What follows belongs to an exercise in optimizing a design on an open flow for small area; a production flow would make more cautious choices.
Where RTL was checked, it was by simulation tests only, not by an equivalence proof against the original.
The series may have gaps, and a smaller design here may also do less where the tests do not look.
No functional check of the RTL was part of run 5.
No driver is modelled on the clock port, so clocking that relies on it looks cheaper here than on a real chip.
Power figures rest on the tool's default switching activity, not on a simulated workload.

<file path="design.v">
module AppAlarmClockForFPGA (
	clk,
	pushBtn,
	switches,
	led,
	buzzer,
	ps,
	seg0, seg1,
	seg2, seg3,
	seg4, seg5
);
input [9:0] switches;
input [1:0] pushBtn;
input clk;
output [9:0] led;
output reg buzzer;
output [3:0] ps;
output reg [7:0] seg0;
output reg [7:0] seg1;
output reg [7:0] seg2;
output reg [7:0] seg3;
output [6:0] seg4;
output [7:0] seg5;
localparam [9:0] SEC_CYCLES = 10'd1000;
localparam [9:0] HALF_SEC   = 10'd500;
localparam [5:0] HOLD       = 6'd40;
reg [8:0] cnt;
reg [1:0] currentState;
reg [5:0] counter_pressed, counter_not_pressed;
reg button_state;
reg alarmflag;
reg timerFlag;
reg buzzerFlag;
reg [5:0] led_flash;
reg [2:0] led_mode;
assign led = {led_flash, 1'b0, led_mode};
assign ps = {2'b00, currentState};
reg [9:0] count;
reg [7:0] hours;
reg [7:0] seconds;
reg [7:0] minutes;
reg [7:0] alarm_hours;
reg [7:0] alarm_minutes;
reg [7:0] timer_hours;
reg [7:0] timer_minutes;
reg [7:0] timer_seconds;
reg [7:0] stopwatch_hours;
reg [7:0] stopwatch_minutes;
reg [7:0] stopwatch_seconds;
reg [7:0] display_hours;
reg [7:0] display_seconds;
reg [7:0] display_minutes;
reg switch_old;
always @ (posedge clk) begin
if(!pushBtn[1]) begin
	hours <= 0;
	minutes <= 0;
	seconds <= 0;
	alarm_hours <= 0;
	alarm_minutes <= 0;
	timer_hours <= 0;
	timer_minutes <= 0;
	timer_seconds <= 8'd2;
	stopwatch_hours <= 0;
	stopwatch_minutes <= 0;
	stopwatch_seconds <= 0;
	alarmflag <= 0;
	timerFlag <= 0;
	count <= 0;
	buzzer <= 0;
end
else begin
	if((switches[9] == 1'b0)) begin  
		if(count == (SEC_CYCLES - 1'b1)) begin
			count <= 0;  
			if(seconds == 6'd59) begin
				seconds <= 0;
				if(minutes == 6'd59) begin
					minutes <= 0;
					if(hours == 6'd23) begin
						hours <= 0;
					end
					else begin
						hours <= hours + 1;
					end
				end
				else begin
					minutes <= minutes + 1;
				end
			end
			else begin
				seconds <= seconds + 1;
			end
			if(timer_seconds == 6'd00 && (timer_minutes != 0 ||timer_hours != 0)) begin
				timer_seconds <= 6'd59;
				if(timer_minutes == 6'd00) begin
					timer_minutes <= 6'd59;
					if(timer_hours == 6'd00) begin
						timer_hours <= 0;
					end
					else begin
						timer_hours <= timer_hours - 1;
					end
				end
				else begin
					timer_minutes <= timer_minutes - 1;
				end
			end
			else begin
			if (timer_seconds != 0) begin
				timer_seconds <= timer_seconds - 1;
				end
			end
			if (currentState ==3 && switches[0] == 1) begin
				if(stopwatch_seconds == 6'd59) begin
					stopwatch_seconds <= 0;
					if(stopwatch_minutes == 6'd59) begin
						stopwatch_minutes <= 0;
						if(stopwatch_hours == 6'd23) begin
							stopwatch_hours <= 0;
						end
						else begin
							stopwatch_hours <= stopwatch_hours + 1;
						end
					end
					else begin
						stopwatch_minutes <= stopwatch_minutes + 1;
					end
				end
				else begin
					stopwatch_seconds <= stopwatch_seconds + 1;
				end
			end
		end
		else begin
			count <= count + 1;
			if(count > HALF_SEC) begin
				if ((buzzerFlag && alarmflag) || (buzzerFlag && timerFlag)) begin
					buzzer <= 1;
				end
				end
			else begin
				buzzer <= 0;
			end
		end
	end
    if(currentState == 0 && switch_old != pushBtn[0] && !pushBtn[0]) begin
        if(switches[9] == 1'b1)
            if(switches[0] == 0 && switches[1] == 1) begin
                if(hours == 6'd23) begin
						hours <= 0;
					end
					else begin
						hours <= hours + 1;
					end
            end
            else if(switches[0] == 1 && switches[1] == 0) begin
                if(minutes == 6'd59) begin
						minutes <= 0;
					end
					else begin
						minutes <= minutes + 1;
					end
            end
    end
    else if(currentState == 1 && switch_old != pushBtn[0] && !pushBtn[0]) begin
			if(switches[9] == 1'b1)
            if(switches[0] == 0 && switches[1] == 1) begin
                if(alarm_hours == 6'd23) begin
						alarm_hours <= 0;
					end
					else begin
						alarm_hours <= alarm_hours + 1;
						alarmflag <=1;
					end
            end
            else if(switches[0] == 1 && switches[1] == 0) begin
                if(alarm_minutes == 6'd59) begin
						alarm_minutes <= 0;
					end
					else begin
						alarm_minutes <= alarm_minutes + 1;
						alarmflag <=1;
					end
            end
    end
	 else if(currentState == 2 && switch_old != pushBtn[0] && !pushBtn[0]) begin
        if(switches[9] == 1'b1)
            if(switches[0] == 0 && switches[1] == 1) begin
                if(timer_hours == 6'd23) begin
						timer_hours <= 0;
					end
					else begin
						timer_hours <= timer_hours + 1;
						timerFlag <= 1;
					end
            end
            else if(switches[0] == 1 && switches[1] == 0) begin
                if(timer_minutes == 6'd59) begin
						timer_minutes <= 0;
					end
					else begin
						timer_minutes <= timer_minutes + 1;
						timerFlag <= 1;
					end
            end
    end
end
switch_old  <= pushBtn[0];
end
wire button_state_mid = (counter_pressed == HOLD) ? 1'b1 : button_state;
always @ (posedge clk)
begin
	if(!pushBtn[1])
		begin
		currentState <= 2'b0;
		counter_pressed <= 6'b0;
		counter_not_pressed <= 6'b0;
		button_state <= 1'b1;
		end
	else
		begin
		if(!pushBtn[0] & !button_state)
			counter_pressed <= counter_pressed + 1'b1;
		else
			counter_pressed <= 6'b0;
		if(counter_pressed == HOLD)
			begin
			if (switches[9] == 1'b0)
				currentState <= currentState + 1'b1;
			counter_pressed <= 6'b0;
			end
		if(pushBtn[0] & button_state_mid)
			counter_not_pressed <= counter_not_pressed + 1'b1;
		else
			counter_not_pressed <= 6'b0;
		if(counter_not_pressed == HOLD)
			begin
			counter_not_pressed <= 6'b0;
			button_state <= 1'b0;
			end
		else
			button_state <= button_state_mid;
		end
end
always @ (posedge clk) begin
	if(!pushBtn[1])
		cnt <= 0;
	else
		cnt <= cnt + 1;
	if((hours == alarm_hours) && (minutes == alarm_minutes) && (alarmflag == 1)
	|| (0 == timer_minutes) && (0 == timer_seconds) && (timerFlag == 1) && (0 == timer_hours))
	begin
		led_flash <= {6{cnt[8]}};
		buzzerFlag <= 1;
	end
	else begin
		led_flash <= 6'b000000;
		buzzerFlag <= 0;
	end
end
always @ (*) begin
	case(currentState)
		0: begin
			display_hours = hours;
			display_minutes = minutes;
			display_seconds = seconds;
			led_mode = 3'b000;
			end
		1: begin
			display_hours = alarm_hours;
			display_minutes = alarm_minutes;
			display_seconds = 0;
			led_mode = 3'b001;
			end
		2: begin
			display_hours = timer_hours;
			display_minutes = timer_minutes;
			display_seconds = timer_seconds;
			led_mode = 3'b011;
			end
		default: begin
			display_hours = stopwatch_hours;
			display_seconds = stopwatch_seconds;
			display_minutes = stopwatch_minutes;
			led_mode = 3'b111;
			end
	endcase
end
reg [7:0] seg5_full, seg4_full;
assign seg5 = seg5_full;
assign seg4 = seg4_full[6:0];
always @ (*) begin
  case(display_hours)
		0: {seg5_full,seg4_full} =  {8'b11_00_00_00,8'b11_00_00_00};
		1: {seg5_full,seg4_full} =  {8'b11_00_00_00,8'b11_11_10_01};
		2: {seg5_full,seg4_full} =  {8'b11_00_00_00,8'b10_10_01_00};
		3: {seg5_full,seg4_full} =  {8'b11_00_00_00,8'b10_11_00_00};
		4: {seg5_full,seg4_full} =  {8'b11_00_00_00,8'b10_01_10_01};
		5: {seg5_full,seg4_full} =  {8'b11_00_00_00,8'b10_01_00_10};
		6: {seg5_full,seg4_full} =  {8'b11_00_00_00,8'b10_00_00_10};
		7: {seg5_full,seg4_full} =  {8'b11_00_00_00,8'b11_11_10_00};
		8: {seg5_full,seg4_full} =  {8'b11_00_00_00,8'b10_00_00_00};
		9: {seg5_full,seg4_full} =  {8'b11_00_00_00,8'b10_01_00_00};
		10: {seg5_full,seg4_full} = {8'b11_11_10_01,8'b11_00_00_00};
		11: {seg5_full,seg4_full} = {8'b11_11_10_01,8'b11_11_10_01};
		12: {seg5_full,seg4_full} = {8'b11_11_10_01,8'b10_10_01_00};
		13: {seg5_full,seg4_full} = {8'b11_11_10_01,8'b10_11_00_00};
		14: {seg5_full,seg4_full} = {8'b11_11_10_01,8'b10_01_10_01};
		15: {seg5_full,seg4_full} = {8'b11_11_10_01,8'b10_01_00_10};
		16: {seg5_full,seg4_full} = {8'b11_11_10_01,8'b10_00_00_10};
		17: {seg5_full,seg4_full} = {8'b11_11_10_01,8'b11_11_10_00};
		18: {seg5_full,seg4_full} = {8'b11_11_10_01,8'b10_00_00_00};
		19: {seg5_full,seg4_full} = {8'b11_11_10_01,8'b10_01_00_00};
		20: {seg5_full,seg4_full} = {8'b10_10_01_00,8'b11_00_00_00};
		21: {seg5_full,seg4_full} = {8'b10_10_01_00,8'b11_11_10_01};
		22: {seg5_full,seg4_full} = {8'b10_10_01_00,8'b10_10_01_00};
		23: {seg5_full,seg4_full} = {8'b10_10_01_00,8'b10_11_00_00};
		24: {seg5_full,seg4_full} = {8'b10_10_01_00,8'b10_01_10_01};
		default: {seg5_full,seg4_full} = {8'b11_11_11_11,8'b11_11_11_11};
  endcase
  case(display_minutes)
		0: {seg3,seg2} =  {8'b11_00_00_00,8'b11_00_00_00};
		1: {seg3,seg2} =  {8'b11_00_00_00,8'b11_11_10_01};
		2: {seg3,seg2} =  {8'b11_00_00_00,8'b10_10_01_00};
		3: {seg3,seg2} =  {8'b11_00_00_00,8'b10_11_00_00};
		4: {seg3,seg2} =  {8'b11_00_00_00,8'b10_01_10_01};
		5: {seg3,seg2} =  {8'b11_00_00_00,8'b10_01_00_10};
		6: {seg3,seg2} =  {8'b11_00_00_00,8'b10_00_00_10};
		7: {seg3,seg2} =  {8'b11_00_00_00,8'b11_11_10_00};
		8: {seg3,seg2} =  {8'b11_00_00_00,8'b10_00_00_00};
		9: {seg3,seg2} =  {8'b11_00_00_00,8'b10_01_00_00};
		10: {seg3,seg2} = {8'b11_11_10_01,8'b11_00_00_00};
		11: {seg3,seg2} = {8'b11_11_10_01,8'b11_11_10_01};
		12: {seg3,seg2} = {8'b11_11_10_01,8'b10_10_01_00};
		13: {seg3,seg2} = {8'b11_11_10_01,8'b10_11_00_00};
		14: {seg3,seg2} = {8'b11_11_10_01,8'b10_01_10_01};
		15: {seg3,seg2} = {8'b11_11_10_01,8'b10_01_00_10};
		16: {seg3,seg2} = {8'b11_11_10_01,8'b10_00_00_10};
		17: {seg3,seg2} = {8'b11_11_10_01,8'b11_11_10_00};
		18: {seg3,seg2} = {8'b11_11_10_01,8'b10_00_00_00};
		19: {seg3,seg2} = {8'b11_11_10_01,8'b10_01_00_00};
		20: {seg3,seg2} = {8'b10_10_01_00,8'b11_00_00_00};
		21: {seg3,seg2} = {8'b10_10_01_00,8'b11_11_10_01};
		22: {seg3,seg2} = {8'b10_10_01_00,8'b10_10_01_00};
		23: {seg3,seg2} = {8'b10_10_01_00,8'b10_11_00_00};
		24: {seg3,seg2} = {8'b10_10_01_00,8'b10_01_10_01};
		25: {seg3,seg2} = {8'b10_10_01_00,8'b10_01_00_10};
		26: {seg3,seg2} = {8'b10_10_01_00,8'b10_00_00_10};
		27: {seg3,seg2} = {8'b10_10_01_00,8'b11_11_10_00};
		28: {seg3,seg2} = {8'b10_10_01_00,8'b10_00_00_00};
		29: {seg3,seg2} = {8'b10_10_01_00,8'b10_01_00_00};
		30: {seg3,seg2} = {8'b10_11_00_00,8'b11_00_00_00};
		31: {seg3,seg2} = {8'b10_11_00_00,8'b11_11_10_01};
		32: {seg3,seg2} = {8'b10_11_00_00,8'b10_10_01_00};
		33: {seg3,seg2} = {8'b10_11_00_00,8'b10_11_00_00};
		34: {seg3,seg2} = {8'b10_11_00_00,8'b10_01_10_01};
		35: {seg3,seg2} = {8'b10_11_00_00,8'b10_01_00_10};
		36: {seg3,seg2} = {8'b10_11_00_00,8'b10_00_00_10};
		37: {seg3,seg2} = {8'b10_11_00_00,8'b11_11_10_00};
		38: {seg3,seg2} = {8'b10_11_00_00,8'b10_00_00_00};
		39: {seg3,seg2} = {8'b10_11_00_00,8'b10_01_00_00};
		40: {seg3,seg2} = {8'b10_01_10_01,8'b11_00_00_00};
		41: {seg3,seg2} = {8'b10_01_10_01,8'b11_11_10_01};
		42: {seg3,seg2} = {8'b10_01_10_01,8'b10_10_01_00};
		43: {seg3,seg2} = {8'b10_01_10_01,8'b10_11_00_00};
		44: {seg3,seg2} = {8'b10_01_10_01,8'b10_01_10_01};
		45: {seg3,seg2} = {8'b10_01_10_01,8'b10_01_00_10};
		46: {seg3,seg2} = {8'b10_01_10_01,8'b10_00_00_10};
		47: {seg3,seg2} = {8'b10_01_10_01,8'b11_11_10_00};
		48: {seg3,seg2} = {8'b10_01_10_01,8'b10_00_00_00};
		49: {seg3,seg2} = {8'b10_01_10_01,8'b10_01_00_00};
		50: {seg3,seg2} = {8'b10_01_00_10,8'b11_00_00_00};
		51: {seg3,seg2} = {8'b10_01_00_10,8'b11_11_10_01};
		52: {seg3,seg2} = {8'b10_01_00_10,8'b10_10_01_00};
		53: {seg3,seg2} = {8'b10_01_00_10,8'b10_11_00_00};
		54: {seg3,seg2} = {8'b10_01_00_10,8'b10_01_10_01};
		55: {seg3,seg2} = {8'b10_01_00_10,8'b10_01_00_10};
		56: {seg3,seg2} = {8'b10_01_00_10,8'b10_00_00_10};
		57: {seg3,seg2} = {8'b10_01_00_10,8'b11_11_10_00};
		58: {seg3,seg2} = {8'b10_01_00_10,8'b10_00_00_00};
		59: {seg3,seg2} = {8'b10_01_00_10,8'b10_01_00_00};
		60: {seg3,seg2} = {8'b10_00_00_10,8'b11_00_00_00};
		default: {seg3,seg2} = {8'b11_11_11_11,8'b11_11_11_11};
  endcase
  case(display_seconds)
		0: {seg1,seg0} =  {8'b11_00_00_00,8'b11_00_00_00};
		1: {seg1,seg0} =  {8'b11_00_00_00,8'b11_11_10_01};
		2: {seg1,seg0} =  {8'b11_00_00_00,8'b10_10_01_00};
		3: {seg1,seg0} =  {8'b11_00_00_00,8'b10_11_00_00};
		4: {seg1,seg0} =  {8'b11_00_00_00,8'b10_01_10_01};
		5: {seg1,seg0} =  {8'b11_00_00_00,8'b10_01_00_10};
		6: {seg1,seg0} =  {8'b11_00_00_00,8'b10_00_00_10};
		7: {seg1,seg0} =  {8'b11_00_00_00,8'b11_11_10_00};
		8: {seg1,seg0} =  {8'b11_00_00_00,8'b10_00_00_00};
		9: {seg1,seg0} =  {8'b11_00_00_00,8'b10_01_00_00};
		10: {seg1,seg0} = {8'b11_11_10_01,8'b11_00_00_00};
		11: {seg1,seg0} = {8'b11_11_10_01,8'b11_11_10_01};
		12: {seg1,seg0} = {8'b11_11_10_01,8'b10_10_01_00};
		13: {seg1,seg0} = {8'b11_11_10_01,8'b10_11_00_00};
		14: {seg1,seg0} = {8'b11_11_10_01,8'b10_01_10_01};
		15: {seg1,seg0} = {8'b11_11_10_01,8'b10_01_00_10};
		16: {seg1,seg0} = {8'b11_11_10_01,8'b10_00_00_10};
		17: {seg1,seg0} = {8'b11_11_10_01,8'b11_11_10_00};
		18: {seg1,seg0} = {8'b11_11_10_01,8'b10_00_00_00};
		19: {seg1,seg0} = {8'b11_11_10_01,8'b10_01_00_00};
		20: {seg1,seg0} = {8'b10_10_01_00,8'b11_00_00_00};
		21: {seg1,seg0} = {8'b10_10_01_00,8'b11_11_10_01};
		22: {seg1,seg0} = {8'b10_10_01_00,8'b10_10_01_00};
		23: {seg1,seg0} = {8'b10_10_01_00,8'b10_11_00_00};
		24: {seg1,seg0} = {8'b10_10_01_00,8'b10_01_10_01};
		25: {seg1,seg0} = {8'b10_10_01_00,8'b10_01_00_10};
		26: {seg1,seg0} = {8'b10_10_01_00,8'b10_00_00_10};
		27: {seg1,seg0} = {8'b10_10_01_00,8'b11_11_10_00};
		28: {seg1,seg0} = {8'b10_10_01_00,8'b10_00_00_00};
		29: {seg1,seg0} = {8'b10_10_01_00,8'b10_01_00_00};
		30: {seg1,seg0} = {8'b10_11_00_00,8'b11_00_00_00};
		31: {seg1,seg0} = {8'b10_11_00_00,8'b11_11_10_01};
		32: {seg1,seg0} = {8'b10_11_00_00,8'b10_10_01_00};
		33: {seg1,seg0} = {8'b10_11_00_00,8'b10_11_00_00};
		34: {seg1,seg0} = {8'b10_11_00_00,8'b10_01_10_01};
		35: {seg1,seg0} = {8'b10_11_00_00,8'b10_01_00_10};
		36: {seg1,seg0} = {8'b10_11_00_00,8'b10_00_00_10};
		37: {seg1,seg0} = {8'b10_11_00_00,8'b11_11_10_00};
		38: {seg1,seg0} = {8'b10_11_00_00,8'b10_00_00_00};
		39: {seg1,seg0} = {8'b10_11_00_00,8'b10_01_00_00};
		40: {seg1,seg0} = {8'b10_01_10_01,8'b11_00_00_00};
		41: {seg1,seg0} = {8'b10_01_10_01,8'b11_11_10_01};
		42: {seg1,seg0} = {8'b10_01_10_01,8'b10_10_01_00};
		43: {seg1,seg0} = {8'b10_01_10_01,8'b10_11_00_00};
		44: {seg1,seg0} = {8'b10_01_10_01,8'b10_01_10_01};
		45: {seg1,seg0} = {8'b10_01_10_01,8'b10_01_00_10};
		46: {seg1,seg0} = {8'b10_01_10_01,8'b10_00_00_10};
		47: {seg1,seg0} = {8'b10_01_10_01,8'b11_11_10_00};
		48: {seg1,seg0} = {8'b10_01_10_01,8'b10_00_00_00};
		49: {seg1,seg0} = {8'b10_01_10_01,8'b10_01_00_00};
		50: {seg1,seg0} = {8'b10_01_00_10,8'b11_00_00_00};
		51: {seg1,seg0} = {8'b10_01_00_10,8'b11_11_10_01};
		52: {seg1,seg0} = {8'b10_01_00_10,8'b10_10_01_00};
		53: {seg1,seg0} = {8'b10_01_00_10,8'b10_11_00_00};
		54: {seg1,seg0} = {8'b10_01_00_10,8'b10_01_10_01};
		55: {seg1,seg0} = {8'b10_01_00_10,8'b10_01_00_10};
		56: {seg1,seg0} = {8'b10_01_00_10,8'b10_00_00_10};
		57: {seg1,seg0} = {8'b10_01_00_10,8'b11_11_10_00};
		58: {seg1,seg0} = {8'b10_01_00_10,8'b10_00_00_00};
		59: {seg1,seg0} = {8'b10_01_00_10,8'b10_01_00_00};
		60: {seg1,seg0} = {8'b10_00_00_10,8'b11_00_00_00};
		default: {seg1,seg0} = {8'b11_11_11_11,8'b11_11_11_11};
  endcase
end
endmodule
</file>
<file path="run.sh">
#!/bin/bash
# synth_recipe.tcl (not shown) runs the flow's synth.tcl, then flattens the netlist and writes it again
# the make line also repeats each setting of config.mk as NAME=value (left out here)
make -C /OpenROAD-flow-scripts/flow DESIGN_CONFIG=/design/flow/config.mk WORK_HOME=/design/flow/orfs CLKGATE_MAP_FILE= SYNTH_SCRIPT=/design/flow/synth_recipe.tcl finish
</file>
<file path="config.mk">
export PLATFORM = sky130hd
export DESIGN_NAME = AppAlarmClockForFPGA
export DESIGN_NICKNAME = AppAlarmClockForFPGA
export VERILOG_FILES = /design/flow/design.v
export SDC_FILE = /design/flow/constraint.sdc
export NUM_CORES = 4
export LEC_CHECK = 0
export CAP_MARGIN = 20
export CORE_MARGIN = 2
export CORE_UTILIZATION = 40
export SLEW_MARGIN = 20
</file>
<file path="constraint.sdc">
create_clock -name core_clock -period 10.0 [get_ports {clk}]
set_input_delay 2.0000 -clock core_clock [delete_from_list [all_inputs] [get_ports {clk}]]
set_output_delay 2.0000 -clock core_clock [all_outputs]
set_load 0.01 [all_outputs]
</file>
run_1/sizing.png
Scale: 2 px per um.
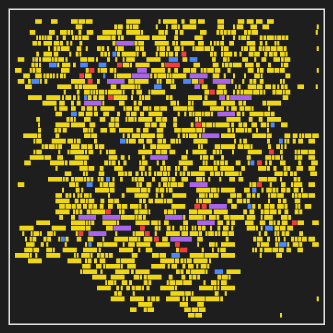
colour	size	cells	share
purple	x6 and larger	22	1.7%
blue	x2	26	2.1%
yellow	x1 and smaller	1193	94%
red	x3 and x4	23	1.8%
fin area: 10640 um^2
area added between synthesis and finish: 14.07%
bufs w/o clock: 74
fin worst setup slack: 3327 ps

run_1/m2.png
Scale: 3 px per um.
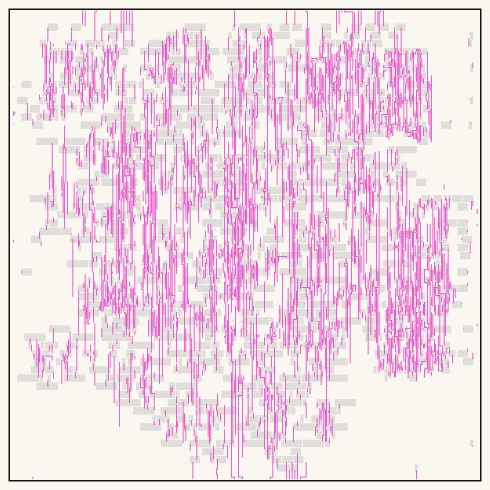
nets with wire on the layer	1013
wire length on this layer	11300 um

run_1/clock_wires.png
Scale: 3 px per um.
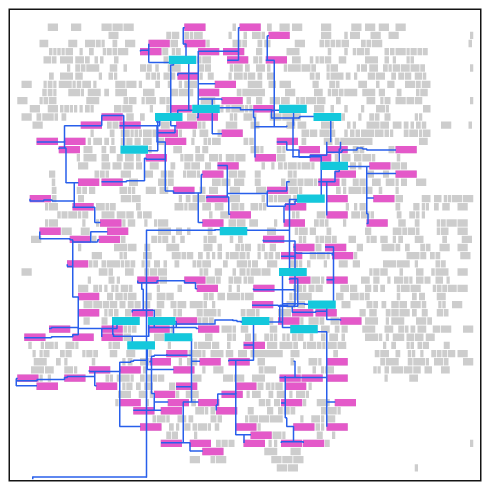
[cyan] clock-net drivers | count: 17
[magenta] flip-flops | count: 128
[blue] clock wires | length: 1840 um
routed clock nets	18

run_1/chip.png
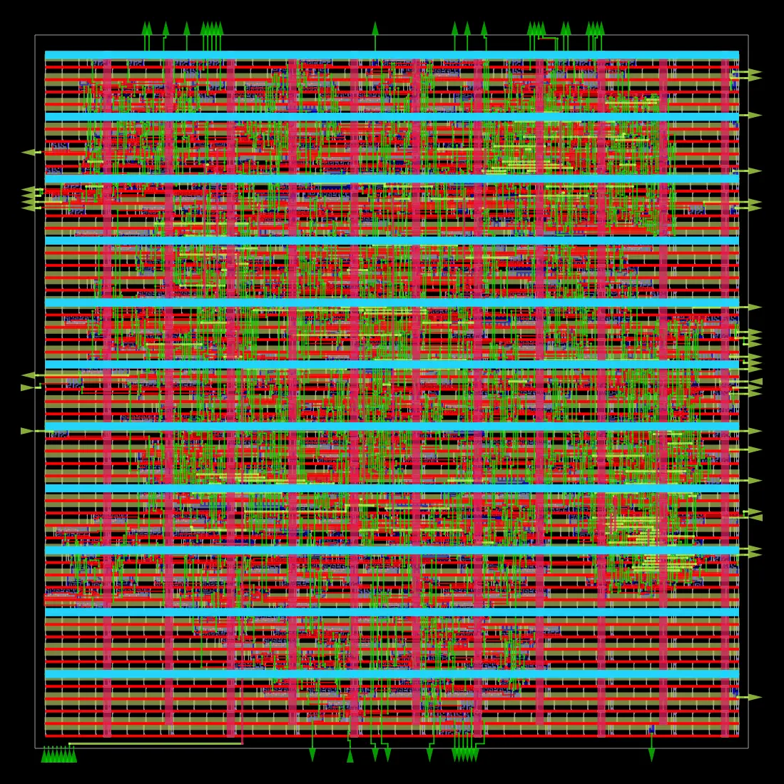
die area: 24550 um^2
die height: 156.7 um

==> reports/qor.yml, run 1 <==
worst_setup_path:
  slowest_delay_ps: 720
  crit_type: "flop to output pin"
  crit_path_top_delay_cell: "clkinv_1"
  arrival_ps: 4670
  r2r_slack_ps: 6960
  required_ps: 8000
  r2r_start: "currentState[1]$_SDFFE_PN0P_"
  crit_path_start_kind: "flop"
  critPathLaunch: "currentState[0]$_SDFFE_PN0P_"
  r2r_end: "timer_minutes[6]$_SDFF_PN0_"
  cp.buffers_inverters: 4
  path_depth: 11
  cp-end-kind: "output pin"
  crit_path_end: "seg0[3]"
  critical_path.top_delay_family: "buffers and inverters"
  reg2reg_depth: 7
  crit_path_max_fanout: 26
synthesis:
  synthArstFlopShare_pct: 0
  synthTopCellsByCount: "158 x nor2_1, 128 x dfxtp_1, 122 x nand2_1"
  ys_top_cells_by_area: "dfxtp_1 27%, ha_1 7.0%, nor2_1 6.4%"
  synth_mux_area_share_pct: 2.884
  post-synth-top-area-cell: "dfxtp_1"
  synth_flop_cell: "dfxtp_1"
  ys_seq_elements: 128
  yosysUniqueCellTypes: 81
  synth-compound-area-share_pct: 19.94
  synth_most_common_cell: "nor2_1"
  ys_warn_count: 1
  synth-adder-area-share_pct: 7.083
  netlist_area_um2: 9326
  synthXorXnorAreaFrac_pct: 10.05
  synth_top_family_by_area: "simple AND/OR/NAND/NOR gates"
  yosysSeqAreaShare_pct: 27.48
  synth_top_area_share_pct: 27.48
power_and_ir_drop:
  pwr-share-clk_pct: 52.6
  netSwitchingPower_mw: 0.2596
  power_frac_seq_pct: 44.6
  sw_frac_of_total_pct: 22.45
  p_per_area_nw_per_um2: 108.7
  p_int_mw: 0.8966
  ir_worst_vdd_v: 0.0001009
  combinationalPower_mw: 0.0319
  fin_total_pwr_mw: 1.156
  p_leak_nw: 3.924
  p_seq_mw: 0.516
worst_hold_path:
  hold_path_class: "flop to flop"
  min_path_cells: 1
  whs_endpoint: "cnt[0]$_SDFF_PN0_"
cts:
  cts_tree: "done"
  numCtsBuffers: 17
  cts_num_sinks: 128
  cts_root_buf: "clkbuf_16"
  clk_latency_ps: 420
  hold_buffers: 0
  cts_setup_buffers: 0
  clk_pin_slew_ps: 60
  cts_resized: 0
  htree_levels: 4
floorplanning:
  die_w_um: 156.7
  start_util_pct: 40.94
  num_rows: 55
  io_pins: 75
  well_tap_count: 313
cells_and_area:
  top_register: "count"
  seq_area_um2: 2562
  buffer_area_share_pct: 6.609
  mostFrequentLayoutCells: "158 x nor2_1, 128 x dfxtp_1, 122 x nand2_1, 73 x o21ai_0, 69 x a21oi_1"
  antenna_cells: 0
  seq-cell-share_pct: 24.09
  multi_input_area_share_pct: 58.46
  fillers: 2250
  nNonClkInverters: 49
  fin_util_pct: 46.71
  largest_registers: "count x10, cnt x9"
  final_net_count: 1317
  drive_above_1_share_pct: 5.617
  final.clkbuf_count: 19
  multi_input_area_um2: 6220
  nMultiInputCombCells: 982
  largest_register_ffs: 10
  layout.cells.non_filler: 1577
drt:
  remaining_drc_errors: 0
  met3_length_um: 1042
  wl_per_cell_um: 15.52
  wl_met1_um: 11760
  drt-pass1-iter-count: 8
  drtIter0Drc: 619
place:
  portBuffers: 59
  dp_cells: 1546
  dp_hpwl_um: 17140
  gp_congestion: 0.8728
  pre_cts_slack_ps: 3875
status:
  status: "finished clean"
timing:
  rsz0062_at_grt: "false"
  tightest_slew_ps: 1009
  fin_tns_setup_ps: 0
  max_freq_ghz: 0.1499
  setup_viol: 0
  fin_crit_sh_pct: 66.73
  skew_ps: 10.51
grt:
  antenna_found_initial: 0
  grt_max_degree: 41
  grtUsageTotal_pct: 20.23
  grt_pass1_vias: 8050
  grt-busiest-layer: "met2"
  met3_usage_pct: 3.129
run:
  max_cap_viol_count: 0
run_1/layers.png
Scale: 3 px per um.
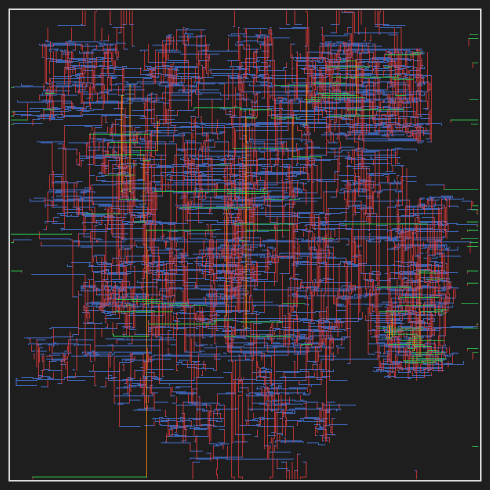

## Run 2: files that changed since run 1, shown whole
==> design.v <==
module AppAlarmClockForFPGA (
	clk,
	pushBtn,
	switches,
	led,
	buzzer,
	ps,
	seg0, seg1,
	seg2, seg3,
	seg4, seg5
);
input [9:0] switches;
input [1:0] pushBtn;
input clk;
output [9:0] led;
output reg buzzer;
output [3:0] ps;
output [7:0] seg0;
output [7:0] seg1;
output [7:0] seg2;
output [7:0] seg3;
output [6:0] seg4;
output [7:0] seg5;
function [3:0] bcd_inc(input [3:0] d);
	bcd_inc = {(d[0] & d[1] & d[2]) | (d[3] & ~d[0]),
	           d[2] ^ (d[0] & d[1]),
	           d[1] ^ (d[0] & ~d[3]),
	           ~d[0]};
endfunction
function [3:0] bcd_dec(input [3:0] d);
	bcd_dec = {(d[3] & d[0]) | ~(d[0] | d[1] | d[2] | d[3]),
	           d[2] ^ (~d[0] & ~d[1] & (d[2] | d[3])),
	           d[1] ^ (~d[0] & (d[1] | d[2] | d[3])),
	           ~d[0]};
endfunction
function [6:0] ms_inc(input [6:0] v);
	ms_inc = {(v[0] & v[3]) ? {v[5], v[4], ~v[6]} : v[6:4], bcd_inc(v[3:0])};
endfunction
function [6:0] ms_dec(input [6:0] v);
	ms_dec = {(v[3:0] == 4'd0) ? {~v[4], v[6], v[5]} : v[6:4], bcd_dec(v[3:0])};
endfunction
function [5:0] h_inc(input [5:0] v);
	if (v[5] & v[1] & v[0])
		h_inc = 6'd0;
	else
		h_inc = {(v[0] & v[3]) ? {v[4], ~v[4]} : v[5:4], bcd_inc(v[3:0])};
endfunction
function [5:0] h_dec(input [5:0] v);
	h_dec = {(v[3:0] == 4'd0) ? {1'b0, v[5]} : v[5:4], bcd_dec(v[3:0])};
endfunction
function ms_is59(input [6:0] v);
	ms_is59 = v[6] & ~v[5] & v[3] & v[0];
endfunction
function h_is23(input [5:0] v);
	h_is23 = v[5] & v[1] & v[0];
endfunction
function ms_is0(input [6:0] v);
	ms_is0 = ~(v[6] | v[4] | v[3] | v[2] | v[1] | v[0]);
endfunction
function h_is0(input [5:0] v);
	h_is0 = ~(v[5] | v[4] | v[3] | v[2] | v[1] | v[0]);
endfunction
function [6:0] seg_bcd(input [3:0] d);
	reg A, B, C, D;
	begin
		A = d[3]; B = d[2]; C = d[1]; D = d[0];
		seg_bcd[0] = ~(A | C | (B & D) | (~B & ~D));
		seg_bcd[1] = ~(~B | (~C & ~D) | (C & D));
		seg_bcd[2] = ~(B | ~C | D);
		seg_bcd[3] = ~(A | (~B & ~D) | (~B & C) | (C & ~D) | (B & ~C & D));
		seg_bcd[4] = ~((~B & ~D) | (C & ~D));
		seg_bcd[5] = ~(A | (~C & ~D) | (B & ~C) | (B & ~D));
		seg_bcd[6] = ~(A | (~B & C) | (B & ~C) | (C & ~D));
	end
endfunction
function [6:0] seg_jt(input [2:0] j);
	seg_jt = {~j[1] & ~j[2], j[0], j[2] | (j[0] & ~j[1]), j[0] ^ j[1],
	          j[1] & ~j[2], j[2] & ~j[1], j[0] ^ j[1]};
endfunction
function [6:0] seg_ht(input [1:0] b);
	seg_ht = {~b[1], b[0] | b[1], b[0], b[0], b[1], 1'b0, b[0]};
endfunction
wire rst = ~pushBtn[1];
wire sw9 = switches[9];
reg [9:0] count;           
reg [8:0] cnt;             
reg [1:0] currentState;
reg [5:0] btn_cnt;
reg button_state;
reg alarmflag, timerFlag, buzzerFlag;
reg led_flash;
reg switch_old;
reg [5:0] hours, alarm_hours, timer_hours, stopwatch_hours;
reg [6:0] minutes, alarm_minutes, timer_minutes, stopwatch_minutes;
reg [6:0] seconds, timer_seconds, stopwatch_seconds;
wire tick = ~sw9 & (&count[9:4]) & count[1];
always @(posedge clk) begin
	if (rst)
		count <= 10'd11;
	else if (~sw9)
		count <= tick ? 10'd11 : count + 1'b1;
end
always @(posedge clk) begin
	if (rst)
		buzzer <= 1'b0;
	else if (~sw9 & ~tick) begin
		if (count[9]) begin
			if (buzzerFlag & (alarmflag | timerFlag))
				buzzer <= 1'b1;
		end
		else
			buzzer <= 1'b0;
	end
end
reg [5:0] disp_h;
reg [6:0] disp_m, disp_s;
always @(*) begin
	case (currentState)
		2'd0: begin disp_h = hours;           disp_m = minutes;           disp_s = seconds; end
		2'd1: begin disp_h = alarm_hours;     disp_m = alarm_minutes;     disp_s = 7'd0; end
		2'd2: begin disp_h = timer_hours;     disp_m = timer_minutes;     disp_s = timer_seconds; end
		default: begin disp_h = stopwatch_hours; disp_m = stopwatch_minutes; disp_s = stopwatch_seconds; end
	endcase
end
wire [5:0] disp_h_inc = h_inc(disp_h);
wire [6:0] disp_m_inc = ms_inc(disp_m);
wire [6:0] disp_s_inc = ms_inc(disp_s);
assign seg0 = {1'b1, seg_bcd(disp_s[3:0])};
assign seg1 = {1'b1, seg_jt(disp_s[6:4])};
assign seg2 = {1'b1, seg_bcd(disp_m[3:0])};
assign seg3 = {1'b1, seg_jt(disp_m[6:4])};
assign seg4 = seg_bcd(disp_h[3:0]);
assign seg5 = {1'b1, seg_ht(disp_h[5:4])};
assign ps = {2'b00, currentState};
assign led = {{6{led_flash}}, 1'b0, currentState[1] & currentState[0],
              currentState[1], currentState[1] | currentState[0]};
wire press = switch_old & ~pushBtn[0];
wire set_h = sw9 & press & ~switches[0] & switches[1];
wire set_m = sw9 & press & switches[0] & ~switches[1];
wire mode0 = currentState == 2'd0;
wire mode1 = currentState == 2'd1;
wire mode2 = currentState == 2'd2;
wire mode3 = currentState == 2'd3;
always @(posedge clk)
	switch_old <= pushBtn[0];
wire s59 = ms_is59(seconds);
wire m59 = ms_is59(minutes);
wire clk_s_en = tick;
wire clk_m_en = (tick & s59) | (set_m & mode0);
wire clk_h_en = (tick & s59 & m59) | (set_h & mode0);
always @(posedge clk) begin
	if (rst) begin
		hours <= 6'd0;
		minutes <= 7'd0;
		seconds <= 7'd0;
	end
	else begin
		if (clk_s_en) seconds <= ms_inc(seconds);
		if (clk_m_en) minutes <= ms_inc(minutes);
		if (clk_h_en) hours <= h_inc(hours);
	end
end
always @(posedge clk) begin
	if (rst) begin
		alarm_hours <= 6'd0;
		alarm_minutes <= 7'd0;
		alarmflag <= 1'b0;
	end
	else begin
		if (set_h & mode1) alarm_hours <= disp_h_inc;
		if (set_m & mode1) alarm_minutes <= disp_m_inc;
		if (mode1 & ((set_h & ~h_is23(disp_h)) | (set_m & ~ms_is59(disp_m))))
			alarmflag <= 1'b1;
	end
end
wire ts0 = ms_is0(timer_seconds);
wire tm0 = ms_is0(timer_minutes);
wire th0 = h_is0(timer_hours);
wire timer_zero = ts0 & tm0 & th0;
wire t_dec = tick & ~timer_zero;
always @(posedge clk) begin
	if (rst) begin
		timer_hours <= 6'd0;
		timer_minutes <= 7'd0;
		timer_seconds <= 7'd2;
		timerFlag <= 1'b0;
	end
	else begin
		if (t_dec) timer_seconds <= ms_dec(timer_seconds);
		if (t_dec & ts0) timer_minutes <= ms_dec(timer_minutes);
		else if (set_m & mode2) timer_minutes <= disp_m_inc;
		if (t_dec & ts0 & tm0) timer_hours <= h_dec(timer_hours);
		else if (set_h & mode2) timer_hours <= disp_h_inc;
		if (mode2 & ((set_h & ~h_is23(disp_h)) | (set_m & ~ms_is59(disp_m))))
			timerFlag <= 1'b1;
	end
end
wire sw_s_en = tick & mode3 & switches[0];
wire sw_m_en = sw_s_en & ms_is59(disp_s);
wire sw_h_en = sw_m_en & ms_is59(disp_m);
always @(posedge clk) begin
	if (rst) begin
		stopwatch_hours <= 6'd0;
		stopwatch_minutes <= 7'd0;
		stopwatch_seconds <= 7'd0;
	end
	else begin
		if (sw_s_en) stopwatch_seconds <= disp_s_inc;
		if (sw_m_en) stopwatch_minutes <= disp_m_inc;
		if (sw_h_en) stopwatch_hours <= disp_h_inc;
	end
end
wire btn_hit = btn_cnt[5] & btn_cnt[3];    
always @(posedge clk) begin
	if (rst) begin
		currentState <= 2'd0;
		btn_cnt <= 6'd0;
		button_state <= 1'b1;
	end
	else if (btn_hit) begin
		btn_cnt <= {5'd0, pushBtn[0] & ~button_state};
		button_state <= ~button_state;
		if (~button_state & ~sw9)
			currentState <= currentState + 1'b1;
	end
	else begin
		btn_cnt <= (pushBtn[0] == button_state) ? btn_cnt + 1'b1 : 6'd0;
	end
end
wire going_off = ((hours == alarm_hours) & (minutes == alarm_minutes) & alarmflag)
               | (timer_zero & timerFlag);
always @(posedge clk) begin
	if (rst)
		cnt <= 9'd0;
	else
		cnt <= cnt + 1'b1;
	led_flash <= going_off & cnt[8];
	buzzerFlag <= going_off;
end
endmodule
run_2/layers.png
Scale: 4 px per um.
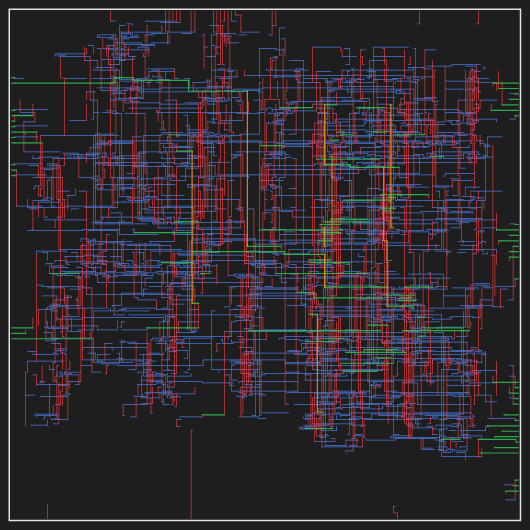
colour	layer	wire length
green	M3	745 um
orange	M4	217 um
red	M2	7110 um
blue	M1	7120 um

run_2/clock_wires.png
Scale: 4 px per um.
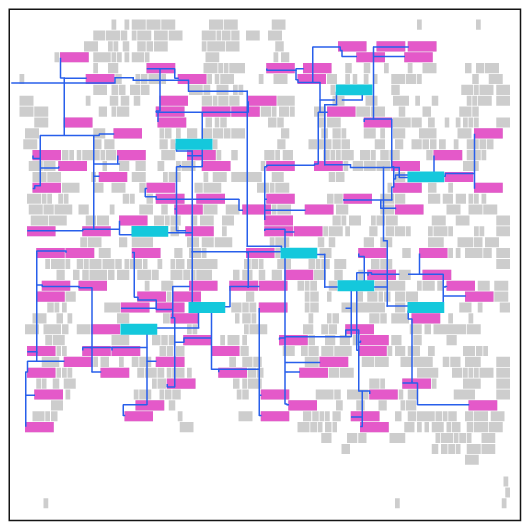
[magenta] flip-flops | count: 107
[blue] clock wires | length: 1400 um
[cyan] clock-net drivers | count: 9
routed clock nets	10
flops lie	spread over the die

run_2/chip.png
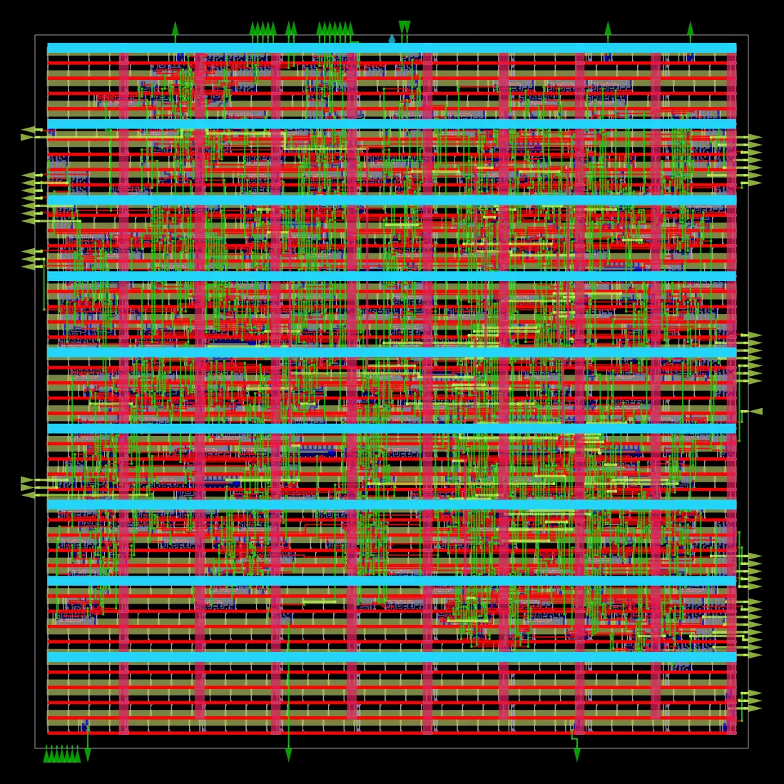
Rows: 45
Die X: 127.4 um
die height: 127.4 um
fin area: 6898 um^2

run_2/m2.png
Scale: 4 px per um.
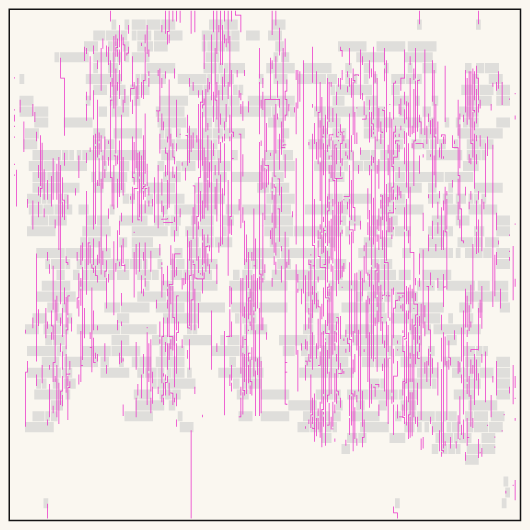
nets with wire on the layer	634
share of all routed wire	47%
wire length on this layer	7110 um
main direction	vertical

==> run 2 against run 1 <==
  * Area after synthesis down 35%
  * First-iteration DRC count down 39%
  * Flip-flop and latch count shrank 21
  * Synthesized cell count decreased by 42%
  * Via count down 41%
  * Clock skew is 2.6 ps lower
  * Combinational power is 11% lower
  * Clock-buffer cell count is 9 lower
  * Still clean on timing, DRC and antenna
==> reports/qor.yml, run 2 <==
cells_and_area:
  final_net_count: 770  # was 1317
  seq-cell-share_pct: 31.05  # was 24.09%
  multi_input_area_um2: 3488  # was 6220 um^2
  multi_input_area_share_pct: 50.57  # was 58.46%
  nMultiInputCombCells: 528  # was 982
  antenna_cells: 0  # unchanged
  largest_register_ffs: 10  # unchanged
  signal_buffers: 63  # was 74
  fillers: 1455  # was 2250
  top_register: "count"  # unchanged
  layout.cells.non_filler: 933  # was 1577
cts:
  cts_resized: 0  # unchanged
  cts_root_buf: "clkbuf_16"  # unchanged
  numCtsBuffers: 9  # was 17
  htree_levels: 3  # was 4
  cts_tree: "done"  # unchanged
synthesis:
  synthArstFlopShare_pct: 0  # unchanged
  ys_top_cells_by_area: "dfxtp_1 35%, nor2_1 4.5%, mux2i_1 4.1%"  # was dfxtp_1 27%, ha_1 7.0%, nor2_1 6.4%
  synth-compound-area-share_pct: 19.04  # was 19.94%
  synth-adder-area-share_pct: 3.615  # was 7.083%
  synth_most_common_cell: "dfxtp_1"  # was nor2_1
  synthXorXnorAreaFrac_pct: 5.463  # was 10.05%
  synth_top_family_by_area: "simple AND/OR/NAND/NOR gates"  # unchanged
grt:
  antenna_found_initial: 0  # unchanged
  met3_usage_pct: 3.476  # was 3.129%
status:
  status: "finished clean"  # unchanged
floorplanning:
  well_tap_count: 188  # was 313
  io_pins: 75  # unchanged
  design.die.area_um2: 16230  # was 24550 um^2
worst_setup_path:
  reg2reg_depth: 11  # was 7
  crit_path_top_delay_cell: "a22oi_1"  # was clkinv_1
  crit_path_max_fanout: 17  # was 26
  crit_path_end: "seg4[6]"  # was seg0[3]
timing:
  rsz0062_at_grt: "false"  # unchanged
  fin_tns_setup_ps: 0  # unchanged
  skew_ps: 7.942  # was 10.51 ps
place:
  dp_cells: 918  # was 1546
  gp_congestion: 0.8207  # was 0.8728
power_and_ir_drop:
  p_leak_nw: 2.594  # was 3.924 nW
drt:
  wl_per_cell_um: 16.29  # was 15.52 um
worst_hold_path:
  whs_endpoint: "cnt[0]$_SDFF_PN0_"  # unchanged
run_2/sizing.png
Scale: 3 px per um.
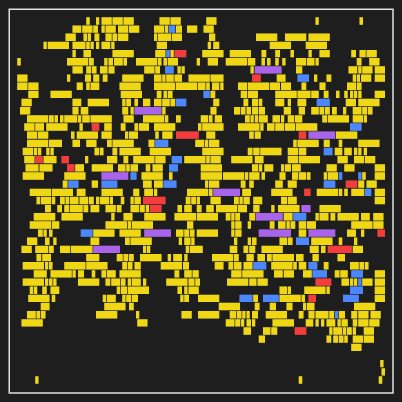

==> run 2 -> run 3 <==
==> flow/run.sh (new file) <==
#!/bin/bash
# Layout flow: the standard ORFS flow with three changes
#  - synthesis maps the logic with an area-oriented ABC script (flow/abc_area.script)
#    and without the adder-cell extraction; registers are mapped exactly as in the
#    standard synthesis, which runs first and whose netlist is compared register by register
#  - port buffers are the smallest buffer (buf_1)
#  - CTS without dummy loads
# Each tool's output goes to a log file in the work folder.
set -euo pipefail
WORK=$(pwd)

# standard synthesis, kept for reference (register names and cells)
bash standard.sh SCRIPTS_DIR=$FLOW_HOME/scripts synth > std_synth.log 2>&1
mkdir -p std
cp orfs/results/$FLOW_PLATFORM/AppAlarmClockForFPGA/base/1_2_yosys.v std/1_2_yosys.v
rm -rf orfs

# ORFS scripts with the area ABC script
rm -rf orfs_scripts
cp -r "$FLOW_HOME/scripts" orfs_scripts
cp flow/abc_area.script orfs_scripts/abc_area.script

bash standard.sh SCRIPTS_DIR=$WORK/orfs_scripts ABC_AREA=1 ADDER_MAP_FILE= synth > synth.log 2>&1

python3 flow/regs.py std/1_2_yosys.v orfs/results/$FLOW_PLATFORM/AppAlarmClockForFPGA/base/1_2_yosys.v > regs_check.log 2>&1

export BUFFER_PORTS_ARGS="-buffer_cell sky130_fd_sc_hd__buf_1"
export CTS_ARGS="-sink_clustering_enable -repair_clock_nets -dont_use_dummy_load"
bash standard.sh > layout.log 2>&1
==> flow/abc_area.script (new file) <==
strash
&get -n
&deepsyn -T 30
&put
amap
==> flow/regs.py (new file) <==
# Compare the flip-flops (instance name -> cell type) of two Yosys netlists; exit 1 on a difference.
import re, sys

def regs(path):
    text = open(path).read()
    out = {}
    for m in re.finditer(r'^\s*(sky130_fd_sc_hd__(?:df|edf|sdf|dl)\w*)\s+(\S+)\s*\(', text, re.M):
        out[m.group(2)] = re.sub(r'_\d+$', '', m.group(1))
    return out

a, b = regs(sys.argv[1]), regs(sys.argv[2])
print(f"standard: {len(a)} registers, this flow: {len(b)} registers")
bad = 0
for k in sorted(set(a) | set(b)):
    if a.get(k) != b.get(k):
        print(f"differs: {k}: {a.get(k)} vs {b.get(k)}")
        bad += 1
print("registers match" if bad == 0 else f"{bad} differences")
sys.exit(1 if bad else 0)
==> standard.sh (new file) <==
#!/bin/bash
# synth_recipe.tcl (not shown) runs the flow's synth.tcl, then flattens the netlist and writes it again
# the make line also repeats each setting of config.mk as NAME=value (left out here)
make -C /OpenROAD-flow-scripts/flow DESIGN_CONFIG=/design/flow/config.mk WORK_HOME=/design/flow/orfs CLKGATE_MAP_FILE= SYNTH_SCRIPT=/design/flow/synth_recipe.tcl "${@:-finish}"
removed: run.sh
run_3/sizing.png
Scale: 3 px per um.
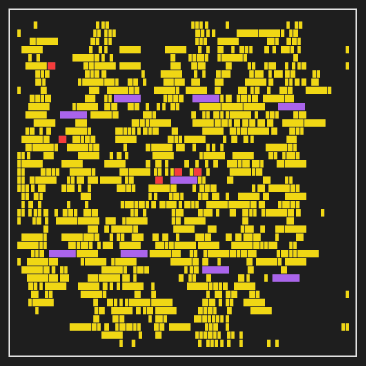
colour	size	cells	share
purple	x6 and larger	9	1.3%
red	x3 and x4	5	0.71%
yellow	x1 and smaller	688	98%

run_3/m2.png
Scale: 4 px per um.
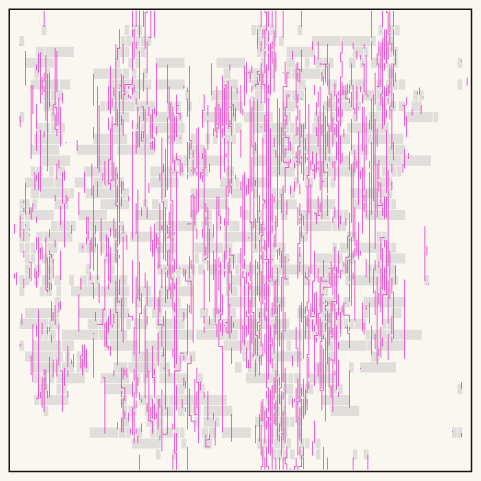
main direction	vertical
longest straight run	37.4 um
share of all routed wire	48%
wire length on this layer	6320 um

run_3/clock_wires.png
Scale: 4 px per um.
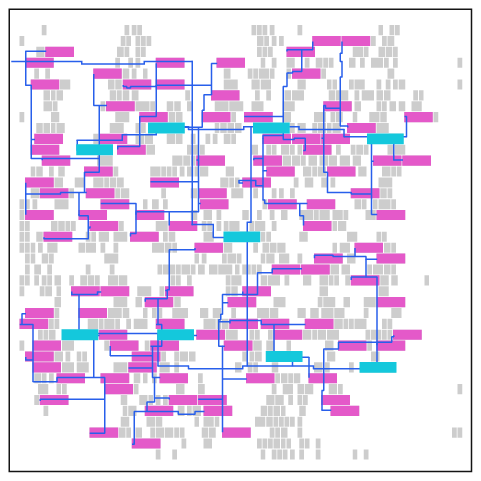
[cyan] clock-net drivers | count: 9
[magenta] flip-flops | count: 107
[blue] clock wires | length: 1280 um
routed clock nets	10
flops lie	spread over the die
later-pin clock latency in the skew report: 350 ps
clk_skew: 14.95 ps
Clock Power Share: 39.2%

run_3/chip.png
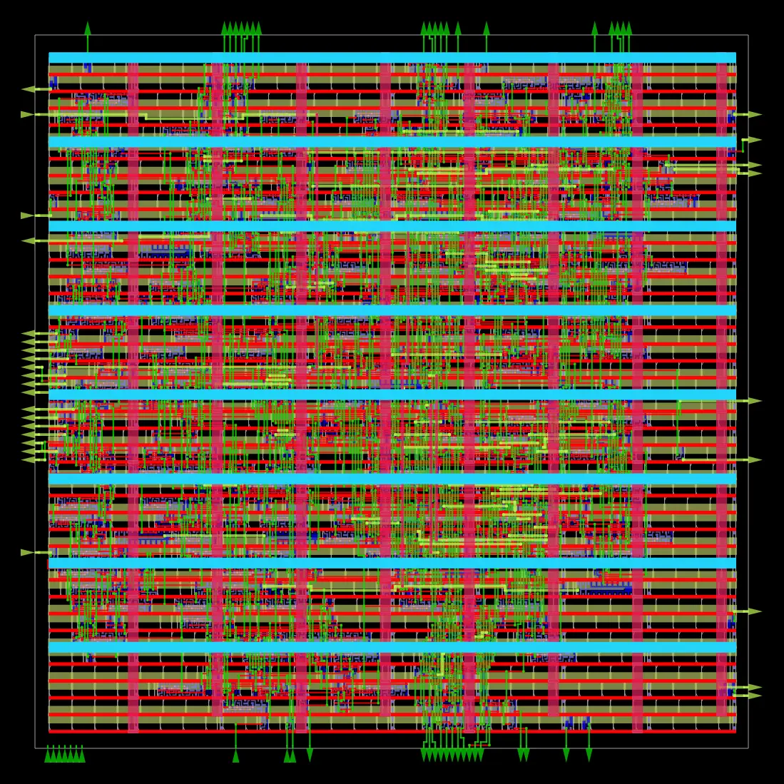
Final Util: 45.70%
Die X: 115.2 um

==> run 3 against run 2 <==
  * Total power decreased by 6.4%
  * Worst hold slack got worse by 18 ps
  * Critical path type unchanged
  * Sequential power hardly changed
  * Die area shrank 18%
  * Register-to-register slack improved by 150 ps
  * Via count shrank 9.3%
  * Still clean
  * Final area is 20% lower
  * Global-route usage is 1.2 points higher
  * Clock-buffer cell count shrank 1
==> reports/qor.yml, run 3 <==
cells_and_area:
  nNonClkInverters: 108  # was 32
  seq-cell-share_pct: 38.86  # was 31.05%
  seq_area_um2: 2142  # unchanged
  top_register: "count"  # unchanged
  fillers: 1196  # was 1455
  drive_above_1_share_pct: 1.994  # was 8.188%
  nMultiInputCombCells: 415  # was 528
power_and_ir_drop:
  p_seq_mw: 0.435  # was 0.433 mW
  p_int_mw: 0.5993  # was 0.6338 mW
  fin_total_pwr_mw: 0.7677  # was 0.8204 mW
  power_frac_seq_pct: 56.6  # was 52.7%
drt:
  drt-pass1-iter-count: 7  # was 6
  wl_met1_um: 5723  # was 7122 um
  remaining_drc_errors: 0  # unchanged
synthesis:
  synthTopCellsByCount: "108 x clkinv_1, 107 x dfxtp_1, 103 x nor2_1"  # was 107 x dfxtp_1, 73 x nor2_1, 66 x nand2_1
  ys_warn_count: 1  # unchanged
  synthXorXnorAreaFrac_pct: 0  # was 5.463%
  synth_mux_area_share_pct: 0  # was 5.689%
  ys_seq_elements: 107  # unchanged
  synthArstFlopShare_pct: 0  # unchanged
worst_setup_path:
  critical_path.top_delay_family: "simple AND/OR/NAND/NOR gates"  # was compound AO/OA/AOI/OAI gates
  cp-end-kind: "output pin"  # unchanged
  crit_path_top_delay_cell: "a221oi_1"  # was a22oi_1
  r2r_end: "timer_hours[4]$_SDFFE_PN0P_"  # was stopwatch_hours[2]$_SDFFE_PN0P_
  crit_type: "flop to output pin"  # unchanged
timing:
  fin_tns_setup_ps: 0  # unchanged
  tightest_slew_ps: 854.0  # was 994.1 ps
  fin_crit_sh_pct: 50.97  # was 53.81%
  setup_ws_ps: 4903  # was 4619 ps
status:
  status: "finished clean"  # unchanged
place:
  dp_cells: 861  # was 918
  gp_congestion: 0.8818  # was 0.8207
floorplanning:
  num_rows: 40  # was 45
  design.die.area_um2: 13270  # was 16230 um^2
  start_util_pct: 41.00  # was 40.52%
worst_hold_path:
  min_path_cells: 2  # was 1
  whs_endpoint: "led_flash$_DFF_P_"  # was cnt[0]$_SDFF_PN0_
run:
  max_cap_viol_count: 0  # unchanged
cts:
  clk_pin_slew_ps: 70  # about the same
grt:
  grt-busiest-layer: "met2"  # unchanged
run_3/layers.png
Scale: 4 px per um.
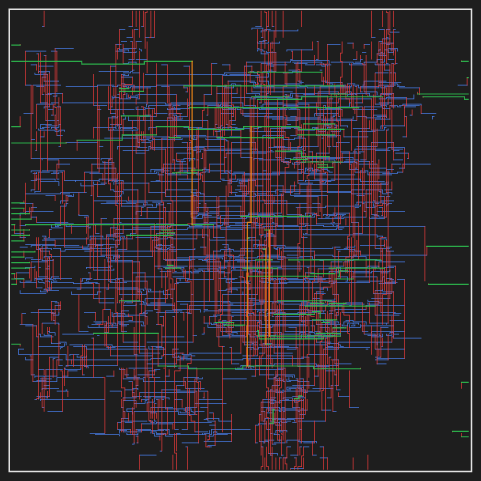

==> run 3 -> run 4 <==
--- a/design.v
+++ b/design.v
@@ -210,7 +210,8 @@
 		if (sw_h_en) stopwatch_hours <= disp_h_inc;
 	end
 end
-wire btn_hit = btn_cnt[5] & btn_cnt[3];    
+wire btn_hit = ~btn_cnt[5] & btn_cnt[3] & ~btn_cnt[2] & btn_cnt[1] & ~btn_cnt[0];
+wire [5:0] btn_next = {btn_cnt[4:0], ~(btn_cnt[5] ^ btn_cnt[4])};
 always @(posedge clk) begin
 	if (rst) begin
 		currentState <= 2'd0;
@@ -224,7 +225,7 @@
 			currentState <= currentState + 1'b1;
 	end
 	else begin
-		btn_cnt <= (pushBtn[0] == button_state) ? btn_cnt + 1'b1 : 6'd0;
+		btn_cnt <= (pushBtn[0] == button_state) ? btn_next : 6'd0;
 	end
 end
 wire going_off = ((hours == alarm_hours) & (minutes == alarm_minutes) & alarmflag)
--- a/flow/run.sh
+++ b/flow/run.sh
@@ -4,7 +4,7 @@
 #    and without the adder-cell extraction; registers are mapped exactly as in the
 #    standard synthesis, which runs first and whose netlist is compared register by register
 #  - port buffers are the smallest buffer (buf_1)
-#  - CTS without dummy loads
+#  - CTS with clkbuf_8 buffers and without dummy loads
 # Each tool's output goes to a log file in the work folder.
 set -euo pipefail
 WORK=$(pwd)
@@ -25,5 +25,5 @@
 python3 flow/regs.py std/1_2_yosys.v orfs/results/$FLOW_PLATFORM/AppAlarmClockForFPGA/base/1_2_yosys.v > regs_check.log 2>&1
 
 export BUFFER_PORTS_ARGS="-buffer_cell sky130_fd_sc_hd__buf_1"
-export CTS_ARGS="-sink_clustering_enable -repair_clock_nets -dont_use_dummy_load"
+export CTS_ARGS="-sink_clustering_enable -repair_clock_nets -dont_use_dummy_load -buf_list sky130_fd_sc_hd__clkbuf_8 -root_buf sky130_fd_sc_hd__clkbuf_8"
 bash standard.sh > layout.log 2>&1
==> flow/abc_area.script (replaced) <==
strash
&get -n
&deepsyn -I 10 -J 50
&put
amap
--- a/flow/regs.py
+++ b/flow/regs.py
@@ -4,7 +4,7 @@
 def regs(path):
     text = open(path).read()
     out = {}
-    for m in re.finditer(r'^\s*(sky130_fd_sc_hd__(?:df|edf|sdf|dl)\w*)\s+(\S+)\s*\(', text, re.M):
+    for m in re.finditer(r'^\s*(sky130_fd_sc_hd__(?:s?e?df|dl[xr])\w*)\s+(\S+)\s*\(', text, re.M):
         out[m.group(2)] = re.sub(r'_\d+$', '', m.group(1))
     return out
 
run_4/layers.png
Scale: 4 px per um.
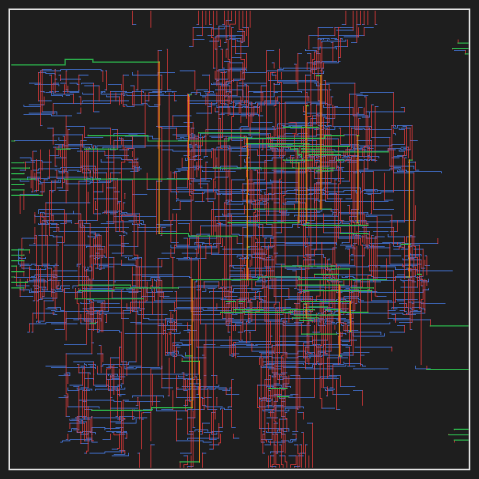
colour	layer	wire length
green	M3	776 um
orange	M4	314 um
red	M2	6150 um
blue	M1	5640 um
vias: 4717
DRT Wirelength: 12890 um

run_4/clock_wires.png
Scale: 4 px per um.
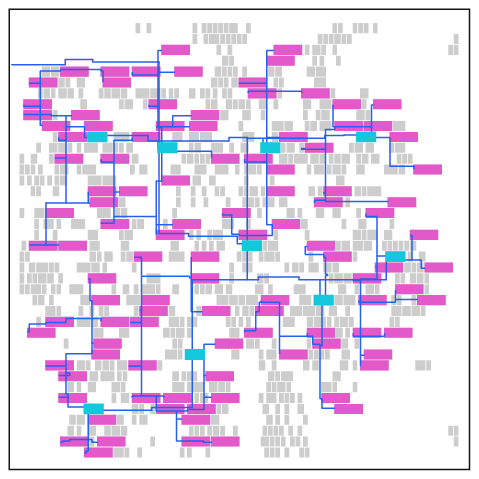
later-pin clock latency in the skew report: 390 ps
clk_skew: 25.30 ps
Clock Power Share: 31.6%
clock-net power: 0.212 mW

==> run 4 against run 3 <==
  * Largest cell class unchanged
  * Register-to-register slack got worse by 760 ps
  * Worst hold slack got worse by 15 ps
  * Clock power fell by about 30%
  * First-iteration DRC count rose by 14%
  * Cell count fell by 3.2%
  * Non-clock buffer count fell by 1
  * Setup slack got worse by 600 ps
  * Critical path type unchanged
  * Largest power group unchanged
  * Synthesized cell count fell by 0.93%
  * Routed wire length fell by 1.2%
  * Die area fell by 0.86%
  * Sequential power barely moved
  * Sequential share of layout area rose by 1.3 points
==> reports/qor.yml, run 4 <==
timing:
  rsz0062_at_grt: "false"  # unchanged
  max_freq_ghz: 0.1754  # was 0.1962 GHz
  setup_ws_ps: 4300  # was 4903 ps
  fin_crit_sh_pct: 57.00  # was 50.97%
synthesis:
  synthTopCellsByCount: "117 x nor2_1, 108 x clkinv_1, 107 x dfxtp_1"  # was 108 x clkinv_1, 107 x dfxtp_1, 103 x nor2_1
  post-synth-top-area-cell: "dfxtp_1"  # unchanged
  synth-compound-area-share_pct: 24.41  # was 26.04%
  synth_mux_area_share_pct: 0  # unchanged
  synthArstFlopShare_pct: 0  # unchanged
  netlist_area_um2: 4901  # was 4945 um^2
drt:
  wl_met1_um: 5643  # was 5723 um
  wl_per_cell_um: 15.31  # was 14.99 um
  drtIter0Drc: 317  # was 277
worst_setup_path:
  path_depth: 9  # was 10
  crit_path_start_kind: "flop"  # unchanged
  r2r_start: "count[4]$_SDFFE_PN0N_"  # unchanged
  r2r_end: "timer_hours[1]$_SDFFE_PN0P_"  # was timer_hours[4]$_SDFFE_PN0P_
  crit_path_end: "seg2[0]"  # was seg2[3]
  arrival_ps: 3700  # was 3100 ps
  cp-end-kind: "output pin"  # unchanged
run:
  max_cap_viol_count: 0  # unchanged
cells_and_area:
  drive_above_1_share_pct: 2.014  # was 1.994%
  final.clkbuf_count: 9  # unchanged
  nMultiInputCombCells: 409  # was 415
  antenna_cells: 0  # unchanged
  final_net_count: 710  # was 717
  multi_input_area_share_pct: 41.84  # was 41.25%
  layout.cells.non_filler: 842  # was 870
cts:
  htree_levels: 3  # unchanged
  cts_resized: 0  # unchanged
  hold_buffers: 0  # unchanged
  cts_root_buf: "clkbuf_8"  # was clkbuf_16
  cts_tree: "done"  # unchanged
  cts_setup_buffers: 0  # unchanged
power_and_ir_drop:
  ir_worst_vdd_v: 0.00008298  # was 0.0001326 V
  netSwitchingPower_mw: 0.1531  # was 0.1684 mW
  p_seq_mw: 0.434  # was 0.435 mW
  p_int_mw: 0.5184  # was 0.5993 mW
  p_per_area_nw_per_um2: 125.9  # was 139.3 nW/um^2
  sw_frac_of_total_pct: 22.80  # was 21.94%
  combinationalPower_mw: 0.0256  # was 0.0321 mW
place:
  dp_hpwl_um: 9582  # was 9815 um
  dp_cells: 833  # was 861
status:
  status: "finished clean"  # unchanged
grt:
  grt_pass1_vias: 4355  # was 4284
run_4/chip.png
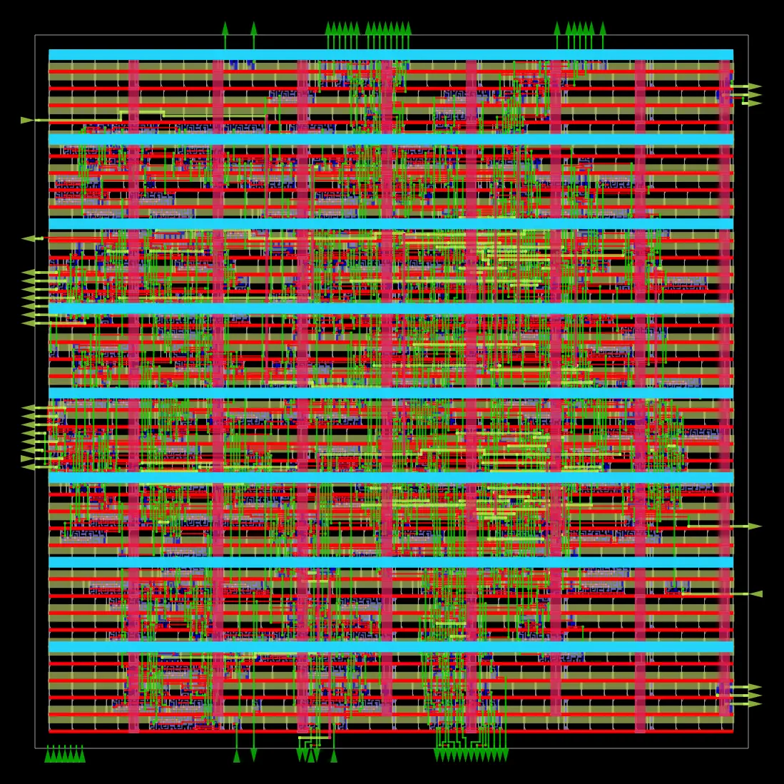
Rows: 40
Die X: 114.7 um
IO Count: 75
fin area: 5335 um^2
die area: 13150 um^2

run_4/m2.png
Scale: 4 px per um.
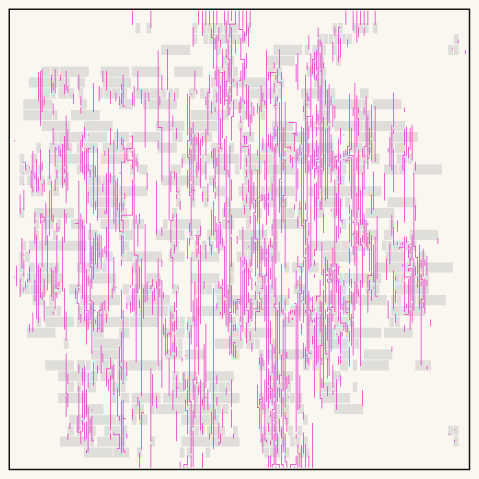
wire length on this layer	6150 um
nets with wire on the layer	616
share of all routed wire	48%
main direction	vertical
longest straight run	43.5 um
routing usage on met2: 34.16%

run_4/sizing.png
Scale: 3 px per um.
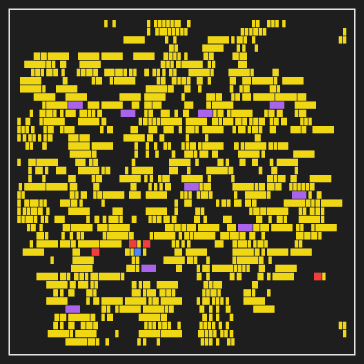

==> run 4 -> run 5 <==
--- a/design.v
+++ b/design.v
@@ -21,57 +21,52 @@
 output [7:0] seg3;
 output [6:0] seg4;
 output [7:0] seg5;
+localparam [3:0] O0 = 4'b0000;
+localparam [3:0] O2 = 4'b0010;
 function [3:0] bcd_inc(input [3:0] d);
-	bcd_inc = {(d[0] & d[1] & d[2]) | (d[3] & ~d[0]),
-	           d[2] ^ (d[0] & d[1]),
-	           d[1] ^ (d[0] & ~d[3]),
-	           ~d[0]};
+	bcd_inc = {((d[0] & d[1] & d[2]) | (~d[0] & d[3])), ((~d[0] & d[2]) | (d[0] & d[1] & ~d[2]) | (~d[1] & d[2])), ((~d[0] & d[1]) | (d[0] & ~d[1] & ~d[3])), ((~d[0]))};
 endfunction
 function [3:0] bcd_dec(input [3:0] d);
-	bcd_dec = {(d[3] & d[0]) | ~(d[0] | d[1] | d[2] | d[3]),
-	           d[2] ^ (~d[0] & ~d[1] & (d[2] | d[3])),
-	           d[1] ^ (~d[0] & (d[1] | d[2] | d[3])),
-	           ~d[0]};
+	bcd_dec = {((d[0] & d[3]) | (~d[0] & ~d[1] & ~d[2] & ~d[3])), ((d[0] & d[2]) | (~d[0] & d[3]) | (d[1] & d[2])), ((~d[0] & ~d[1] & d[2]) | (~d[0] & d[3]) | (d[0] & d[1])), ((~d[0]))};
+endfunction
+function [6:0] seg_bcd(input [3:0] d);
+	seg_bcd = {((~d[1] & ~d[2] & ~d[3]) | (d[0] & d[1] & d[2])), ((d[1] & ~d[2]) | (d[0] & ~d[2] & ~d[3]) | (d[0] & d[1])), ((~d[1] & d[2]) | (d[0])), ((~d[0] & ~d[1] & d[2]) | (d[0] & ~d[1] & ~d[2] & ~d[3]) | (d[0] & d[1] & d[2])), ((~d[0] & d[1] & ~d[2])), ((~d[0] & d[1] & d[2]) | (d[0] & ~d[1] & d[2])), ((d[0] & ~d[1] & ~d[2] & ~d[3]) | (~d[0] & ~d[1] & d[2]))};
+endfunction
+function [0:0] o_is9(input [3:0] d);
+	o_is9 = ((d[0] & d[3]));
+endfunction
+function [0:0] o_is0(input [3:0] d);
+	o_is0 = ((~d[0] & ~d[1] & ~d[2] & ~d[3]));
+endfunction
+function o_is3h(input [3:0] d);
+	o_is3h = ((d[0] & d[1]));
 endfunction
 function [6:0] ms_inc(input [6:0] v);
-	ms_inc = {(v[0] & v[3]) ? {v[5], v[4], ~v[6]} : v[6:4], bcd_inc(v[3:0])};
+	ms_inc = {o_is9(v[3:0]) ? {v[5], v[4], ~v[6]} : v[6:4], bcd_inc(v[3:0])};
 endfunction
 function [6:0] ms_dec(input [6:0] v);
-	ms_dec = {(v[3:0] == 4'd0) ? {~v[4], v[6], v[5]} : v[6:4], bcd_dec(v[3:0])};
+	ms_dec = {o_is0(v[3:0]) ? {~v[4], v[6], v[5]} : v[6:4], bcd_dec(v[3:0])};
 endfunction
 function [5:0] h_inc(input [5:0] v);
-	if (v[5] & v[1] & v[0])
-		h_inc = 6'd0;
+	if (v[5] & o_is3h(v[3:0]))
+		h_inc = {2'd0, O0};
 	else
-		h_inc = {(v[0] & v[3]) ? {v[4], ~v[4]} : v[5:4], bcd_inc(v[3:0])};
+		h_inc = {o_is9(v[3:0]) ? {v[4], ~v[4]} : v[5:4], bcd_inc(v[3:0])};
 endfunction
 function [5:0] h_dec(input [5:0] v);
-	h_dec = {(v[3:0] == 4'd0) ? {1'b0, v[5]} : v[5:4], bcd_dec(v[3:0])};
+	h_dec = {o_is0(v[3:0]) ? {1'b0, v[5]} : v[5:4], bcd_dec(v[3:0])};
 endfunction
 function ms_is59(input [6:0] v);
-	ms_is59 = v[6] & ~v[5] & v[3] & v[0];
+	ms_is59 = v[6] & ~v[5] & o_is9(v[3:0]);
 endfunction
 function h_is23(input [5:0] v);
-	h_is23 = v[5] & v[1] & v[0];
+	h_is23 = v[5] & o_is3h(v[3:0]);
 endfunction
 function ms_is0(input [6:0] v);
-	ms_is0 = ~(v[6] | v[4] | v[3] | v[2] | v[1] | v[0]);
+	ms_is0 = ~(v[6] | v[4]) & o_is0(v[3:0]);
 endfunction
 function h_is0(input [5:0] v);
-	h_is0 = ~(v[5] | v[4] | v[3] | v[2] | v[1] | v[0]);
-endfunction
-function [6:0] seg_bcd(input [3:0] d);
-	reg A, B, C, D;
-	begin
-		A = d[3]; B = d[2]; C = d[1]; D = d[0];
-		seg_bcd[0] = ~(A | C | (B & D) | (~B & ~D));
-		seg_bcd[1] = ~(~B | (~C & ~D) | (C & D));
-		seg_bcd[2] = ~(B | ~C | D);
-		seg_bcd[3] = ~(A | (~B & ~D) | (~B & C) | (C & ~D) | (B & ~C & D));
-		seg_bcd[4] = ~((~B & ~D) | (C & ~D));
-		seg_bcd[5] = ~(A | (~C & ~D) | (B & ~C) | (B & ~D));
-		seg_bcd[6] = ~(A | (~B & C) | (B & ~C) | (C & ~D));
-	end
+	h_is0 = ~(v[5] | v[4]) & o_is0(v[3:0]);
 endfunction
 function [6:0] seg_jt(input [2:0] j);
 	seg_jt = {~j[1] & ~j[2], j[0], j[2] | (j[0] & ~j[1]), j[0] ^ j[1],
@@ -117,7 +112,7 @@
 always @(*) begin
 	case (currentState)
 		2'd0: begin disp_h = hours;           disp_m = minutes;           disp_s = seconds; end
-		2'd1: begin disp_h = alarm_hours;     disp_m = alarm_minutes;     disp_s = 7'd0; end
+		2'd1: begin disp_h = alarm_hours;     disp_m = alarm_minutes;     disp_s = {3'd0, O0}; end
 		2'd2: begin disp_h = timer_hours;     disp_m = timer_minutes;     disp_s = timer_seconds; end
 		default: begin disp_h = stopwatch_hours; disp_m = stopwatch_minutes; disp_s = stopwatch_seconds; end
 	endcase
@@ -150,9 +145,9 @@
 wire clk_h_en = (tick & s59 & m59) | (set_h & mode0);
 always @(posedge clk) begin
 	if (rst) begin
-		hours <= 6'd0;
-		minutes <= 7'd0;
-		seconds <= 7'd0;
+		hours <= {2'd0, O0};
+		minutes <= {3'd0, O0};
+		seconds <= {3'd0, O0};
 	end
 	else begin
 		if (clk_s_en) seconds <= ms_inc(seconds);
@@ -162,8 +157,8 @@
 end
 always @(posedge clk) begin
 	if (rst) begin
-		alarm_hours <= 6'd0;
-		alarm_minutes <= 7'd0;
+		alarm_hours <= {2'd0, O0};
+		alarm_minutes <= {3'd0, O0};
 		alarmflag <= 1'b0;
 	end
 	else begin
@@ -180,9 +175,9 @@
 wire t_dec = tick & ~timer_zero;
 always @(posedge clk) begin
 	if (rst) begin
-		timer_hours <= 6'd0;
-		timer_minutes <= 7'd0;
-		timer_seconds <= 7'd2;
+		timer_hours <= {2'd0, O0};
+		timer_minutes <= {3'd0, O0};
+		timer_seconds <= {3'd0, O2};
 		timerFlag <= 1'b0;
 	end
 	else begin
@@ -200,9 +195,9 @@
 wire sw_h_en = sw_m_en & ms_is59(disp_m);
 always @(posedge clk) begin
 	if (rst) begin
-		stopwatch_hours <= 6'd0;
-		stopwatch_minutes <= 7'd0;
-		stopwatch_seconds <= 7'd0;
+		stopwatch_hours <= {2'd0, O0};
+		stopwatch_minutes <= {3'd0, O0};
+		stopwatch_seconds <= {3'd0, O0};
 	end
 	else begin
 		if (sw_s_en) stopwatch_seconds <= disp_s_inc;
--- a/config.mk
+++ b/config.mk
@@ -7,5 +7,5 @@
 export LEC_CHECK = 0
 export CAP_MARGIN = 20
 export CORE_MARGIN = 2
-export CORE_UTILIZATION = 40
+export CORE_UTILIZATION = 60
 export SLEW_MARGIN = 20
run_5/sizing.png
Scale: 4 px per um.
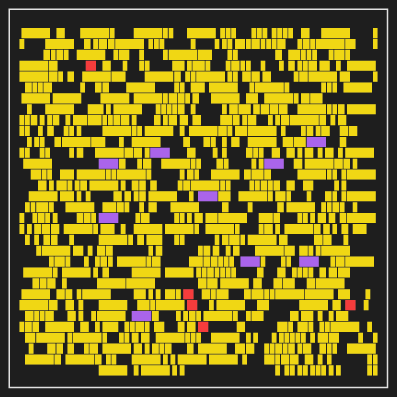
colour	size	cells	share
yellow	x1 and smaller	685	98%
purple	x6 and larger	9	1.3%
red	x3 and x4	5	0.72%
area added between synthesis and finish: 7.846%
fin worst setup slack: 4801 ps
bufs w/o clock: 63

run_5/clock_wires.png
Scale: 4 px per um.
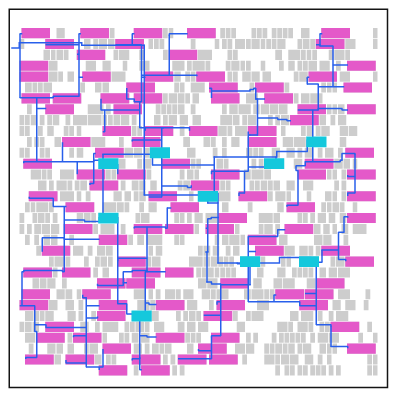
[magenta] flip-flops | count: 107
[cyan] clock-net drivers | count: 9
[blue] clock wires | length: 1140 um
routed clock nets	10
clk_skew: 38.55 ps
later-pin clock latency in the skew report: 380 ps

==> run 5 against run 4 <==
  * Worst hold slack worse by 2.8 ps
  * Sequential share of layout area up 0.55 points
  * Largest cell class unchanged
  * Global-route usage up 7.7 points
  * Flip-flop and latch count unchanged
  * Register-to-register slack better by 620 ps
  * Critical path depth up 3
  * Critical endpoint unchanged
==> reports/qor.yml, run 5 <==
status:
  status: "finished clean"  # unchanged
place:
  gp_congestion: 0.9463  # was 0.9096
  portBuffers: 58  # unchanged
  pre_cts_slack_ps: 5183  # was 4243 ps
worst_setup_path:
  slowest_delay_ps: 570  # was 610 ps
  crit_path_end: "seg2[0]"  # unchanged
  reg2reg_depth: 13  # was 16
  crit_path_start_kind: "flop"  # unchanged
  arrival_ps: 3200  # was 3700 ps
  r2r_end: "timer_hours[2]$_SDFFE_PN0P_"  # was timer_hours[1]$_SDFFE_PN0P_
  crit_type: "flop to output pin"  # unchanged
  r2r_start: "currentState[1]$_SDFFE_PN0P_"  # was count[4]$_SDFFE_PN0N_
  path_depth: 12  # was 9
  r2r_slack_ps: 6650  # was 6030 ps
cells_and_area:
  largest_register_ffs: 10  # unchanged
  postLayoutCellArea_um2: 5263  # was 5335 um^2
  multi_input_area_share_pct: 42.11  # was 41.84%
  fin_util_pct: 67.40  # was 44.60%
  mostFrequentLayoutCells: "111 x nor2_1, 107 x dfxtp_1, 106 x clkinv_1, 58 x buf_1, 47 x o22ai_1"  # was 116 x nor2_1, 108 x clkinv_1, 107 x dfxtp_1, 58 x buf_1, 44 x o22ai_1
  fillers: 710  # was 1208
  nMultiInputCombCells: 414  # was 409
  buffer_area_share_pct: 4.850  # was 4.644%
  antenna_cells: 0  # unchanged
  final.clkbuf_count: 9  # unchanged
  top_register: "count"  # unchanged
floorplanning:
  die_h_um: 94.18  # was 114.7 um
  start_util_pct: 62.50  # was 40.97%
worst_hold_path:
  hold_path_class: "flop to flop"  # unchanged
  min_path_cells: 2  # unchanged
  whs_endpoint: "btn_cnt[4]$_SDFF_PP0_"  # was btn_cnt[3]$_SDFF_PP0_
power_and_ir_drop:
  p_leak_nw: 1.875  # was 1.876 nW
  sw_frac_of_total_pct: 22.36  # was 22.80%
  ir_worst_vdd_v: 0.00006525  # was 0.00008298 V
  clock_net_power_mw: 0.211  # was 0.212 mW
  netSwitchingPower_mw: 0.1492  # was 0.1531 mW
cts:
  clk_pin_slew_ps: 80  # was 100 ps
  numCtsBuffers: 9  # unchanged
  cts_setup_buffers: 0  # unchanged
synthesis:
  synth-compound-area-share_pct: 23.79  # was 24.41%
  yosysUniqueCellTypes: 37  # was 39
  synthTopCellsByCount: "111 x nor2_1, 107 x dfxtp_1, 106 x clkinv_1"  # was 117 x nor2_1, 108 x clkinv_1, 107 x dfxtp_1
  netlist_area_um2: 4880  # was 4901 um^2
  ys_warn_count: 1  # unchanged
  ys_top_cells_by_area: "dfxtp_1 44%, nor2_1 8.5%, clkinv_1 8.2%"  # was dfxtp_1 44%, nor2_1 9.0%, clkinv_1 8.3%
  synth_top_area_share_pct: 43.90  # was 43.71%
  synth_mux_area_share_pct: 0  # unchanged
timing:
  max_freq_ghz: 0.1923  # was 0.1754 GHz
  rsz0062_at_grt: "false"  # unchanged
  fin_tns_setup_ps: 0  # unchanged
drt:
  remaining_drc_errors: 0  # unchanged
  met3_length_um: 917  # was 776 um
  drt-pass1-iter-count: 5  # was 7
run_5/layers.png
Scale: 4 px per um.
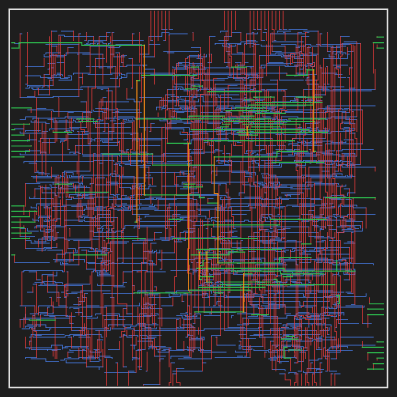
DRT Wirelength: 12180 um
vias: 4772
GRT Util Overall: 28.02%
wire length per cell: 15.21 um

run_5/m2.png
Scale: 4 px per um.
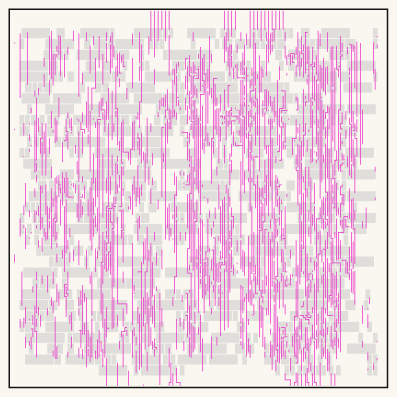
wire length on this layer	5750 um
nets with wire on the layer	611
longest straight run	34.7 um
main direction	vertical
share of all routed wire	47%

run_5/chip.png
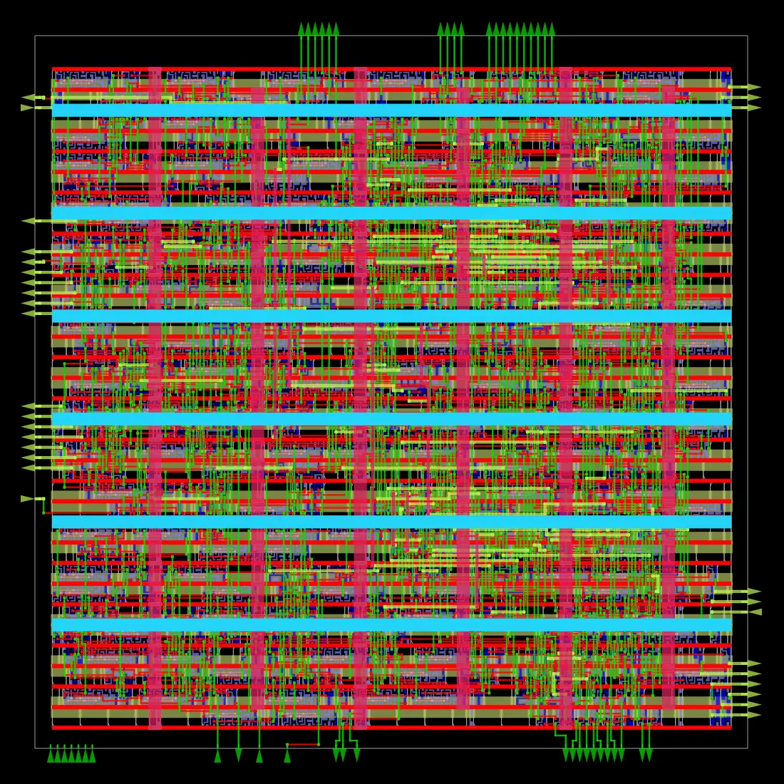

==> run 5 -> run 6 <==
--- a/design.v
+++ b/design.v
@@ -41,32 +41,38 @@
 function o_is3h(input [3:0] d);
 	o_is3h = ((d[0] & d[1]));
 endfunction
+function [6:0] seg_h1(input [3:0] d);
+	seg_h1 = {((~d[1] & ~d[2] & ~d[3]) | (d[1] & d[3]) | (d[0] & d[1] & d[2])), ((d[0] & d[1]) | (d[0] & ~d[2] & ~d[3]) | (d[1] & ~d[2] & ~d[3]) | (d[2] & d[3])), ((d[0]) | (~d[1] & d[2] & ~d[3])), ~((d[1] & ~d[2] & ~d[3]) | (~d[0] & ~d[2]) | (d[0] & ~d[1] & d[2]) | (~d[0] & d[1]) | (~d[1] & d[3])), ((~d[0] & d[1] & ~d[2] & ~d[3]) | (~d[0] & d[2] & d[3])), ((~d[0] & d[1] & d[2]) | (d[0] & ~d[1] & d[2] & ~d[3])), ~((~d[0] & ~d[2]) | (d[0] & d[2]) | (d[1] & ~d[3]) | (~d[1] & d[3]))};
+endfunction
 function [6:0] ms_inc(input [6:0] v);
 	ms_inc = {o_is9(v[3:0]) ? {v[5], v[4], ~v[6]} : v[6:4], bcd_inc(v[3:0])};
 endfunction
 function [6:0] ms_dec(input [6:0] v);
 	ms_dec = {o_is0(v[3:0]) ? {~v[4], v[6], v[5]} : v[6:4], bcd_dec(v[3:0])};
 endfunction
-function [5:0] h_inc(input [5:0] v);
-	if (v[5] & o_is3h(v[3:0]))
-		h_inc = {2'd0, O0};
+function h_o9(input [3:0] o);
+	h_o9 = o[3] & ~o[2] & ~o[1] & o[0];
+endfunction
+function [4:0] h_inc(input [4:0] v);
+	if (v[3] & v[2] & v[0])
+		h_inc = 5'd0;
 	else
-		h_inc = {o_is9(v[3:0]) ? {v[4], ~v[4]} : v[5:4], bcd_inc(v[3:0])};
-endfunction
-function [5:0] h_dec(input [5:0] v);
-	h_dec = {o_is0(v[3:0]) ? {1'b0, v[5]} : v[5:4], bcd_dec(v[3:0])};
+		h_inc = {v[4] ^ h_o9(v[3:0]), (h_o9(v[3:0]) & ~v[4]) ? 4'd0 : v[3:0] + 4'd1};
+endfunction
+function [4:0] h_dec(input [4:0] v);
+	h_dec = {v[4] ^ (v[3:0] == 4'd0) ^ (v[3:0] == 4'd10), (v[3:0] == 4'd0) ? 4'd9 : v[3:0] - 4'd1};
 endfunction
 function ms_is59(input [6:0] v);
 	ms_is59 = v[6] & ~v[5] & o_is9(v[3:0]);
 endfunction
-function h_is23(input [5:0] v);
-	h_is23 = v[5] & o_is3h(v[3:0]);
+function h_is23(input [4:0] v);
+	h_is23 = v[3] & v[2] & v[0];
 endfunction
 function ms_is0(input [6:0] v);
 	ms_is0 = ~(v[6] | v[4]) & o_is0(v[3:0]);
 endfunction
-function h_is0(input [5:0] v);
-	h_is0 = ~(v[5] | v[4]) & o_is0(v[3:0]);
+function h_is0(input [4:0] v);
+	h_is0 = ~v[4] & ~(v[3] | v[2] | v[1] | v[0]);
 endfunction
 function [6:0] seg_jt(input [2:0] j);
 	seg_jt = {~j[1] & ~j[2], j[0], j[2] | (j[0] & ~j[1]), j[0] ^ j[1],
@@ -85,7 +91,7 @@
 reg alarmflag, timerFlag, buzzerFlag;
 reg led_flash;
 reg switch_old;
-reg [5:0] hours, alarm_hours, timer_hours, stopwatch_hours;
+reg [4:0] hours, alarm_hours, timer_hours, stopwatch_hours;
 reg [6:0] minutes, alarm_minutes, timer_minutes, stopwatch_minutes;
 reg [6:0] seconds, timer_seconds, stopwatch_seconds;
 wire tick = ~sw9 & (&count[9:4]) & count[1];
@@ -107,7 +113,7 @@
 			buzzer <= 1'b0;
 	end
 end
-reg [5:0] disp_h;
+reg [4:0] disp_h;
 reg [6:0] disp_m, disp_s;
 always @(*) begin
 	case (currentState)
@@ -117,15 +123,15 @@
 		default: begin disp_h = stopwatch_hours; disp_m = stopwatch_minutes; disp_s = stopwatch_seconds; end
 	endcase
 end
-wire [5:0] disp_h_inc = h_inc(disp_h);
+wire [4:0] disp_h_inc = h_inc(disp_h);
 wire [6:0] disp_m_inc = ms_inc(disp_m);
 wire [6:0] disp_s_inc = ms_inc(disp_s);
 assign seg0 = {1'b1, seg_bcd(disp_s[3:0])};
 assign seg1 = {1'b1, seg_jt(disp_s[6:4])};
 assign seg2 = {1'b1, seg_bcd(disp_m[3:0])};
 assign seg3 = {1'b1, seg_jt(disp_m[6:4])};
-assign seg4 = seg_bcd(disp_h[3:0]);
-assign seg5 = {1'b1, seg_ht(disp_h[5:4])};
+assign seg4 = seg_h1(disp_h[3:0]);
+assign seg5 = {1'b1, seg_ht({disp_h[3] & (disp_h[2] | disp_h[1]), disp_h[4]})};
 assign ps = {2'b00, currentState};
 assign led = {{6{led_flash}}, 1'b0, currentState[1] & currentState[0],
               currentState[1], currentState[1] | currentState[0]};
@@ -145,7 +151,7 @@
 wire clk_h_en = (tick & s59 & m59) | (set_h & mode0);
 always @(posedge clk) begin
 	if (rst) begin
-		hours <= {2'd0, O0};
+		hours <= 5'd0;
 		minutes <= {3'd0, O0};
 		seconds <= {3'd0, O0};
 	end
@@ -157,7 +163,7 @@
 end
 always @(posedge clk) begin
 	if (rst) begin
-		alarm_hours <= {2'd0, O0};
+		alarm_hours <= 5'd0;
 		alarm_minutes <= {3'd0, O0};
 		alarmflag <= 1'b0;
 	end
@@ -175,7 +181,7 @@
 wire t_dec = tick & ~timer_zero;
 always @(posedge clk) begin
 	if (rst) begin
-		timer_hours <= {2'd0, O0};
+		timer_hours <= 5'd0;
 		timer_minutes <= {3'd0, O0};
 		timer_seconds <= {3'd0, O2};
 		timerFlag <= 1'b0;
@@ -195,7 +201,7 @@
 wire sw_h_en = sw_m_en & ms_is59(disp_m);
 always @(posedge clk) begin
 	if (rst) begin
-		stopwatch_hours <= {2'd0, O0};
+		stopwatch_hours <= 5'd0;
 		stopwatch_minutes <= {3'd0, O0};
 		stopwatch_seconds <= {3'd0, O0};
 	end
run_6/chip.png
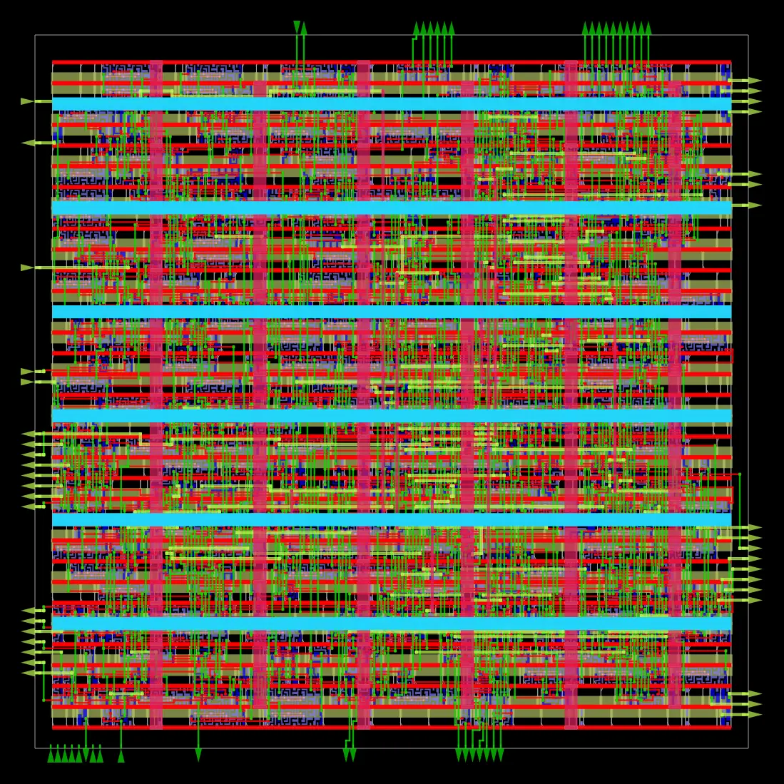
fin area: 5157 um^2
Final Util: 66.74%
die area: 8713 um^2
Die X: 93.35 um

run_6/m2.png
Scale: 4 px per um.
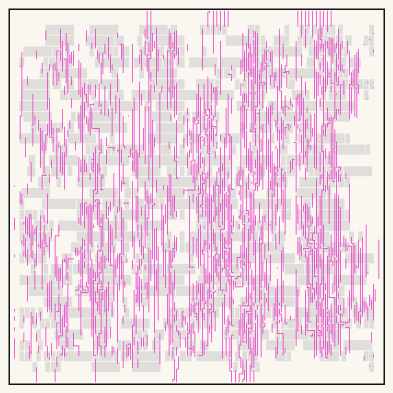
nets with wire on the layer	600
share of all routed wire	47%

==> run 6 against run 5 <==
  * Setup slack worse by 860 ps
  * Non-clock buffer count down 2
  * Cell count down 1.4%
  * Register-to-register slack worse by 830 ps
  * Largest power group unchanged
  * Global-route usage up 0.12 points
  * Via count down 2.8%
  * Critical path type unchanged
  * Die area down 1.8%
  * Routed wire length down 1.4%
  * First-iteration DRC count up 35%
  * Critical path depth down 2
  * Still clean
==> reports/qor.yml, run 6 <==
drt:
  wl_met1_um: 5262  # was 5333 um
  met3_length_um: 903  # was 917 um
  remaining_drc_errors: 0  # unchanged
  drt-pass1-iter-count: 5  # unchanged
  num_vias: 4640  # was 4772
status:
  status: "finished clean"  # unchanged
place:
  pre_cts_slack_ps: 4442  # was 5183 ps
  portBuffers: 58  # unchanged
  dp_cells: 781  # was 792
cells_and_area:
  buffer_area_share_pct: 4.658  # was 4.850%
  seq_area_um2: 2062  # was 2142 um^2
  multi_input_area_um2: 2183  # was 2216 um^2
  drive_above_1_share_pct: 1.744  # was 2.003%
  syn_to_final_growth_pct: 7.680  # was 7.846%
  antenna_cells: 0  # unchanged
  nMultiInputCombCells: 403  # was 414
  largest_registers: "count x10, cnt x9"  # unchanged
  multi_input_area_share_pct: 42.33  # was 42.11%
  signal_buffers: 61  # was 63
  layout.cells.non_filler: 790  # was 801
  final.clkbuf_count: 9  # unchanged
  top_register: "count"  # unchanged
  seq-cell-share_pct: 39.98  # was 40.70%
  fillers: 695  # was 710
timing:
  tightest_slew_ps: 788.0  # was 736.8 ps
  fin_crit_sh_pct: 60.60  # was 51.99%
  setup_ws_ps: 3940  # was 4801 ps
  rsz0062_at_grt: "false"  # unchanged
  max_freq_ghz: 0.1650  # was 0.1923 GHz
  setup_viol: 0  # unchanged
worst_setup_path:
  crit_path_max_fanout: 14  # was 15
  r2r_slack_ps: 5820  # was 6650 ps
  crit_type: "flop to output pin"  # unchanged
  reg2reg_depth: 12  # was 13
  r2r_end: "timer_hours[3]$_SDFFE_PN0P_"  # was timer_hours[2]$_SDFFE_PN0P_
  arrival_ps: 4060  # was 3200 ps
  r2r_start: "currentState[1]$_SDFFE_PN0P_"  # unchanged
  crit_path_end: "seg4[2]"  # was seg2[0]
  path_depth: 10  # was 12
  cp-end-kind: "output pin"  # unchanged
  crit_path_start_kind: "flop"  # unchanged
  crit_path_top_delay_cell: "o221ai_1"  # unchanged
  critPathLaunch: "currentState[1]$_SDFFE_PN0P_"  # was currentState[0]$_SDFFE_PN0P_
  slowest_delay_ps: 700  # was 570 ps
synthesis:
  synthArstFlopShare_pct: 0  # unchanged
  netlist_area_um2: 4790  # was 4880 um^2
  synth_flop_cell: "dfxtp_1"  # unchanged
  ys_top_cells_by_area: "dfxtp_1 43%, clkinv_1 8.8%, nor2_1 8.2%"  # was dfxtp_1 44%, nor2_1 8.5%, clkinv_1 8.2%
  synth_most_common_cell: "clkinv_1"  # was nor2_1
  synth-adder-area-share_pct: 0  # unchanged
  yosysSeqAreaShare_pct: 43.05  # was 43.90%
  synthXorXnorAreaFrac_pct: 0  # unchanged
  synth-compound-area-share_pct: 24.37  # was 23.79%
  synth_mux_area_share_pct: 0  # unchanged
  ys_seq_elements: 103  # was 107
  synth_top_family_by_area: "compound AO/OA/AOI/OAI gates"  # unchanged
  yosysUniqueCellTypes: 39  # was 37
floorplanning:
  io_pins: 75  # unchanged
  design.core.area_um2: 7727  # was 7807 um^2
  well_tap_count: 102  # unchanged
  start_util_pct: 61.98  # was 62.50%
power_and_ir_drop:
  netSwitchingPower_mw: 0.1436  # was 0.1492 mW
  p_per_area_nw_per_um2: 125.1  # was 126.8 nW/um^2
  p_seq_mw: 0.417  # was 0.433 mW
  sw_frac_of_total_pct: 22.25  # was 22.36%
  power_frac_seq_pct: 64.5  # was 64.8%
  combinationalPower_mw: 0.0241  # was 0.0240 mW
  p_int_mw: 0.5018  # was 0.5180 mW
  p_leak_nw: 1.773  # was 1.875 nW
  fin_total_pwr_mw: 0.6454  # was 0.6672 mW
cts:
  htree_levels: 3  # unchanged
  cts_num_sinks: 103  # was 107
  cts_tree: "done"  # unchanged
  cts_resized: 0  # unchanged
  cts_setup_buffers: 0  # unchanged
  clk_pin_slew_ps: 100  # was 80 ps
run:
  max_cap_viol_count: 0  # unchanged
worst_hold_path:
  hold_path_class: "flop to flop"  # unchanged
grt:
  met3_usage_pct: 6.769  # was 5.859%
  grt_util_met2_pct: 46.82  # was 46.79%
  grt_max_degree: 32  # was 35
  grt_pass1_vias: 4183  # was 4237
run_6/layers.png
Scale: 4 px per um.
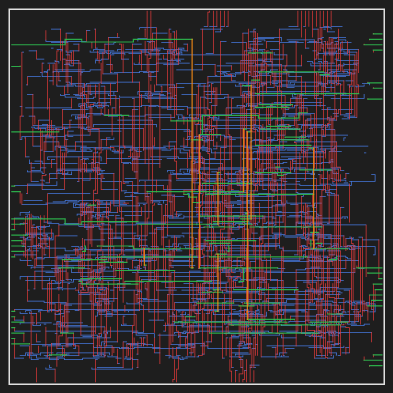
wire length per cell: 15.21 um
DRT Wirelength: 12010 um

run_6/clock_wires.png
Scale: 4 px per um.
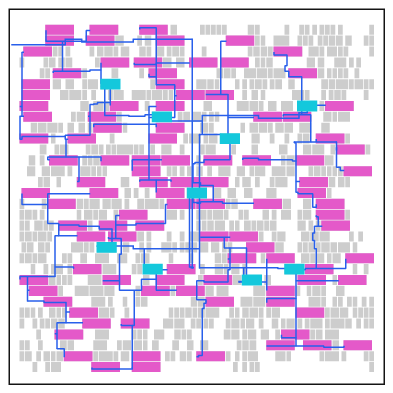
[magenta] flip-flops | count: 103
[cyan] clock-net drivers | count: 9
[blue] clock wires | length: 1140 um
routed clock nets	10
clk_skew: 33.21 ps
later-pin clock latency in the skew report: 370 ps
Clock Power Share: 31.7%
clock-net power: 0.205 mW

run_6/sizing.png
Scale: 4 px per um.
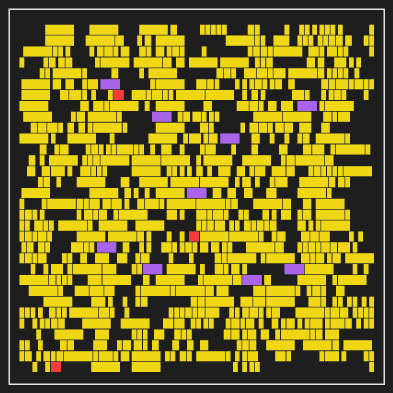

==> run 6 -> run 7 <==
==> flow/abc_area.script (replaced) <==
strash
&get -n
&deepsyn -I 10 -J 50
&put
dch -f
amap
run_7/sizing.png
Scale: 4 px per um.
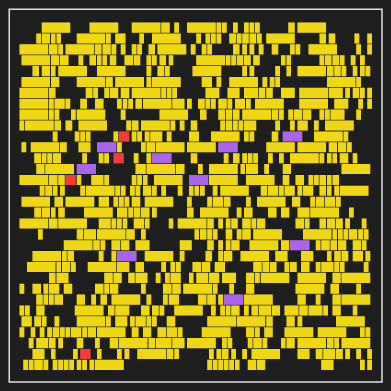
colour	size	cells	share
red	x3 and x4	4	0.59%
yellow	x1 and smaller	665	98%
purple	x6 and larger	9	1.3%

run_7/clock_wires.png
Scale: 4 px per um.
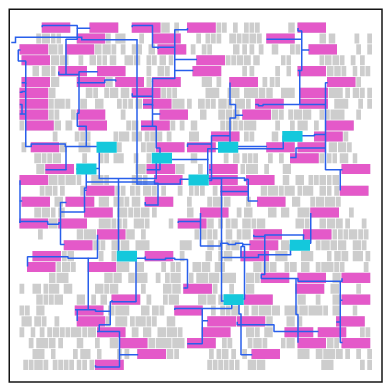
later-pin clock latency in the skew report: 360 ps
clock-net power: 0.202 mW
Clock Power Share: 31.6%
clk_skew: 31.03 ps

==> run 7 against run 6 <==
  * Still clean on timing, DRC and antenna
  * Clock skew is 2.2 ps lower
  * Setup slack better by 560 ps
  * Clock-buffer cell count stayed put
  * Non-clock buffer count is 1 higher
  * Combinational power is 7% lower
  * Register-to-register slack better by 320 ps
  * Total power is 0.92% lower
  * Global-route usage is 0.48 points lower
  * Critical path type unchanged
==> reports/qor.yml, run 7 <==
cells_and_area:
  final.clkbuf_count: 9  # unchanged
  seq-cell-share_pct: 40.37  # was 39.98%
  mostFrequentLayoutCells: "103 x dfxtp_1, 100 x clkinv_1, 91 x nor2_1, 58 x buf_1, 54 x o22ai_1"  # was 112 x clkinv_1, 105 x nor2_1, 103 x dfxtp_1, 58 x buf_1, 43 x o22ai_1
  largest_register_ffs: 10  # unchanged
  seq_area_um2: 2062  # unchanged
  layout.cells.non_filler: 780  # was 790
  multi_input_area_share_pct: 42.50  # was 42.33%
  final_net_count: 693  # was 703
  syn_to_final_growth_pct: 7.932  # was 7.680%
synthesis:
  synth-compound-area-share_pct: 24.09  # was 24.37%
  synth_most_common_cell: "dfxtp_1"  # was clkinv_1
  synth-adder-area-share_pct: 0  # unchanged
  yosysSeqAreaShare_pct: 43.57  # was 43.05%
  ys_top_cells_by_area: "dfxtp_1 44%, clkinv_1 7.9%, nor2_1 7.2%"  # was dfxtp_1 43%, clkinv_1 8.8%, nor2_1 8.2%
cts:
  cts_num_sinks: 103  # unchanged
  clk_pin_slew_ps: 100  # about the same
  hold_buffers: 0  # unchanged
  cts_setup_buffers: 0  # unchanged
  numCtsBuffers: 9  # unchanged
  cts_resized: 0  # unchanged
power_and_ir_drop:
  p_seq_mw: 0.415  # was 0.417 mW
  p_per_area_nw_per_um2: 125.2  # was 125.1 nW/um^2
  netSwitchingPower_mw: 0.1393  # was 0.1436 mW
  combinationalPower_mw: 0.0224  # was 0.0241 mW
  p_leak_nw: 1.724  # was 1.773 nW
worst_setup_path:
  arrival_ps: 3500  # was 4060 ps
  required_ps: 8000  # about the same
  crit_path_end: "seg2[5]"  # was seg4[2]
  r2r_end: "timer_hours[1]$_SDFFE_PN0P_"  # was timer_hours[3]$_SDFFE_PN0P_
  r2r_slack_ps: 6140  # was 5820 ps
  path_depth: 10  # unchanged
  crit_path_max_fanout: 18  # was 14
floorplanning:
  well_tap_count: 102  # unchanged
  die_w_um: 92.81  # was 93.35 um
  io_pins: 75  # unchanged
  start_util_pct: 61.56  # was 61.98%
  design.die.area_um2: 8613  # was 8713 um^2
worst_hold_path:
  min_path_cells: 2  # unchanged
  hold_path_class: "flop to flop"  # unchanged
timing:
  setup_ws_ps: 4497  # was 3940 ps
  tightest_slew_ps: 911.0  # was 788.0 ps
grt:
  grt_util_met2_pct: 46.50  # was 46.82%
  antenna_found_initial: 0  # unchanged
  grt_pass1_vias: 4142  # was 4183
  grt_max_degree: 31  # was 32
run:
  max_cap_viol_count: 0  # unchanged
place:
  dp_hpwl_um: 8694  # was 8990 um
drt:
  num_vias: 4580  # was 4640
status:
  status: "finished clean"  # unchanged
run_7/chip.png
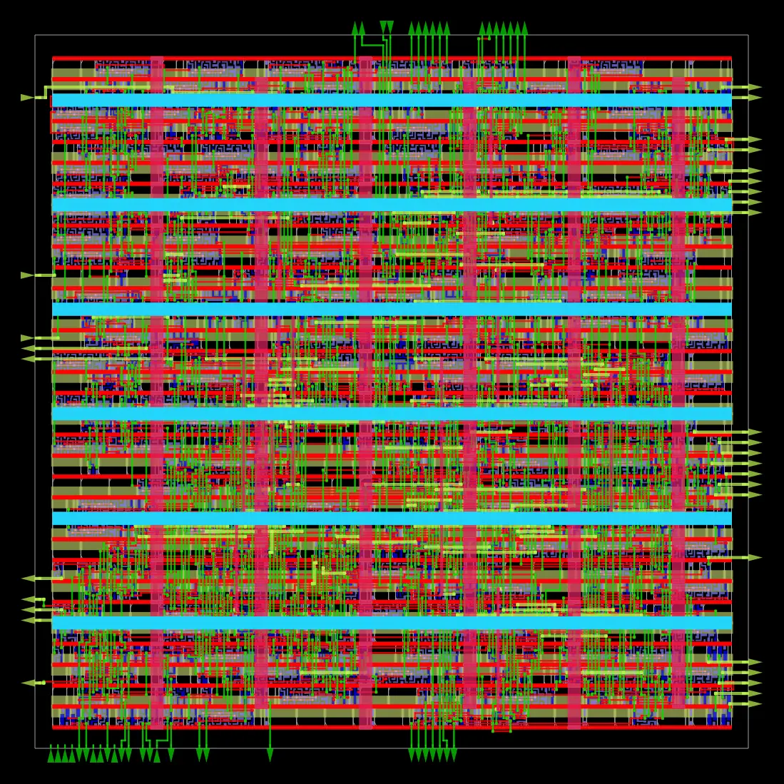
die height: 92.81 um
Final Util: 66.44%
DRT Wirelength: 11690 um
fin area: 5107 um^2
Rows: 32

run_7/m2.png
Scale: 4 px per um.
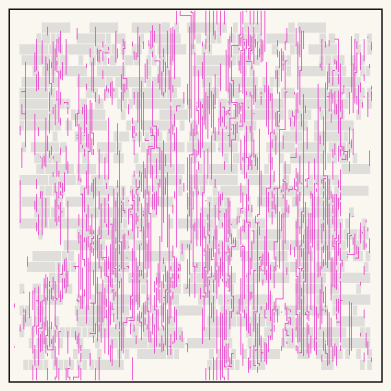
wire length on this layer	5500 um
main direction	vertical

run_7/layers.png
Scale: 4 px per um.
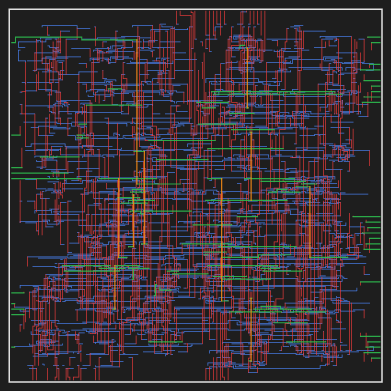

==> run 7 -> run 8 <==
==> flow/run.sh (replaced) <==
#!/bin/bash
# Layout flow: the standard ORFS flow with these changes
#  - synthesis: ORFS's synthesis script run with each area-oriented ABC script in
#    flow/abc_*.script (and without the adder-cell extraction); the netlist with the
#    smallest cell area is kept. Registers are mapped before ABC, exactly as in the
#    standard synthesis, which runs first and whose netlist is compared register by register.
#  - port buffers are the smallest buffer (buf_1)
#  - global placement keeps none of its timing-driven buffering (GPL_KEEP_OVERFLOW=0)
#  - CTS with clkbuf_8 buffers and without dummy loads
# Each tool's output goes to a log file in the work folder.
set -euo pipefail
WORK=$(pwd)
RES=results/$FLOW_PLATFORM/AppAlarmClockForFPGA/base

# standard synthesis, kept for reference (register names and cells)
bash standard.sh SCRIPTS_DIR=$FLOW_HOME/scripts synth > std_synth.log 2>&1
mkdir -p std
cp orfs/$RES/1_2_yosys.v std/1_2_yosys.v
rm -rf orfs

# synthesis candidates, in parallel
for s in flow/abc_*.script; do
  n=$(basename $s .script)
  rm -rf scripts_$n orfs_$n
  cp -r "$FLOW_HOME/scripts" scripts_$n
  cp $s scripts_$n/abc_area.script
  bash standard.sh SCRIPTS_DIR=$WORK/scripts_$n WORK_HOME=$WORK/orfs_$n ABC_AREA=1 ADDER_MAP_FILE= synth > synth_$n.log 2>&1 &
done
wait
best=$(python3 flow/pick.py orfs_abc_* 2> pick.log)
echo "picked $best" >> pick.log
mv orfs_$best orfs

python3 flow/regs.py std/1_2_yosys.v orfs/$RES/1_2_yosys.v > regs_check.log 2>&1

export BUFFER_PORTS_ARGS="-buffer_cell sky130_fd_sc_hd__buf_1"
export GPL_KEEP_OVERFLOW=0
export CTS_ARGS="-sink_clustering_enable -repair_clock_nets -dont_use_dummy_load -buf_list sky130_fd_sc_hd__clkbuf_8 -root_buf sky130_fd_sc_hd__clkbuf_8"
bash standard.sh > layout.log 2>&1
==> flow/abc_a.script (new file) <==
strash
&get -n
&deepsyn -I 10 -J 50
&put
dch -f
amap
==> flow/abc_b.script (new file) <==
strash
&get -n
&deepsyn -I 10 -J 50
&put
amap
==> flow/abc_c.script (new file) <==
strash
&get -n
&deepsyn -I 4 -J 200
&put
dch -f
amap
==> flow/abc_d.script (new file) <==
strash
dc2
dch -f
amap
strash
&get -n
&deepsyn -I 10 -J 50
&put
dch -f
amap
==> flow/pick.py (new file) <==
# Print the name of the synthesis candidate (folder orfs_NAME) with the smallest cell area.
import re, sys, glob
best = None
for d in sorted(sys.argv[1:]):
    f = glob.glob(d + "/reports/*/AppAlarmClockForFPGA/base/synth_stat.txt")
    if not f:
        continue
    m = re.search(r"Chip area for module .*?: ([\d.]+)", open(f[0]).read())
    if not m:
        continue
    a = float(m.group(1))
    print(f"{d}: {a}", file=sys.stderr)
    if best is None or a < best[0]:
        best = (a, d)
print(best[1][len("orfs_"):])
removed: flow/abc_area.script
run_8/layers.png
Scale: 4 px per um.
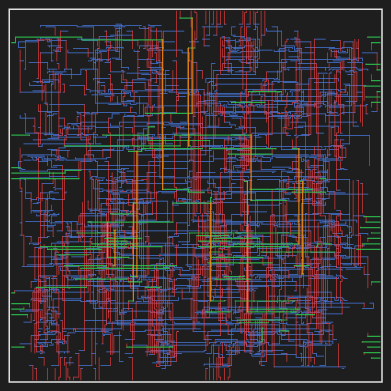
colour	layer	wire length
red	M2	5450 um
orange	M4	280 um
green	M3	838 um
blue	M1	5210 um
DRT Wirelength: 11770 um
wire length per cell: 15.17 um
vias: 4566
GRT Util Overall: 28.07%

run_8/clock_wires.png
Scale: 4 px per um.
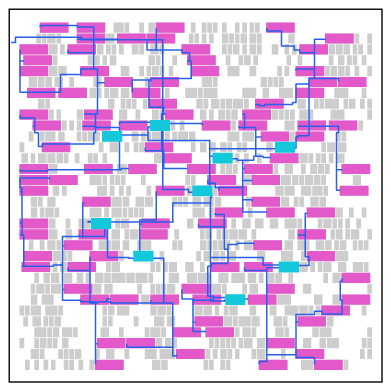
[magenta] flip-flops | count: 103
[blue] clock wires | length: 1120 um
[cyan] clock-net drivers | count: 9
routed clock nets	10

run_8/m2.png
Scale: 4 px per um.
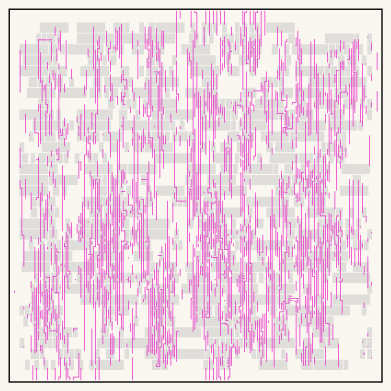
share of all routed wire	46%
main direction	vertical
routing usage on met2: 46.38%

run_8/sizing.png
Scale: 4 px per um.
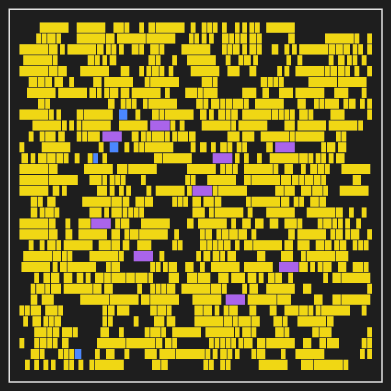
fin area: 5084 um^2
bufs w/o clock: 58
fin worst setup slack: 4289 ps
area added between synthesis and finish: 7.430%

==> run 8 against run 7 <==
  * First-iteration DRC count is 29% higher
  * Cell count is 0.51% lower
  * Highest routed layer unchanged
  * Non-clock buffer count is 4 lower
  * Critical path depth is 2 higher
  * Clock skew is 11 ps higher
  * Core utilization is 0.31 points lower
  * Synthesized cell count stayed put
  * Combinational power is 2% lower
  * Maximum frequency is 3.6% lower
  * Routed wire length is 0.71% higher
  * Largest power group unchanged
  * Via count is 0.31% lower
==> reports/qor.yml, run 8 <==
cells_and_area:
  fillers: 726  # was 699
  fin_util_pct: 66.13  # was 66.44%
  largest_register_ffs: 10  # unchanged
  multi_input_area_um2: 2176  # was 2171 um^2
  seq-cell-share_pct: 40.56  # was 40.37%
  final.clkbuf_count: 9  # unchanged
  nNonClkInverters: 100  # unchanged
  antenna_cells: 0  # unchanged
  multi_input_area_share_pct: 42.80  # was 42.50%
  drive_above_1_share_pct: 1.929  # was 1.917%
  seq_area_um2: 2062  # unchanged
  nMultiInputCombCells: 404  # unchanged
  mostFrequentLayoutCells: "103 x dfxtp_1, 99 x clkinv_1, 89 x nor2_1, 57 x buf_1, 54 x o22ai_1"  # was 103 x dfxtp_1, 100 x clkinv_1, 91 x nor2_1, 58 x buf_1, 54 x o22ai_1
  layout.cells.non_filler: 776  # was 780
synthesis:
  synthXorXnorAreaFrac_pct: 0  # unchanged
  synth_flop_cell: "dfxtp_1"  # unchanged
  ys_seq_elements: 103  # unchanged
  synth-compound-area-share_pct: 24.09  # unchanged
  synthArstFlopShare_pct: 0  # unchanged
  yosysSeqAreaShare_pct: 43.57  # unchanged
  ys_top_cells_by_area: "dfxtp_1 44%, clkinv_1 7.9%, nor2_1 7.2%"  # unchanged
  synth_mux_area_share_pct: 0  # unchanged
power_and_ir_drop:
  ir_worst_vdd_v: 0.00009683  # was 0.00007262 V
  power_frac_seq_pct: 64.4  # was 64.9%
  p_leak_nw: 1.711  # was 1.724 nW
  sw_frac_of_total_pct: 22.40  # was 21.78%
  p_int_mw: 0.4998  # was 0.5002 mW
  p_seq_mw: 0.415  # about the same
  pwr-share-clk_pct: 32.2  # was 31.6%
  fin_total_pwr_mw: 0.6441  # was 0.6395 mW
floorplanning:
  num_rows: 32  # unchanged
  die_w_um: 92.81  # unchanged
  design.core.area_um2: 7687  # unchanged
  io_pins: 75  # unchanged
  design.die.area_um2: 8613  # unchanged
  well_tap_count: 102  # unchanged
worst_setup_path:
  crit_path_top_delay_cell: "nor2_2"  # was a221oi_1
  path_depth: 12  # was 10
  reg2reg_depth: 13  # was 10
  slowest_delay_ps: 650  # was 620 ps
  r2r_end: "timer_hours[1]$_SDFFE_PN0P_"  # unchanged
  cp-end-kind: "output pin"  # unchanged
  crit_path_max_fanout: 14  # was 18
  critPathLaunch: "currentState[1]$_SDFFE_PN0P_"  # was currentState[0]$_SDFFE_PN0P_
status:
  status: "finished clean"  # unchanged
timing:
  max_freq_ghz: 0.1751  # was 0.1817 GHz
  fin_crit_sh_pct: 57.11  # was 55.03%
  setup_viol: 0  # unchanged
place:
  dp_cells: 767  # was 771
  gp_congestion: 0.8746  # was 0.8817
cts:
  cts_num_sinks: 103  # unchanged
  hold_buffers: 0  # unchanged
  cts_setup_buffers: 0  # unchanged
  cts_tree: "done"  # unchanged
  clk_latency_ps: 380  # was 360 ps
worst_hold_path:
  min_path_cells: 2  # unchanged
run:
  max_cap_viol_count: 0  # unchanged
drt:
  remaining_drc_errors: 0  # unchanged
grt:
  met3_usage_pct: 6.184  # was 4.963%
run_8/chip.png
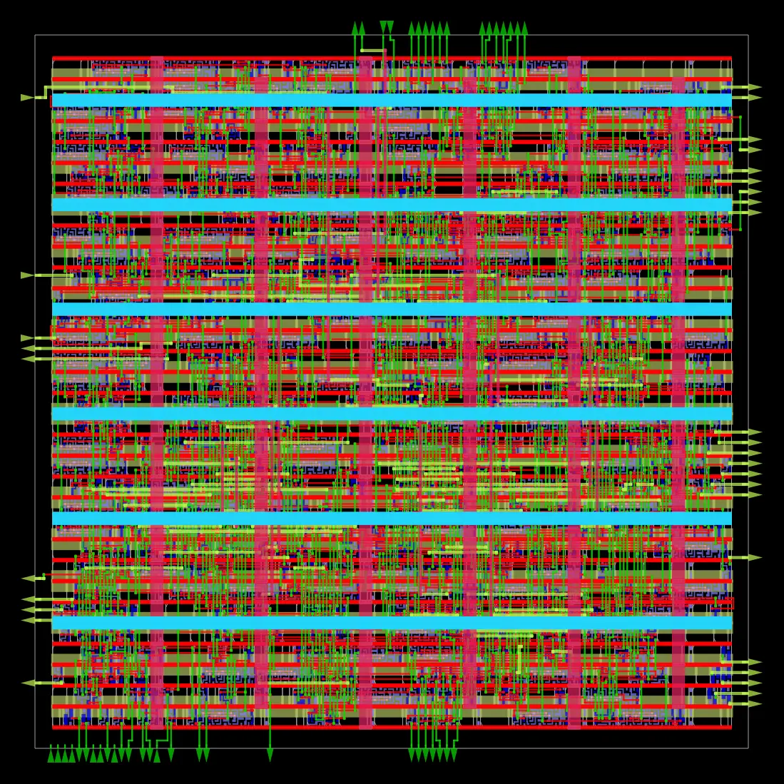

==> run 8 -> run 9 <==
--- a/flow/run.sh
+++ b/flow/run.sh
@@ -6,7 +6,8 @@
 #    standard synthesis, which runs first and whose netlist is compared register by register.
 #  - port buffers are the smallest buffer (buf_1)
 #  - global placement keeps none of its timing-driven buffering (GPL_KEEP_OVERFLOW=0)
-#  - CTS with clkbuf_8 buffers and without dummy loads
+#  - CTS with clkbuf_8 buffers and without dummy loads; a leaf buffer whose flip-flop
+#    clock pins would see more than 110 ps of slew becomes a clkbuf_16 (flow/clock_fix.tcl)
 # Each tool's output goes to a log file in the work folder.
 set -euo pipefail
 WORK=$(pwd)
@@ -35,5 +36,6 @@
 
 export BUFFER_PORTS_ARGS="-buffer_cell sky130_fd_sc_hd__buf_1"
 export GPL_KEEP_OVERFLOW=0
+export POST_CTS_TCL=$WORK/flow/clock_fix.tcl
 export CTS_ARGS="-sink_clustering_enable -repair_clock_nets -dont_use_dummy_load -buf_list sky130_fd_sc_hd__clkbuf_8 -root_buf sky130_fd_sc_hd__clkbuf_8"
 bash standard.sh > layout.log 2>&1
==> flow/clock_fix.tcl (new file) <==
estimate_parasitics -placement
set m16 [[ord::get_db] findMaster sky130_fd_sc_hd__clkbuf_16]
set changed 0
foreach inst [[ord::get_db_block] getInsts] {
  if { [[$inst getMaster] getName] ne "sky130_fd_sc_hd__clkbuf_8" } { continue }
  set onet [[$inst findITerm X] getNet]
  if { $onet eq "NULL" } { continue }
  set worst 0
  foreach it [$onet getITerms] {
    if { ![$it isInputSignal] } { continue }
    if { ![string match "sky130_fd_sc_hd__df*" [[[$it getInst] getMaster] getName]] } { continue }
    set p [get_pins -quiet "[[$it getInst] getName]/[[$it getMTerm] getName]"]
    if { [llength $p] != 1 } { continue }
    set s [get_property $p slew_max]
    if { $s > $worst } { set worst $s }
  }
  if { $worst > 0.110 } {
    $inst swapMaster $m16
    incr changed
    puts "clock_fix: [$inst getName] -> clkbuf_16 (clock pin slew $worst ns)"
  }
}
if { $changed } {
  detailed_placement
  check_placement -verbose
  estimate_parasitics -placement
}
--- a/config.mk
+++ b/config.mk
@@ -7,5 +7,5 @@
 export LEC_CHECK = 0
 export CAP_MARGIN = 20
 export CORE_MARGIN = 2
-export CORE_UTILIZATION = 60
+export CORE_UTILIZATION = 75
 export SLEW_MARGIN = 20
run_9/chip.png
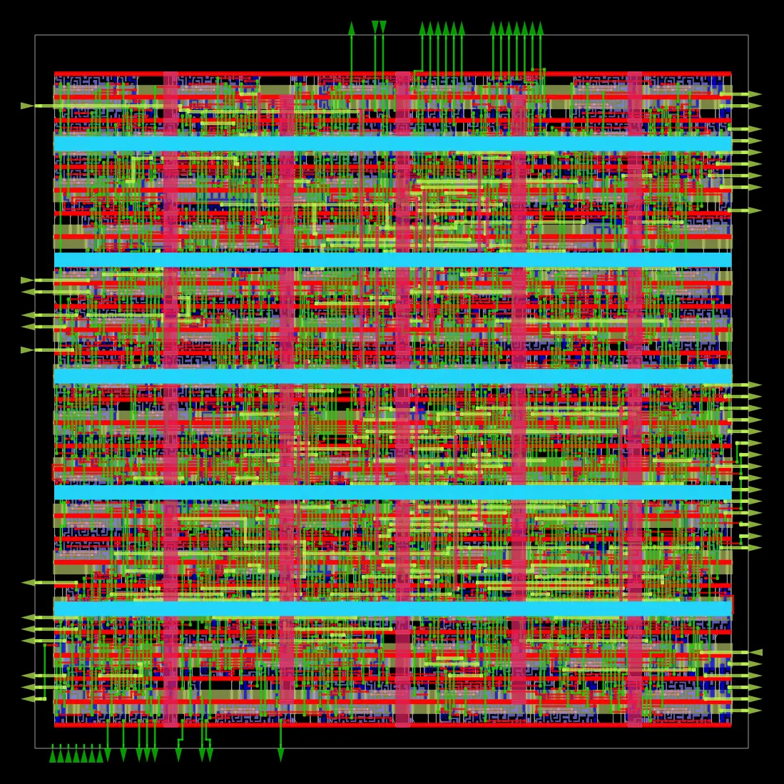
Final Util: 83.99%
DRT Wirelength: 12080 um
fin area: 5061 um^2
Die X: 83.43 um

run_9/sizing.png
Scale: 4 px per um.
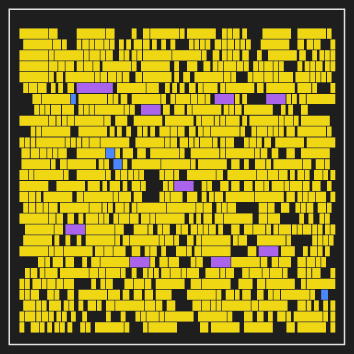
colour	size	cells	share
blue	x2	4	0.59%
yellow	x1 and smaller	661	98%
purple	x6 and larger	9	1.3%
area added between synthesis and finish: 6.954%
fin worst setup slack: 4286 ps

==> run 9 against run 8 <==
  * Largest cell class unchanged
  * Flip-flop and latch count did not move
  * First-iteration DRC count up 83%
  * Synthesized cell count is the same
  * Highest routed layer unchanged
  * Critical path type unchanged
==> reports/qor.yml, run 9 <==
status:
  status: "finished clean"  # unchanged
worst_setup_path:
  critical_path.top_delay_family: "buffers and inverters"  # unchanged
  arrival_ps: 3710  # about the same
  r2r_start: "currentState[1]$_SDFFE_PN0P_"  # unchanged
  crit_path_top_delay_cell: "nor2_2"  # unchanged
  reg2reg_depth: 13  # unchanged
  crit_type: "flop to output pin"  # unchanged
  r2r_end: "timer_hours[1]$_SDFFE_PN0P_"  # unchanged
  path_depth: 12  # unchanged
  cp-end-kind: "output pin"  # unchanged
  required_ps: 8000  # about the same
cells_and_area:
  antenna_cells: 0  # unchanged
  final_net_count: 689  # unchanged
  drive_above_1_share_pct: 1.929  # unchanged
  mostFrequentLayoutCells: "103 x dfxtp_1, 99 x clkinv_1, 89 x nor2_1, 57 x buf_1, 54 x o22ai_1"  # unchanged
  layout.cells.non_filler: 749  # was 776
  seq-cell-share_pct: 40.74  # was 40.56%
  multi_input_area_share_pct: 42.99  # was 42.80%
  nNonClkInverters: 100  # unchanged
  buffer_area_share_pct: 4.326  # was 4.307%
  final.clkbuf_count: 9  # unchanged
  largest_register_ffs: 10  # unchanged
  largest_registers: "count x10, cnt x9"  # unchanged
  top_register: "count"  # unchanged
  nMultiInputCombCells: 404  # unchanged
place:
  pre_cts_slack_ps: 4378  # was 4818 ps
  gp_congestion: 0.9582  # was 0.8746
  dp_hpwl_um: 8476  # was 8687 um
  portBuffers: 58  # unchanged
  dp_cells: 740  # was 767
power_and_ir_drop:
  p_seq_mw: 0.415  # about the same
  fin_total_pwr_mw: 0.6513  # was 0.6441 mW
  power_frac_seq_pct: 63.7  # was 64.4%
  netSwitchingPower_mw: 0.1431  # was 0.1442 mW
  p_leak_nw: 1.716  # was 1.711 nW
synthesis:
  netlist_area_um2: 4732  # unchanged
  synthArstFlopShare_pct: 0  # unchanged
  synth_top_area_share_pct: 43.57  # unchanged
  yosysSeqAreaShare_pct: 43.57  # unchanged
  yosysUniqueCellTypes: 39  # unchanged
  synth_top_family_by_area: "compound AO/OA/AOI/OAI gates"  # unchanged
  post-synth-top-area-cell: "dfxtp_1"  # unchanged
  synthTopCellsByCount: "103 x dfxtp_1, 100 x clkinv_1, 91 x nor2_1"  # unchanged
  synth-compound-area-share_pct: 24.09  # unchanged
  synth-adder-area-share_pct: 0  # unchanged
  ys_warn_count: 1  # unchanged
  ys_top_cells_by_area: "dfxtp_1 44%, clkinv_1 7.9%, nor2_1 7.2%"  # unchanged
  synth_most_common_cell: "dfxtp_1"  # unchanged
floorplanning:
  start_util_pct: 78.53  # was 61.56%
  design.die.area_um2: 6961  # was 8613 um^2
  io_pins: 75  # unchanged
  design.core.area_um2: 6026  # was 7687 um^2
worst_hold_path:
  min_path_cells: 2  # unchanged
drt:
  wl_per_cell_um: 16.13  # was 15.17 um
  wl_met1_um: 4836  # was 5211 um
run:
  max_cap_viol_count: 0  # unchanged
timing:
  fin_tns_setup_ps: 0  # unchanged
  tightest_slew_ps: 950.7  # was 935.8 ps
cts:
  clk_pin_slew_ps: 80  # was 120 ps
  clk_latency_ps: 360  # was 380 ps
  cts_tree: "done"  # unchanged
grt:
  grt_max_degree: 40  # unchanged
  grtUsageTotal_pct: 34.73  # was 28.07%
run_9/clock_wires.png
Scale: 6 px per um.
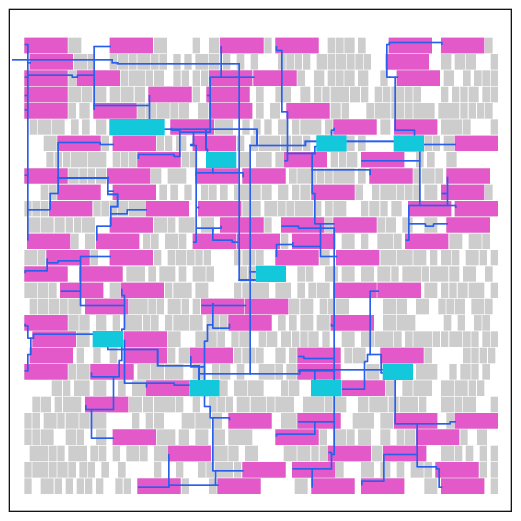
[magenta] flip-flops | count: 103
[blue] clock wires | length: 1010 um
[cyan] clock-net drivers | count: 9
routed clock nets	10
Clock Power Share: 32.8%
clk_skew: 12.68 ps
clock-net power: 0.214 mW

run_9/m2.png
Scale: 6 px per um.
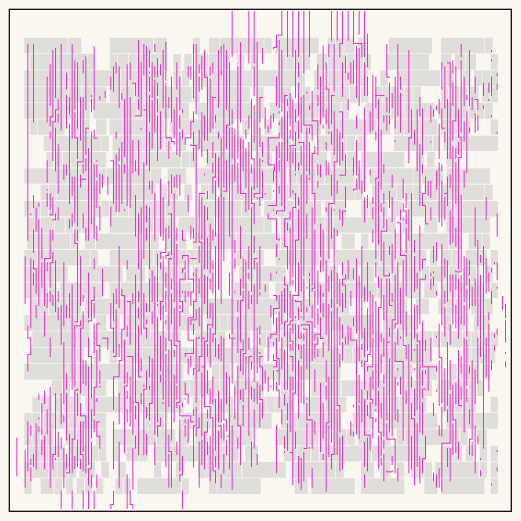
share of all routed wire	48%
wire length on this layer	5810 um
longest straight run	37.7 um
nets with wire on the layer	608
main direction	vertical
routing usage on met2: 60.12%
vias: 4806

run_9/layers.png
Scale: 6 px per um.
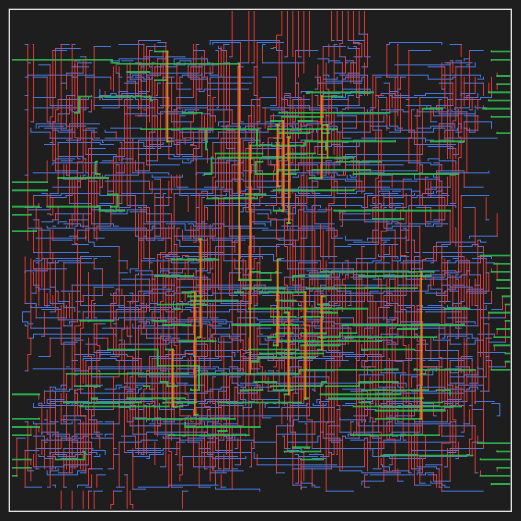

==> run 9 -> run 10 <==
--- a/config.mk
+++ b/config.mk
@@ -7,5 +7,5 @@
 export LEC_CHECK = 0
 export CAP_MARGIN = 20
 export CORE_MARGIN = 2
-export CORE_UTILIZATION = 75
+export CORE_UTILIZATION = 60
 export SLEW_MARGIN = 20
run_10/layers.png
Scale: 4 px per um.
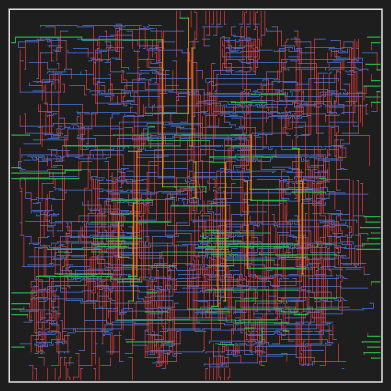
colour	layer	wire length
blue	M1	5160 um
orange	M4	297 um
red	M2	5500 um
green	M3	878 um

run_10/clock_wires.png
Scale: 4 px per um.
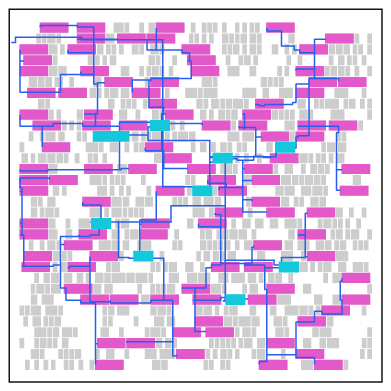
clk_skew: 18.35 ps
clock-net power: 0.216 mW
Clock Power Share: 33.1%

==> run 10 against run 9 <==
  * Clock power about the same
  * Critical path depth is the same
  * Combinational power down 3%
  * Clock skew rose by 5.7 ps
  * Largest power group unchanged
==> reports/qor.yml, run 10 <==
worst_setup_path:
  r2r_start: "currentState[1]$_SDFFE_PN0P_"  # unchanged
  arrival_ps: 3630  # was 3710 ps
  slowest_delay_ps: 620  # was 630 ps
  crit_path_top_delay_cell: "nor2_2"  # unchanged
  cp-end-kind: "output pin"  # unchanged
  crit_path_start_kind: "flop"  # unchanged
  critPathLaunch: "currentState[1]$_SDFFE_PN0P_"  # unchanged
  crit_path_end: "seg2[5]"  # unchanged
  required_ps: 8000  # about the same
  crit_path_max_fanout: 14  # unchanged
  path_depth: 12  # unchanged
synthesis:
  ys_top_cells_by_area: "dfxtp_1 44%, clkinv_1 7.9%, nor2_1 7.2%"  # unchanged
  synth_flop_cell: "dfxtp_1"  # unchanged
  synth-adder-area-share_pct: 0  # unchanged
  synth_top_area_share_pct: 43.57  # unchanged
  synthArstFlopShare_pct: 0  # unchanged
  synthXorXnorAreaFrac_pct: 0  # unchanged
  synth-compound-area-share_pct: 24.09  # unchanged
  synth_top_family_by_area: "compound AO/OA/AOI/OAI gates"  # unchanged
  netlist_area_um2: 4732  # unchanged
  ys_warn_count: 1  # unchanged
  yosysSeqAreaShare_pct: 43.57  # unchanged
power_and_ir_drop:
  p_leak_nw: 1.716  # unchanged
  p_per_area_nw_per_um2: 128.2  # was 128.7 nW/um^2
  sw_frac_of_total_pct: 22.17  # was 21.98%
  power_frac_seq_pct: 63.5  # was 63.7%
cells_and_area:
  multi_input_area_share_pct: 42.71  # was 42.99%
  largest_register_ffs: 10  # unchanged
  seq_area_um2: 2062  # unchanged
  signal_buffers: 58  # unchanged
  top_register: "count"  # unchanged
  final.clkbuf_count: 9  # unchanged
  mostFrequentLayoutCells: "103 x dfxtp_1, 99 x clkinv_1, 89 x nor2_1, 57 x buf_1, 54 x o22ai_1"  # unchanged
  largest_registers: "count x10, cnt x9"  # unchanged
  multi_input_area_um2: 2176  # unchanged
  fillers: 726  # was 398
grt:
  grtUsageTotal_pct: 28.07  # was 34.73%
  met3_usage_pct: 6.184  # was 8.648%
drt:
  drt-pass1-iter-count: 6  # was 5
  num_vias: 4608  # was 4806
  remaining_drc_errors: 0  # unchanged
  met3_length_um: 878  # was 1158 um
  wl_per_cell_um: 15.26  # was 16.13 um
  drtIter0Drc: 388  # was 689
place:
  pre_cts_slack_ps: 4818  # was 4378 ps
  dp_cells: 767  # was 740
  portBuffers: 58  # unchanged
timing:
  setup_viol: 0  # unchanged
  fin_tns_setup_ps: 0  # unchanged
  rsz0062_at_grt: "false"  # unchanged
worst_hold_path:
  hold_path_class: "flop to flop"  # unchanged
  whs_endpoint: "btn_cnt[2]$_SDFF_PP0_"  # unchanged
floorplanning:
  num_rows: 32  # was 28
  start_util_pct: 61.56  # was 78.53%
cts:
  clk_pin_slew_ps: 80  # about the same
  cts_tree: "done"  # unchanged
  clk_latency_ps: 360  # about the same
  cts_num_sinks: 103  # unchanged
status:
  status: "finished clean"  # unchanged
run_10/sizing.png
Scale: 4 px per um.
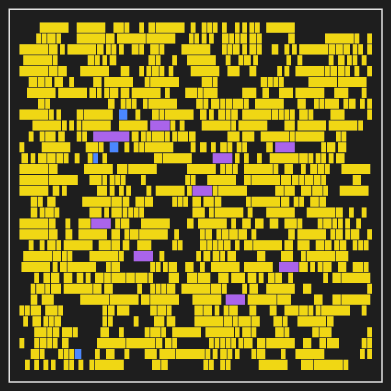
fin area: 5095 um^2
area added between synthesis and finish: 7.668%
fin worst setup slack: 4373 ps

run_10/chip.png
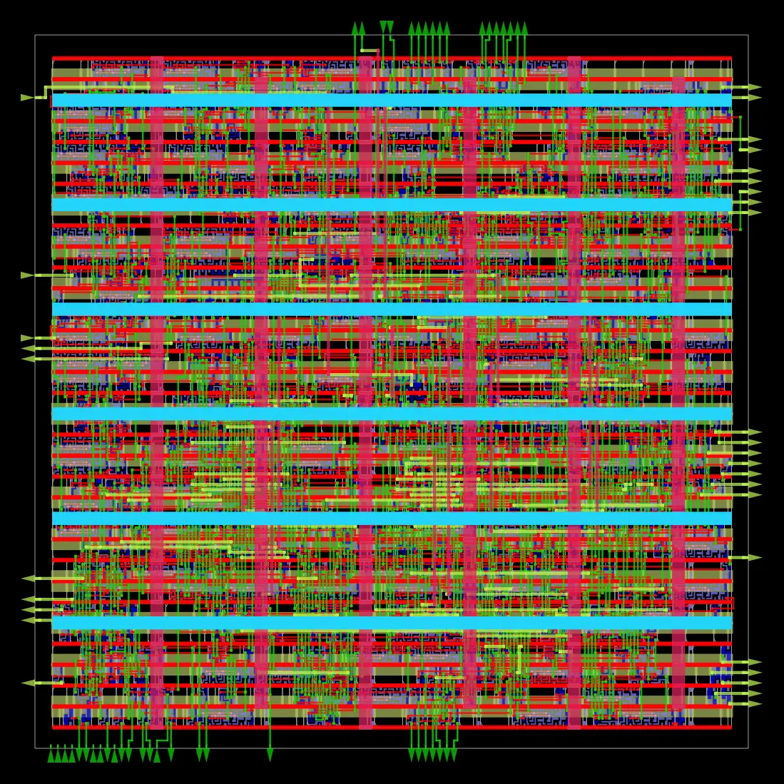
die area: 8613 um^2
Die X: 92.81 um
Final Util: 66.28%
Non-Filler Instances: 776

re-timing with driven ports:
How much do the figures lean on ideal ports? The routed layouts below were timed once more, with nothing changed but the port constraints. Step 1: set_driving_cell puts a clkbuf_16 on clk and a buf_2 on each other input, an assumption about the parent block. Step 2 moves the port delays by t, midway between the first and last clock arrival at a register: inputs arrive t later, outputs are due t later. That takes back most of the time a late clock gives input paths. a / b / c = ideal ports / drivers / drivers and shift; a / b = the first two.
| run | shift t [ns] | setup slack, ns | worst hold slack (ns) |
|---|---|---|---|
| run 1 | 0.457 | 3.327 / 3.281 / 3.738 | 0.448 / 0.448 / 0.448 |
| run 2 | 0.394 | 4.619 / 4.578 / 4.972 | 0.460 / 0.460 / 0.460 |
| run 3 | 0.384 | 4.903 / 4.864 / 4.927 | 0.442 / 0.442 / 0.442 |
| run 4 | 0.411 | 4.300 / 4.265 / 4.183 | 0.427 / 0.427 / 0.427 |
| run 5 | 0.389 | 4.801 / 4.768 / 5.081 | 0.424 / 0.424 / 0.424 |
| run 6 | 0.395 | 3.940 / 3.901 / 4.296 | 0.428 / 0.428 / 0.428 |
| run 7 | 0.382 | 4.497 / 4.465 / 4.805 | 0.445 / 0.445 / 0.445 |
| run 8 | 0.392 | 4.289 / 4.256 / 4.648 | 0.448 / 0.448 / 0.448 |
| run 9 | 0.391 | 4.286 / 4.253 / 4.644 | 0.440 / 0.440 / 0.440 |
| run 10 | 0.388 | 4.373 / 4.339 / 4.727 | 0.442 / 0.442 / 0.442 |
After both steps setup and hold are still met in every run listed. For run 4, which loses most, drivers alone change the setup slack by -0.035 ns; drivers and shift together by -0.117 ns.
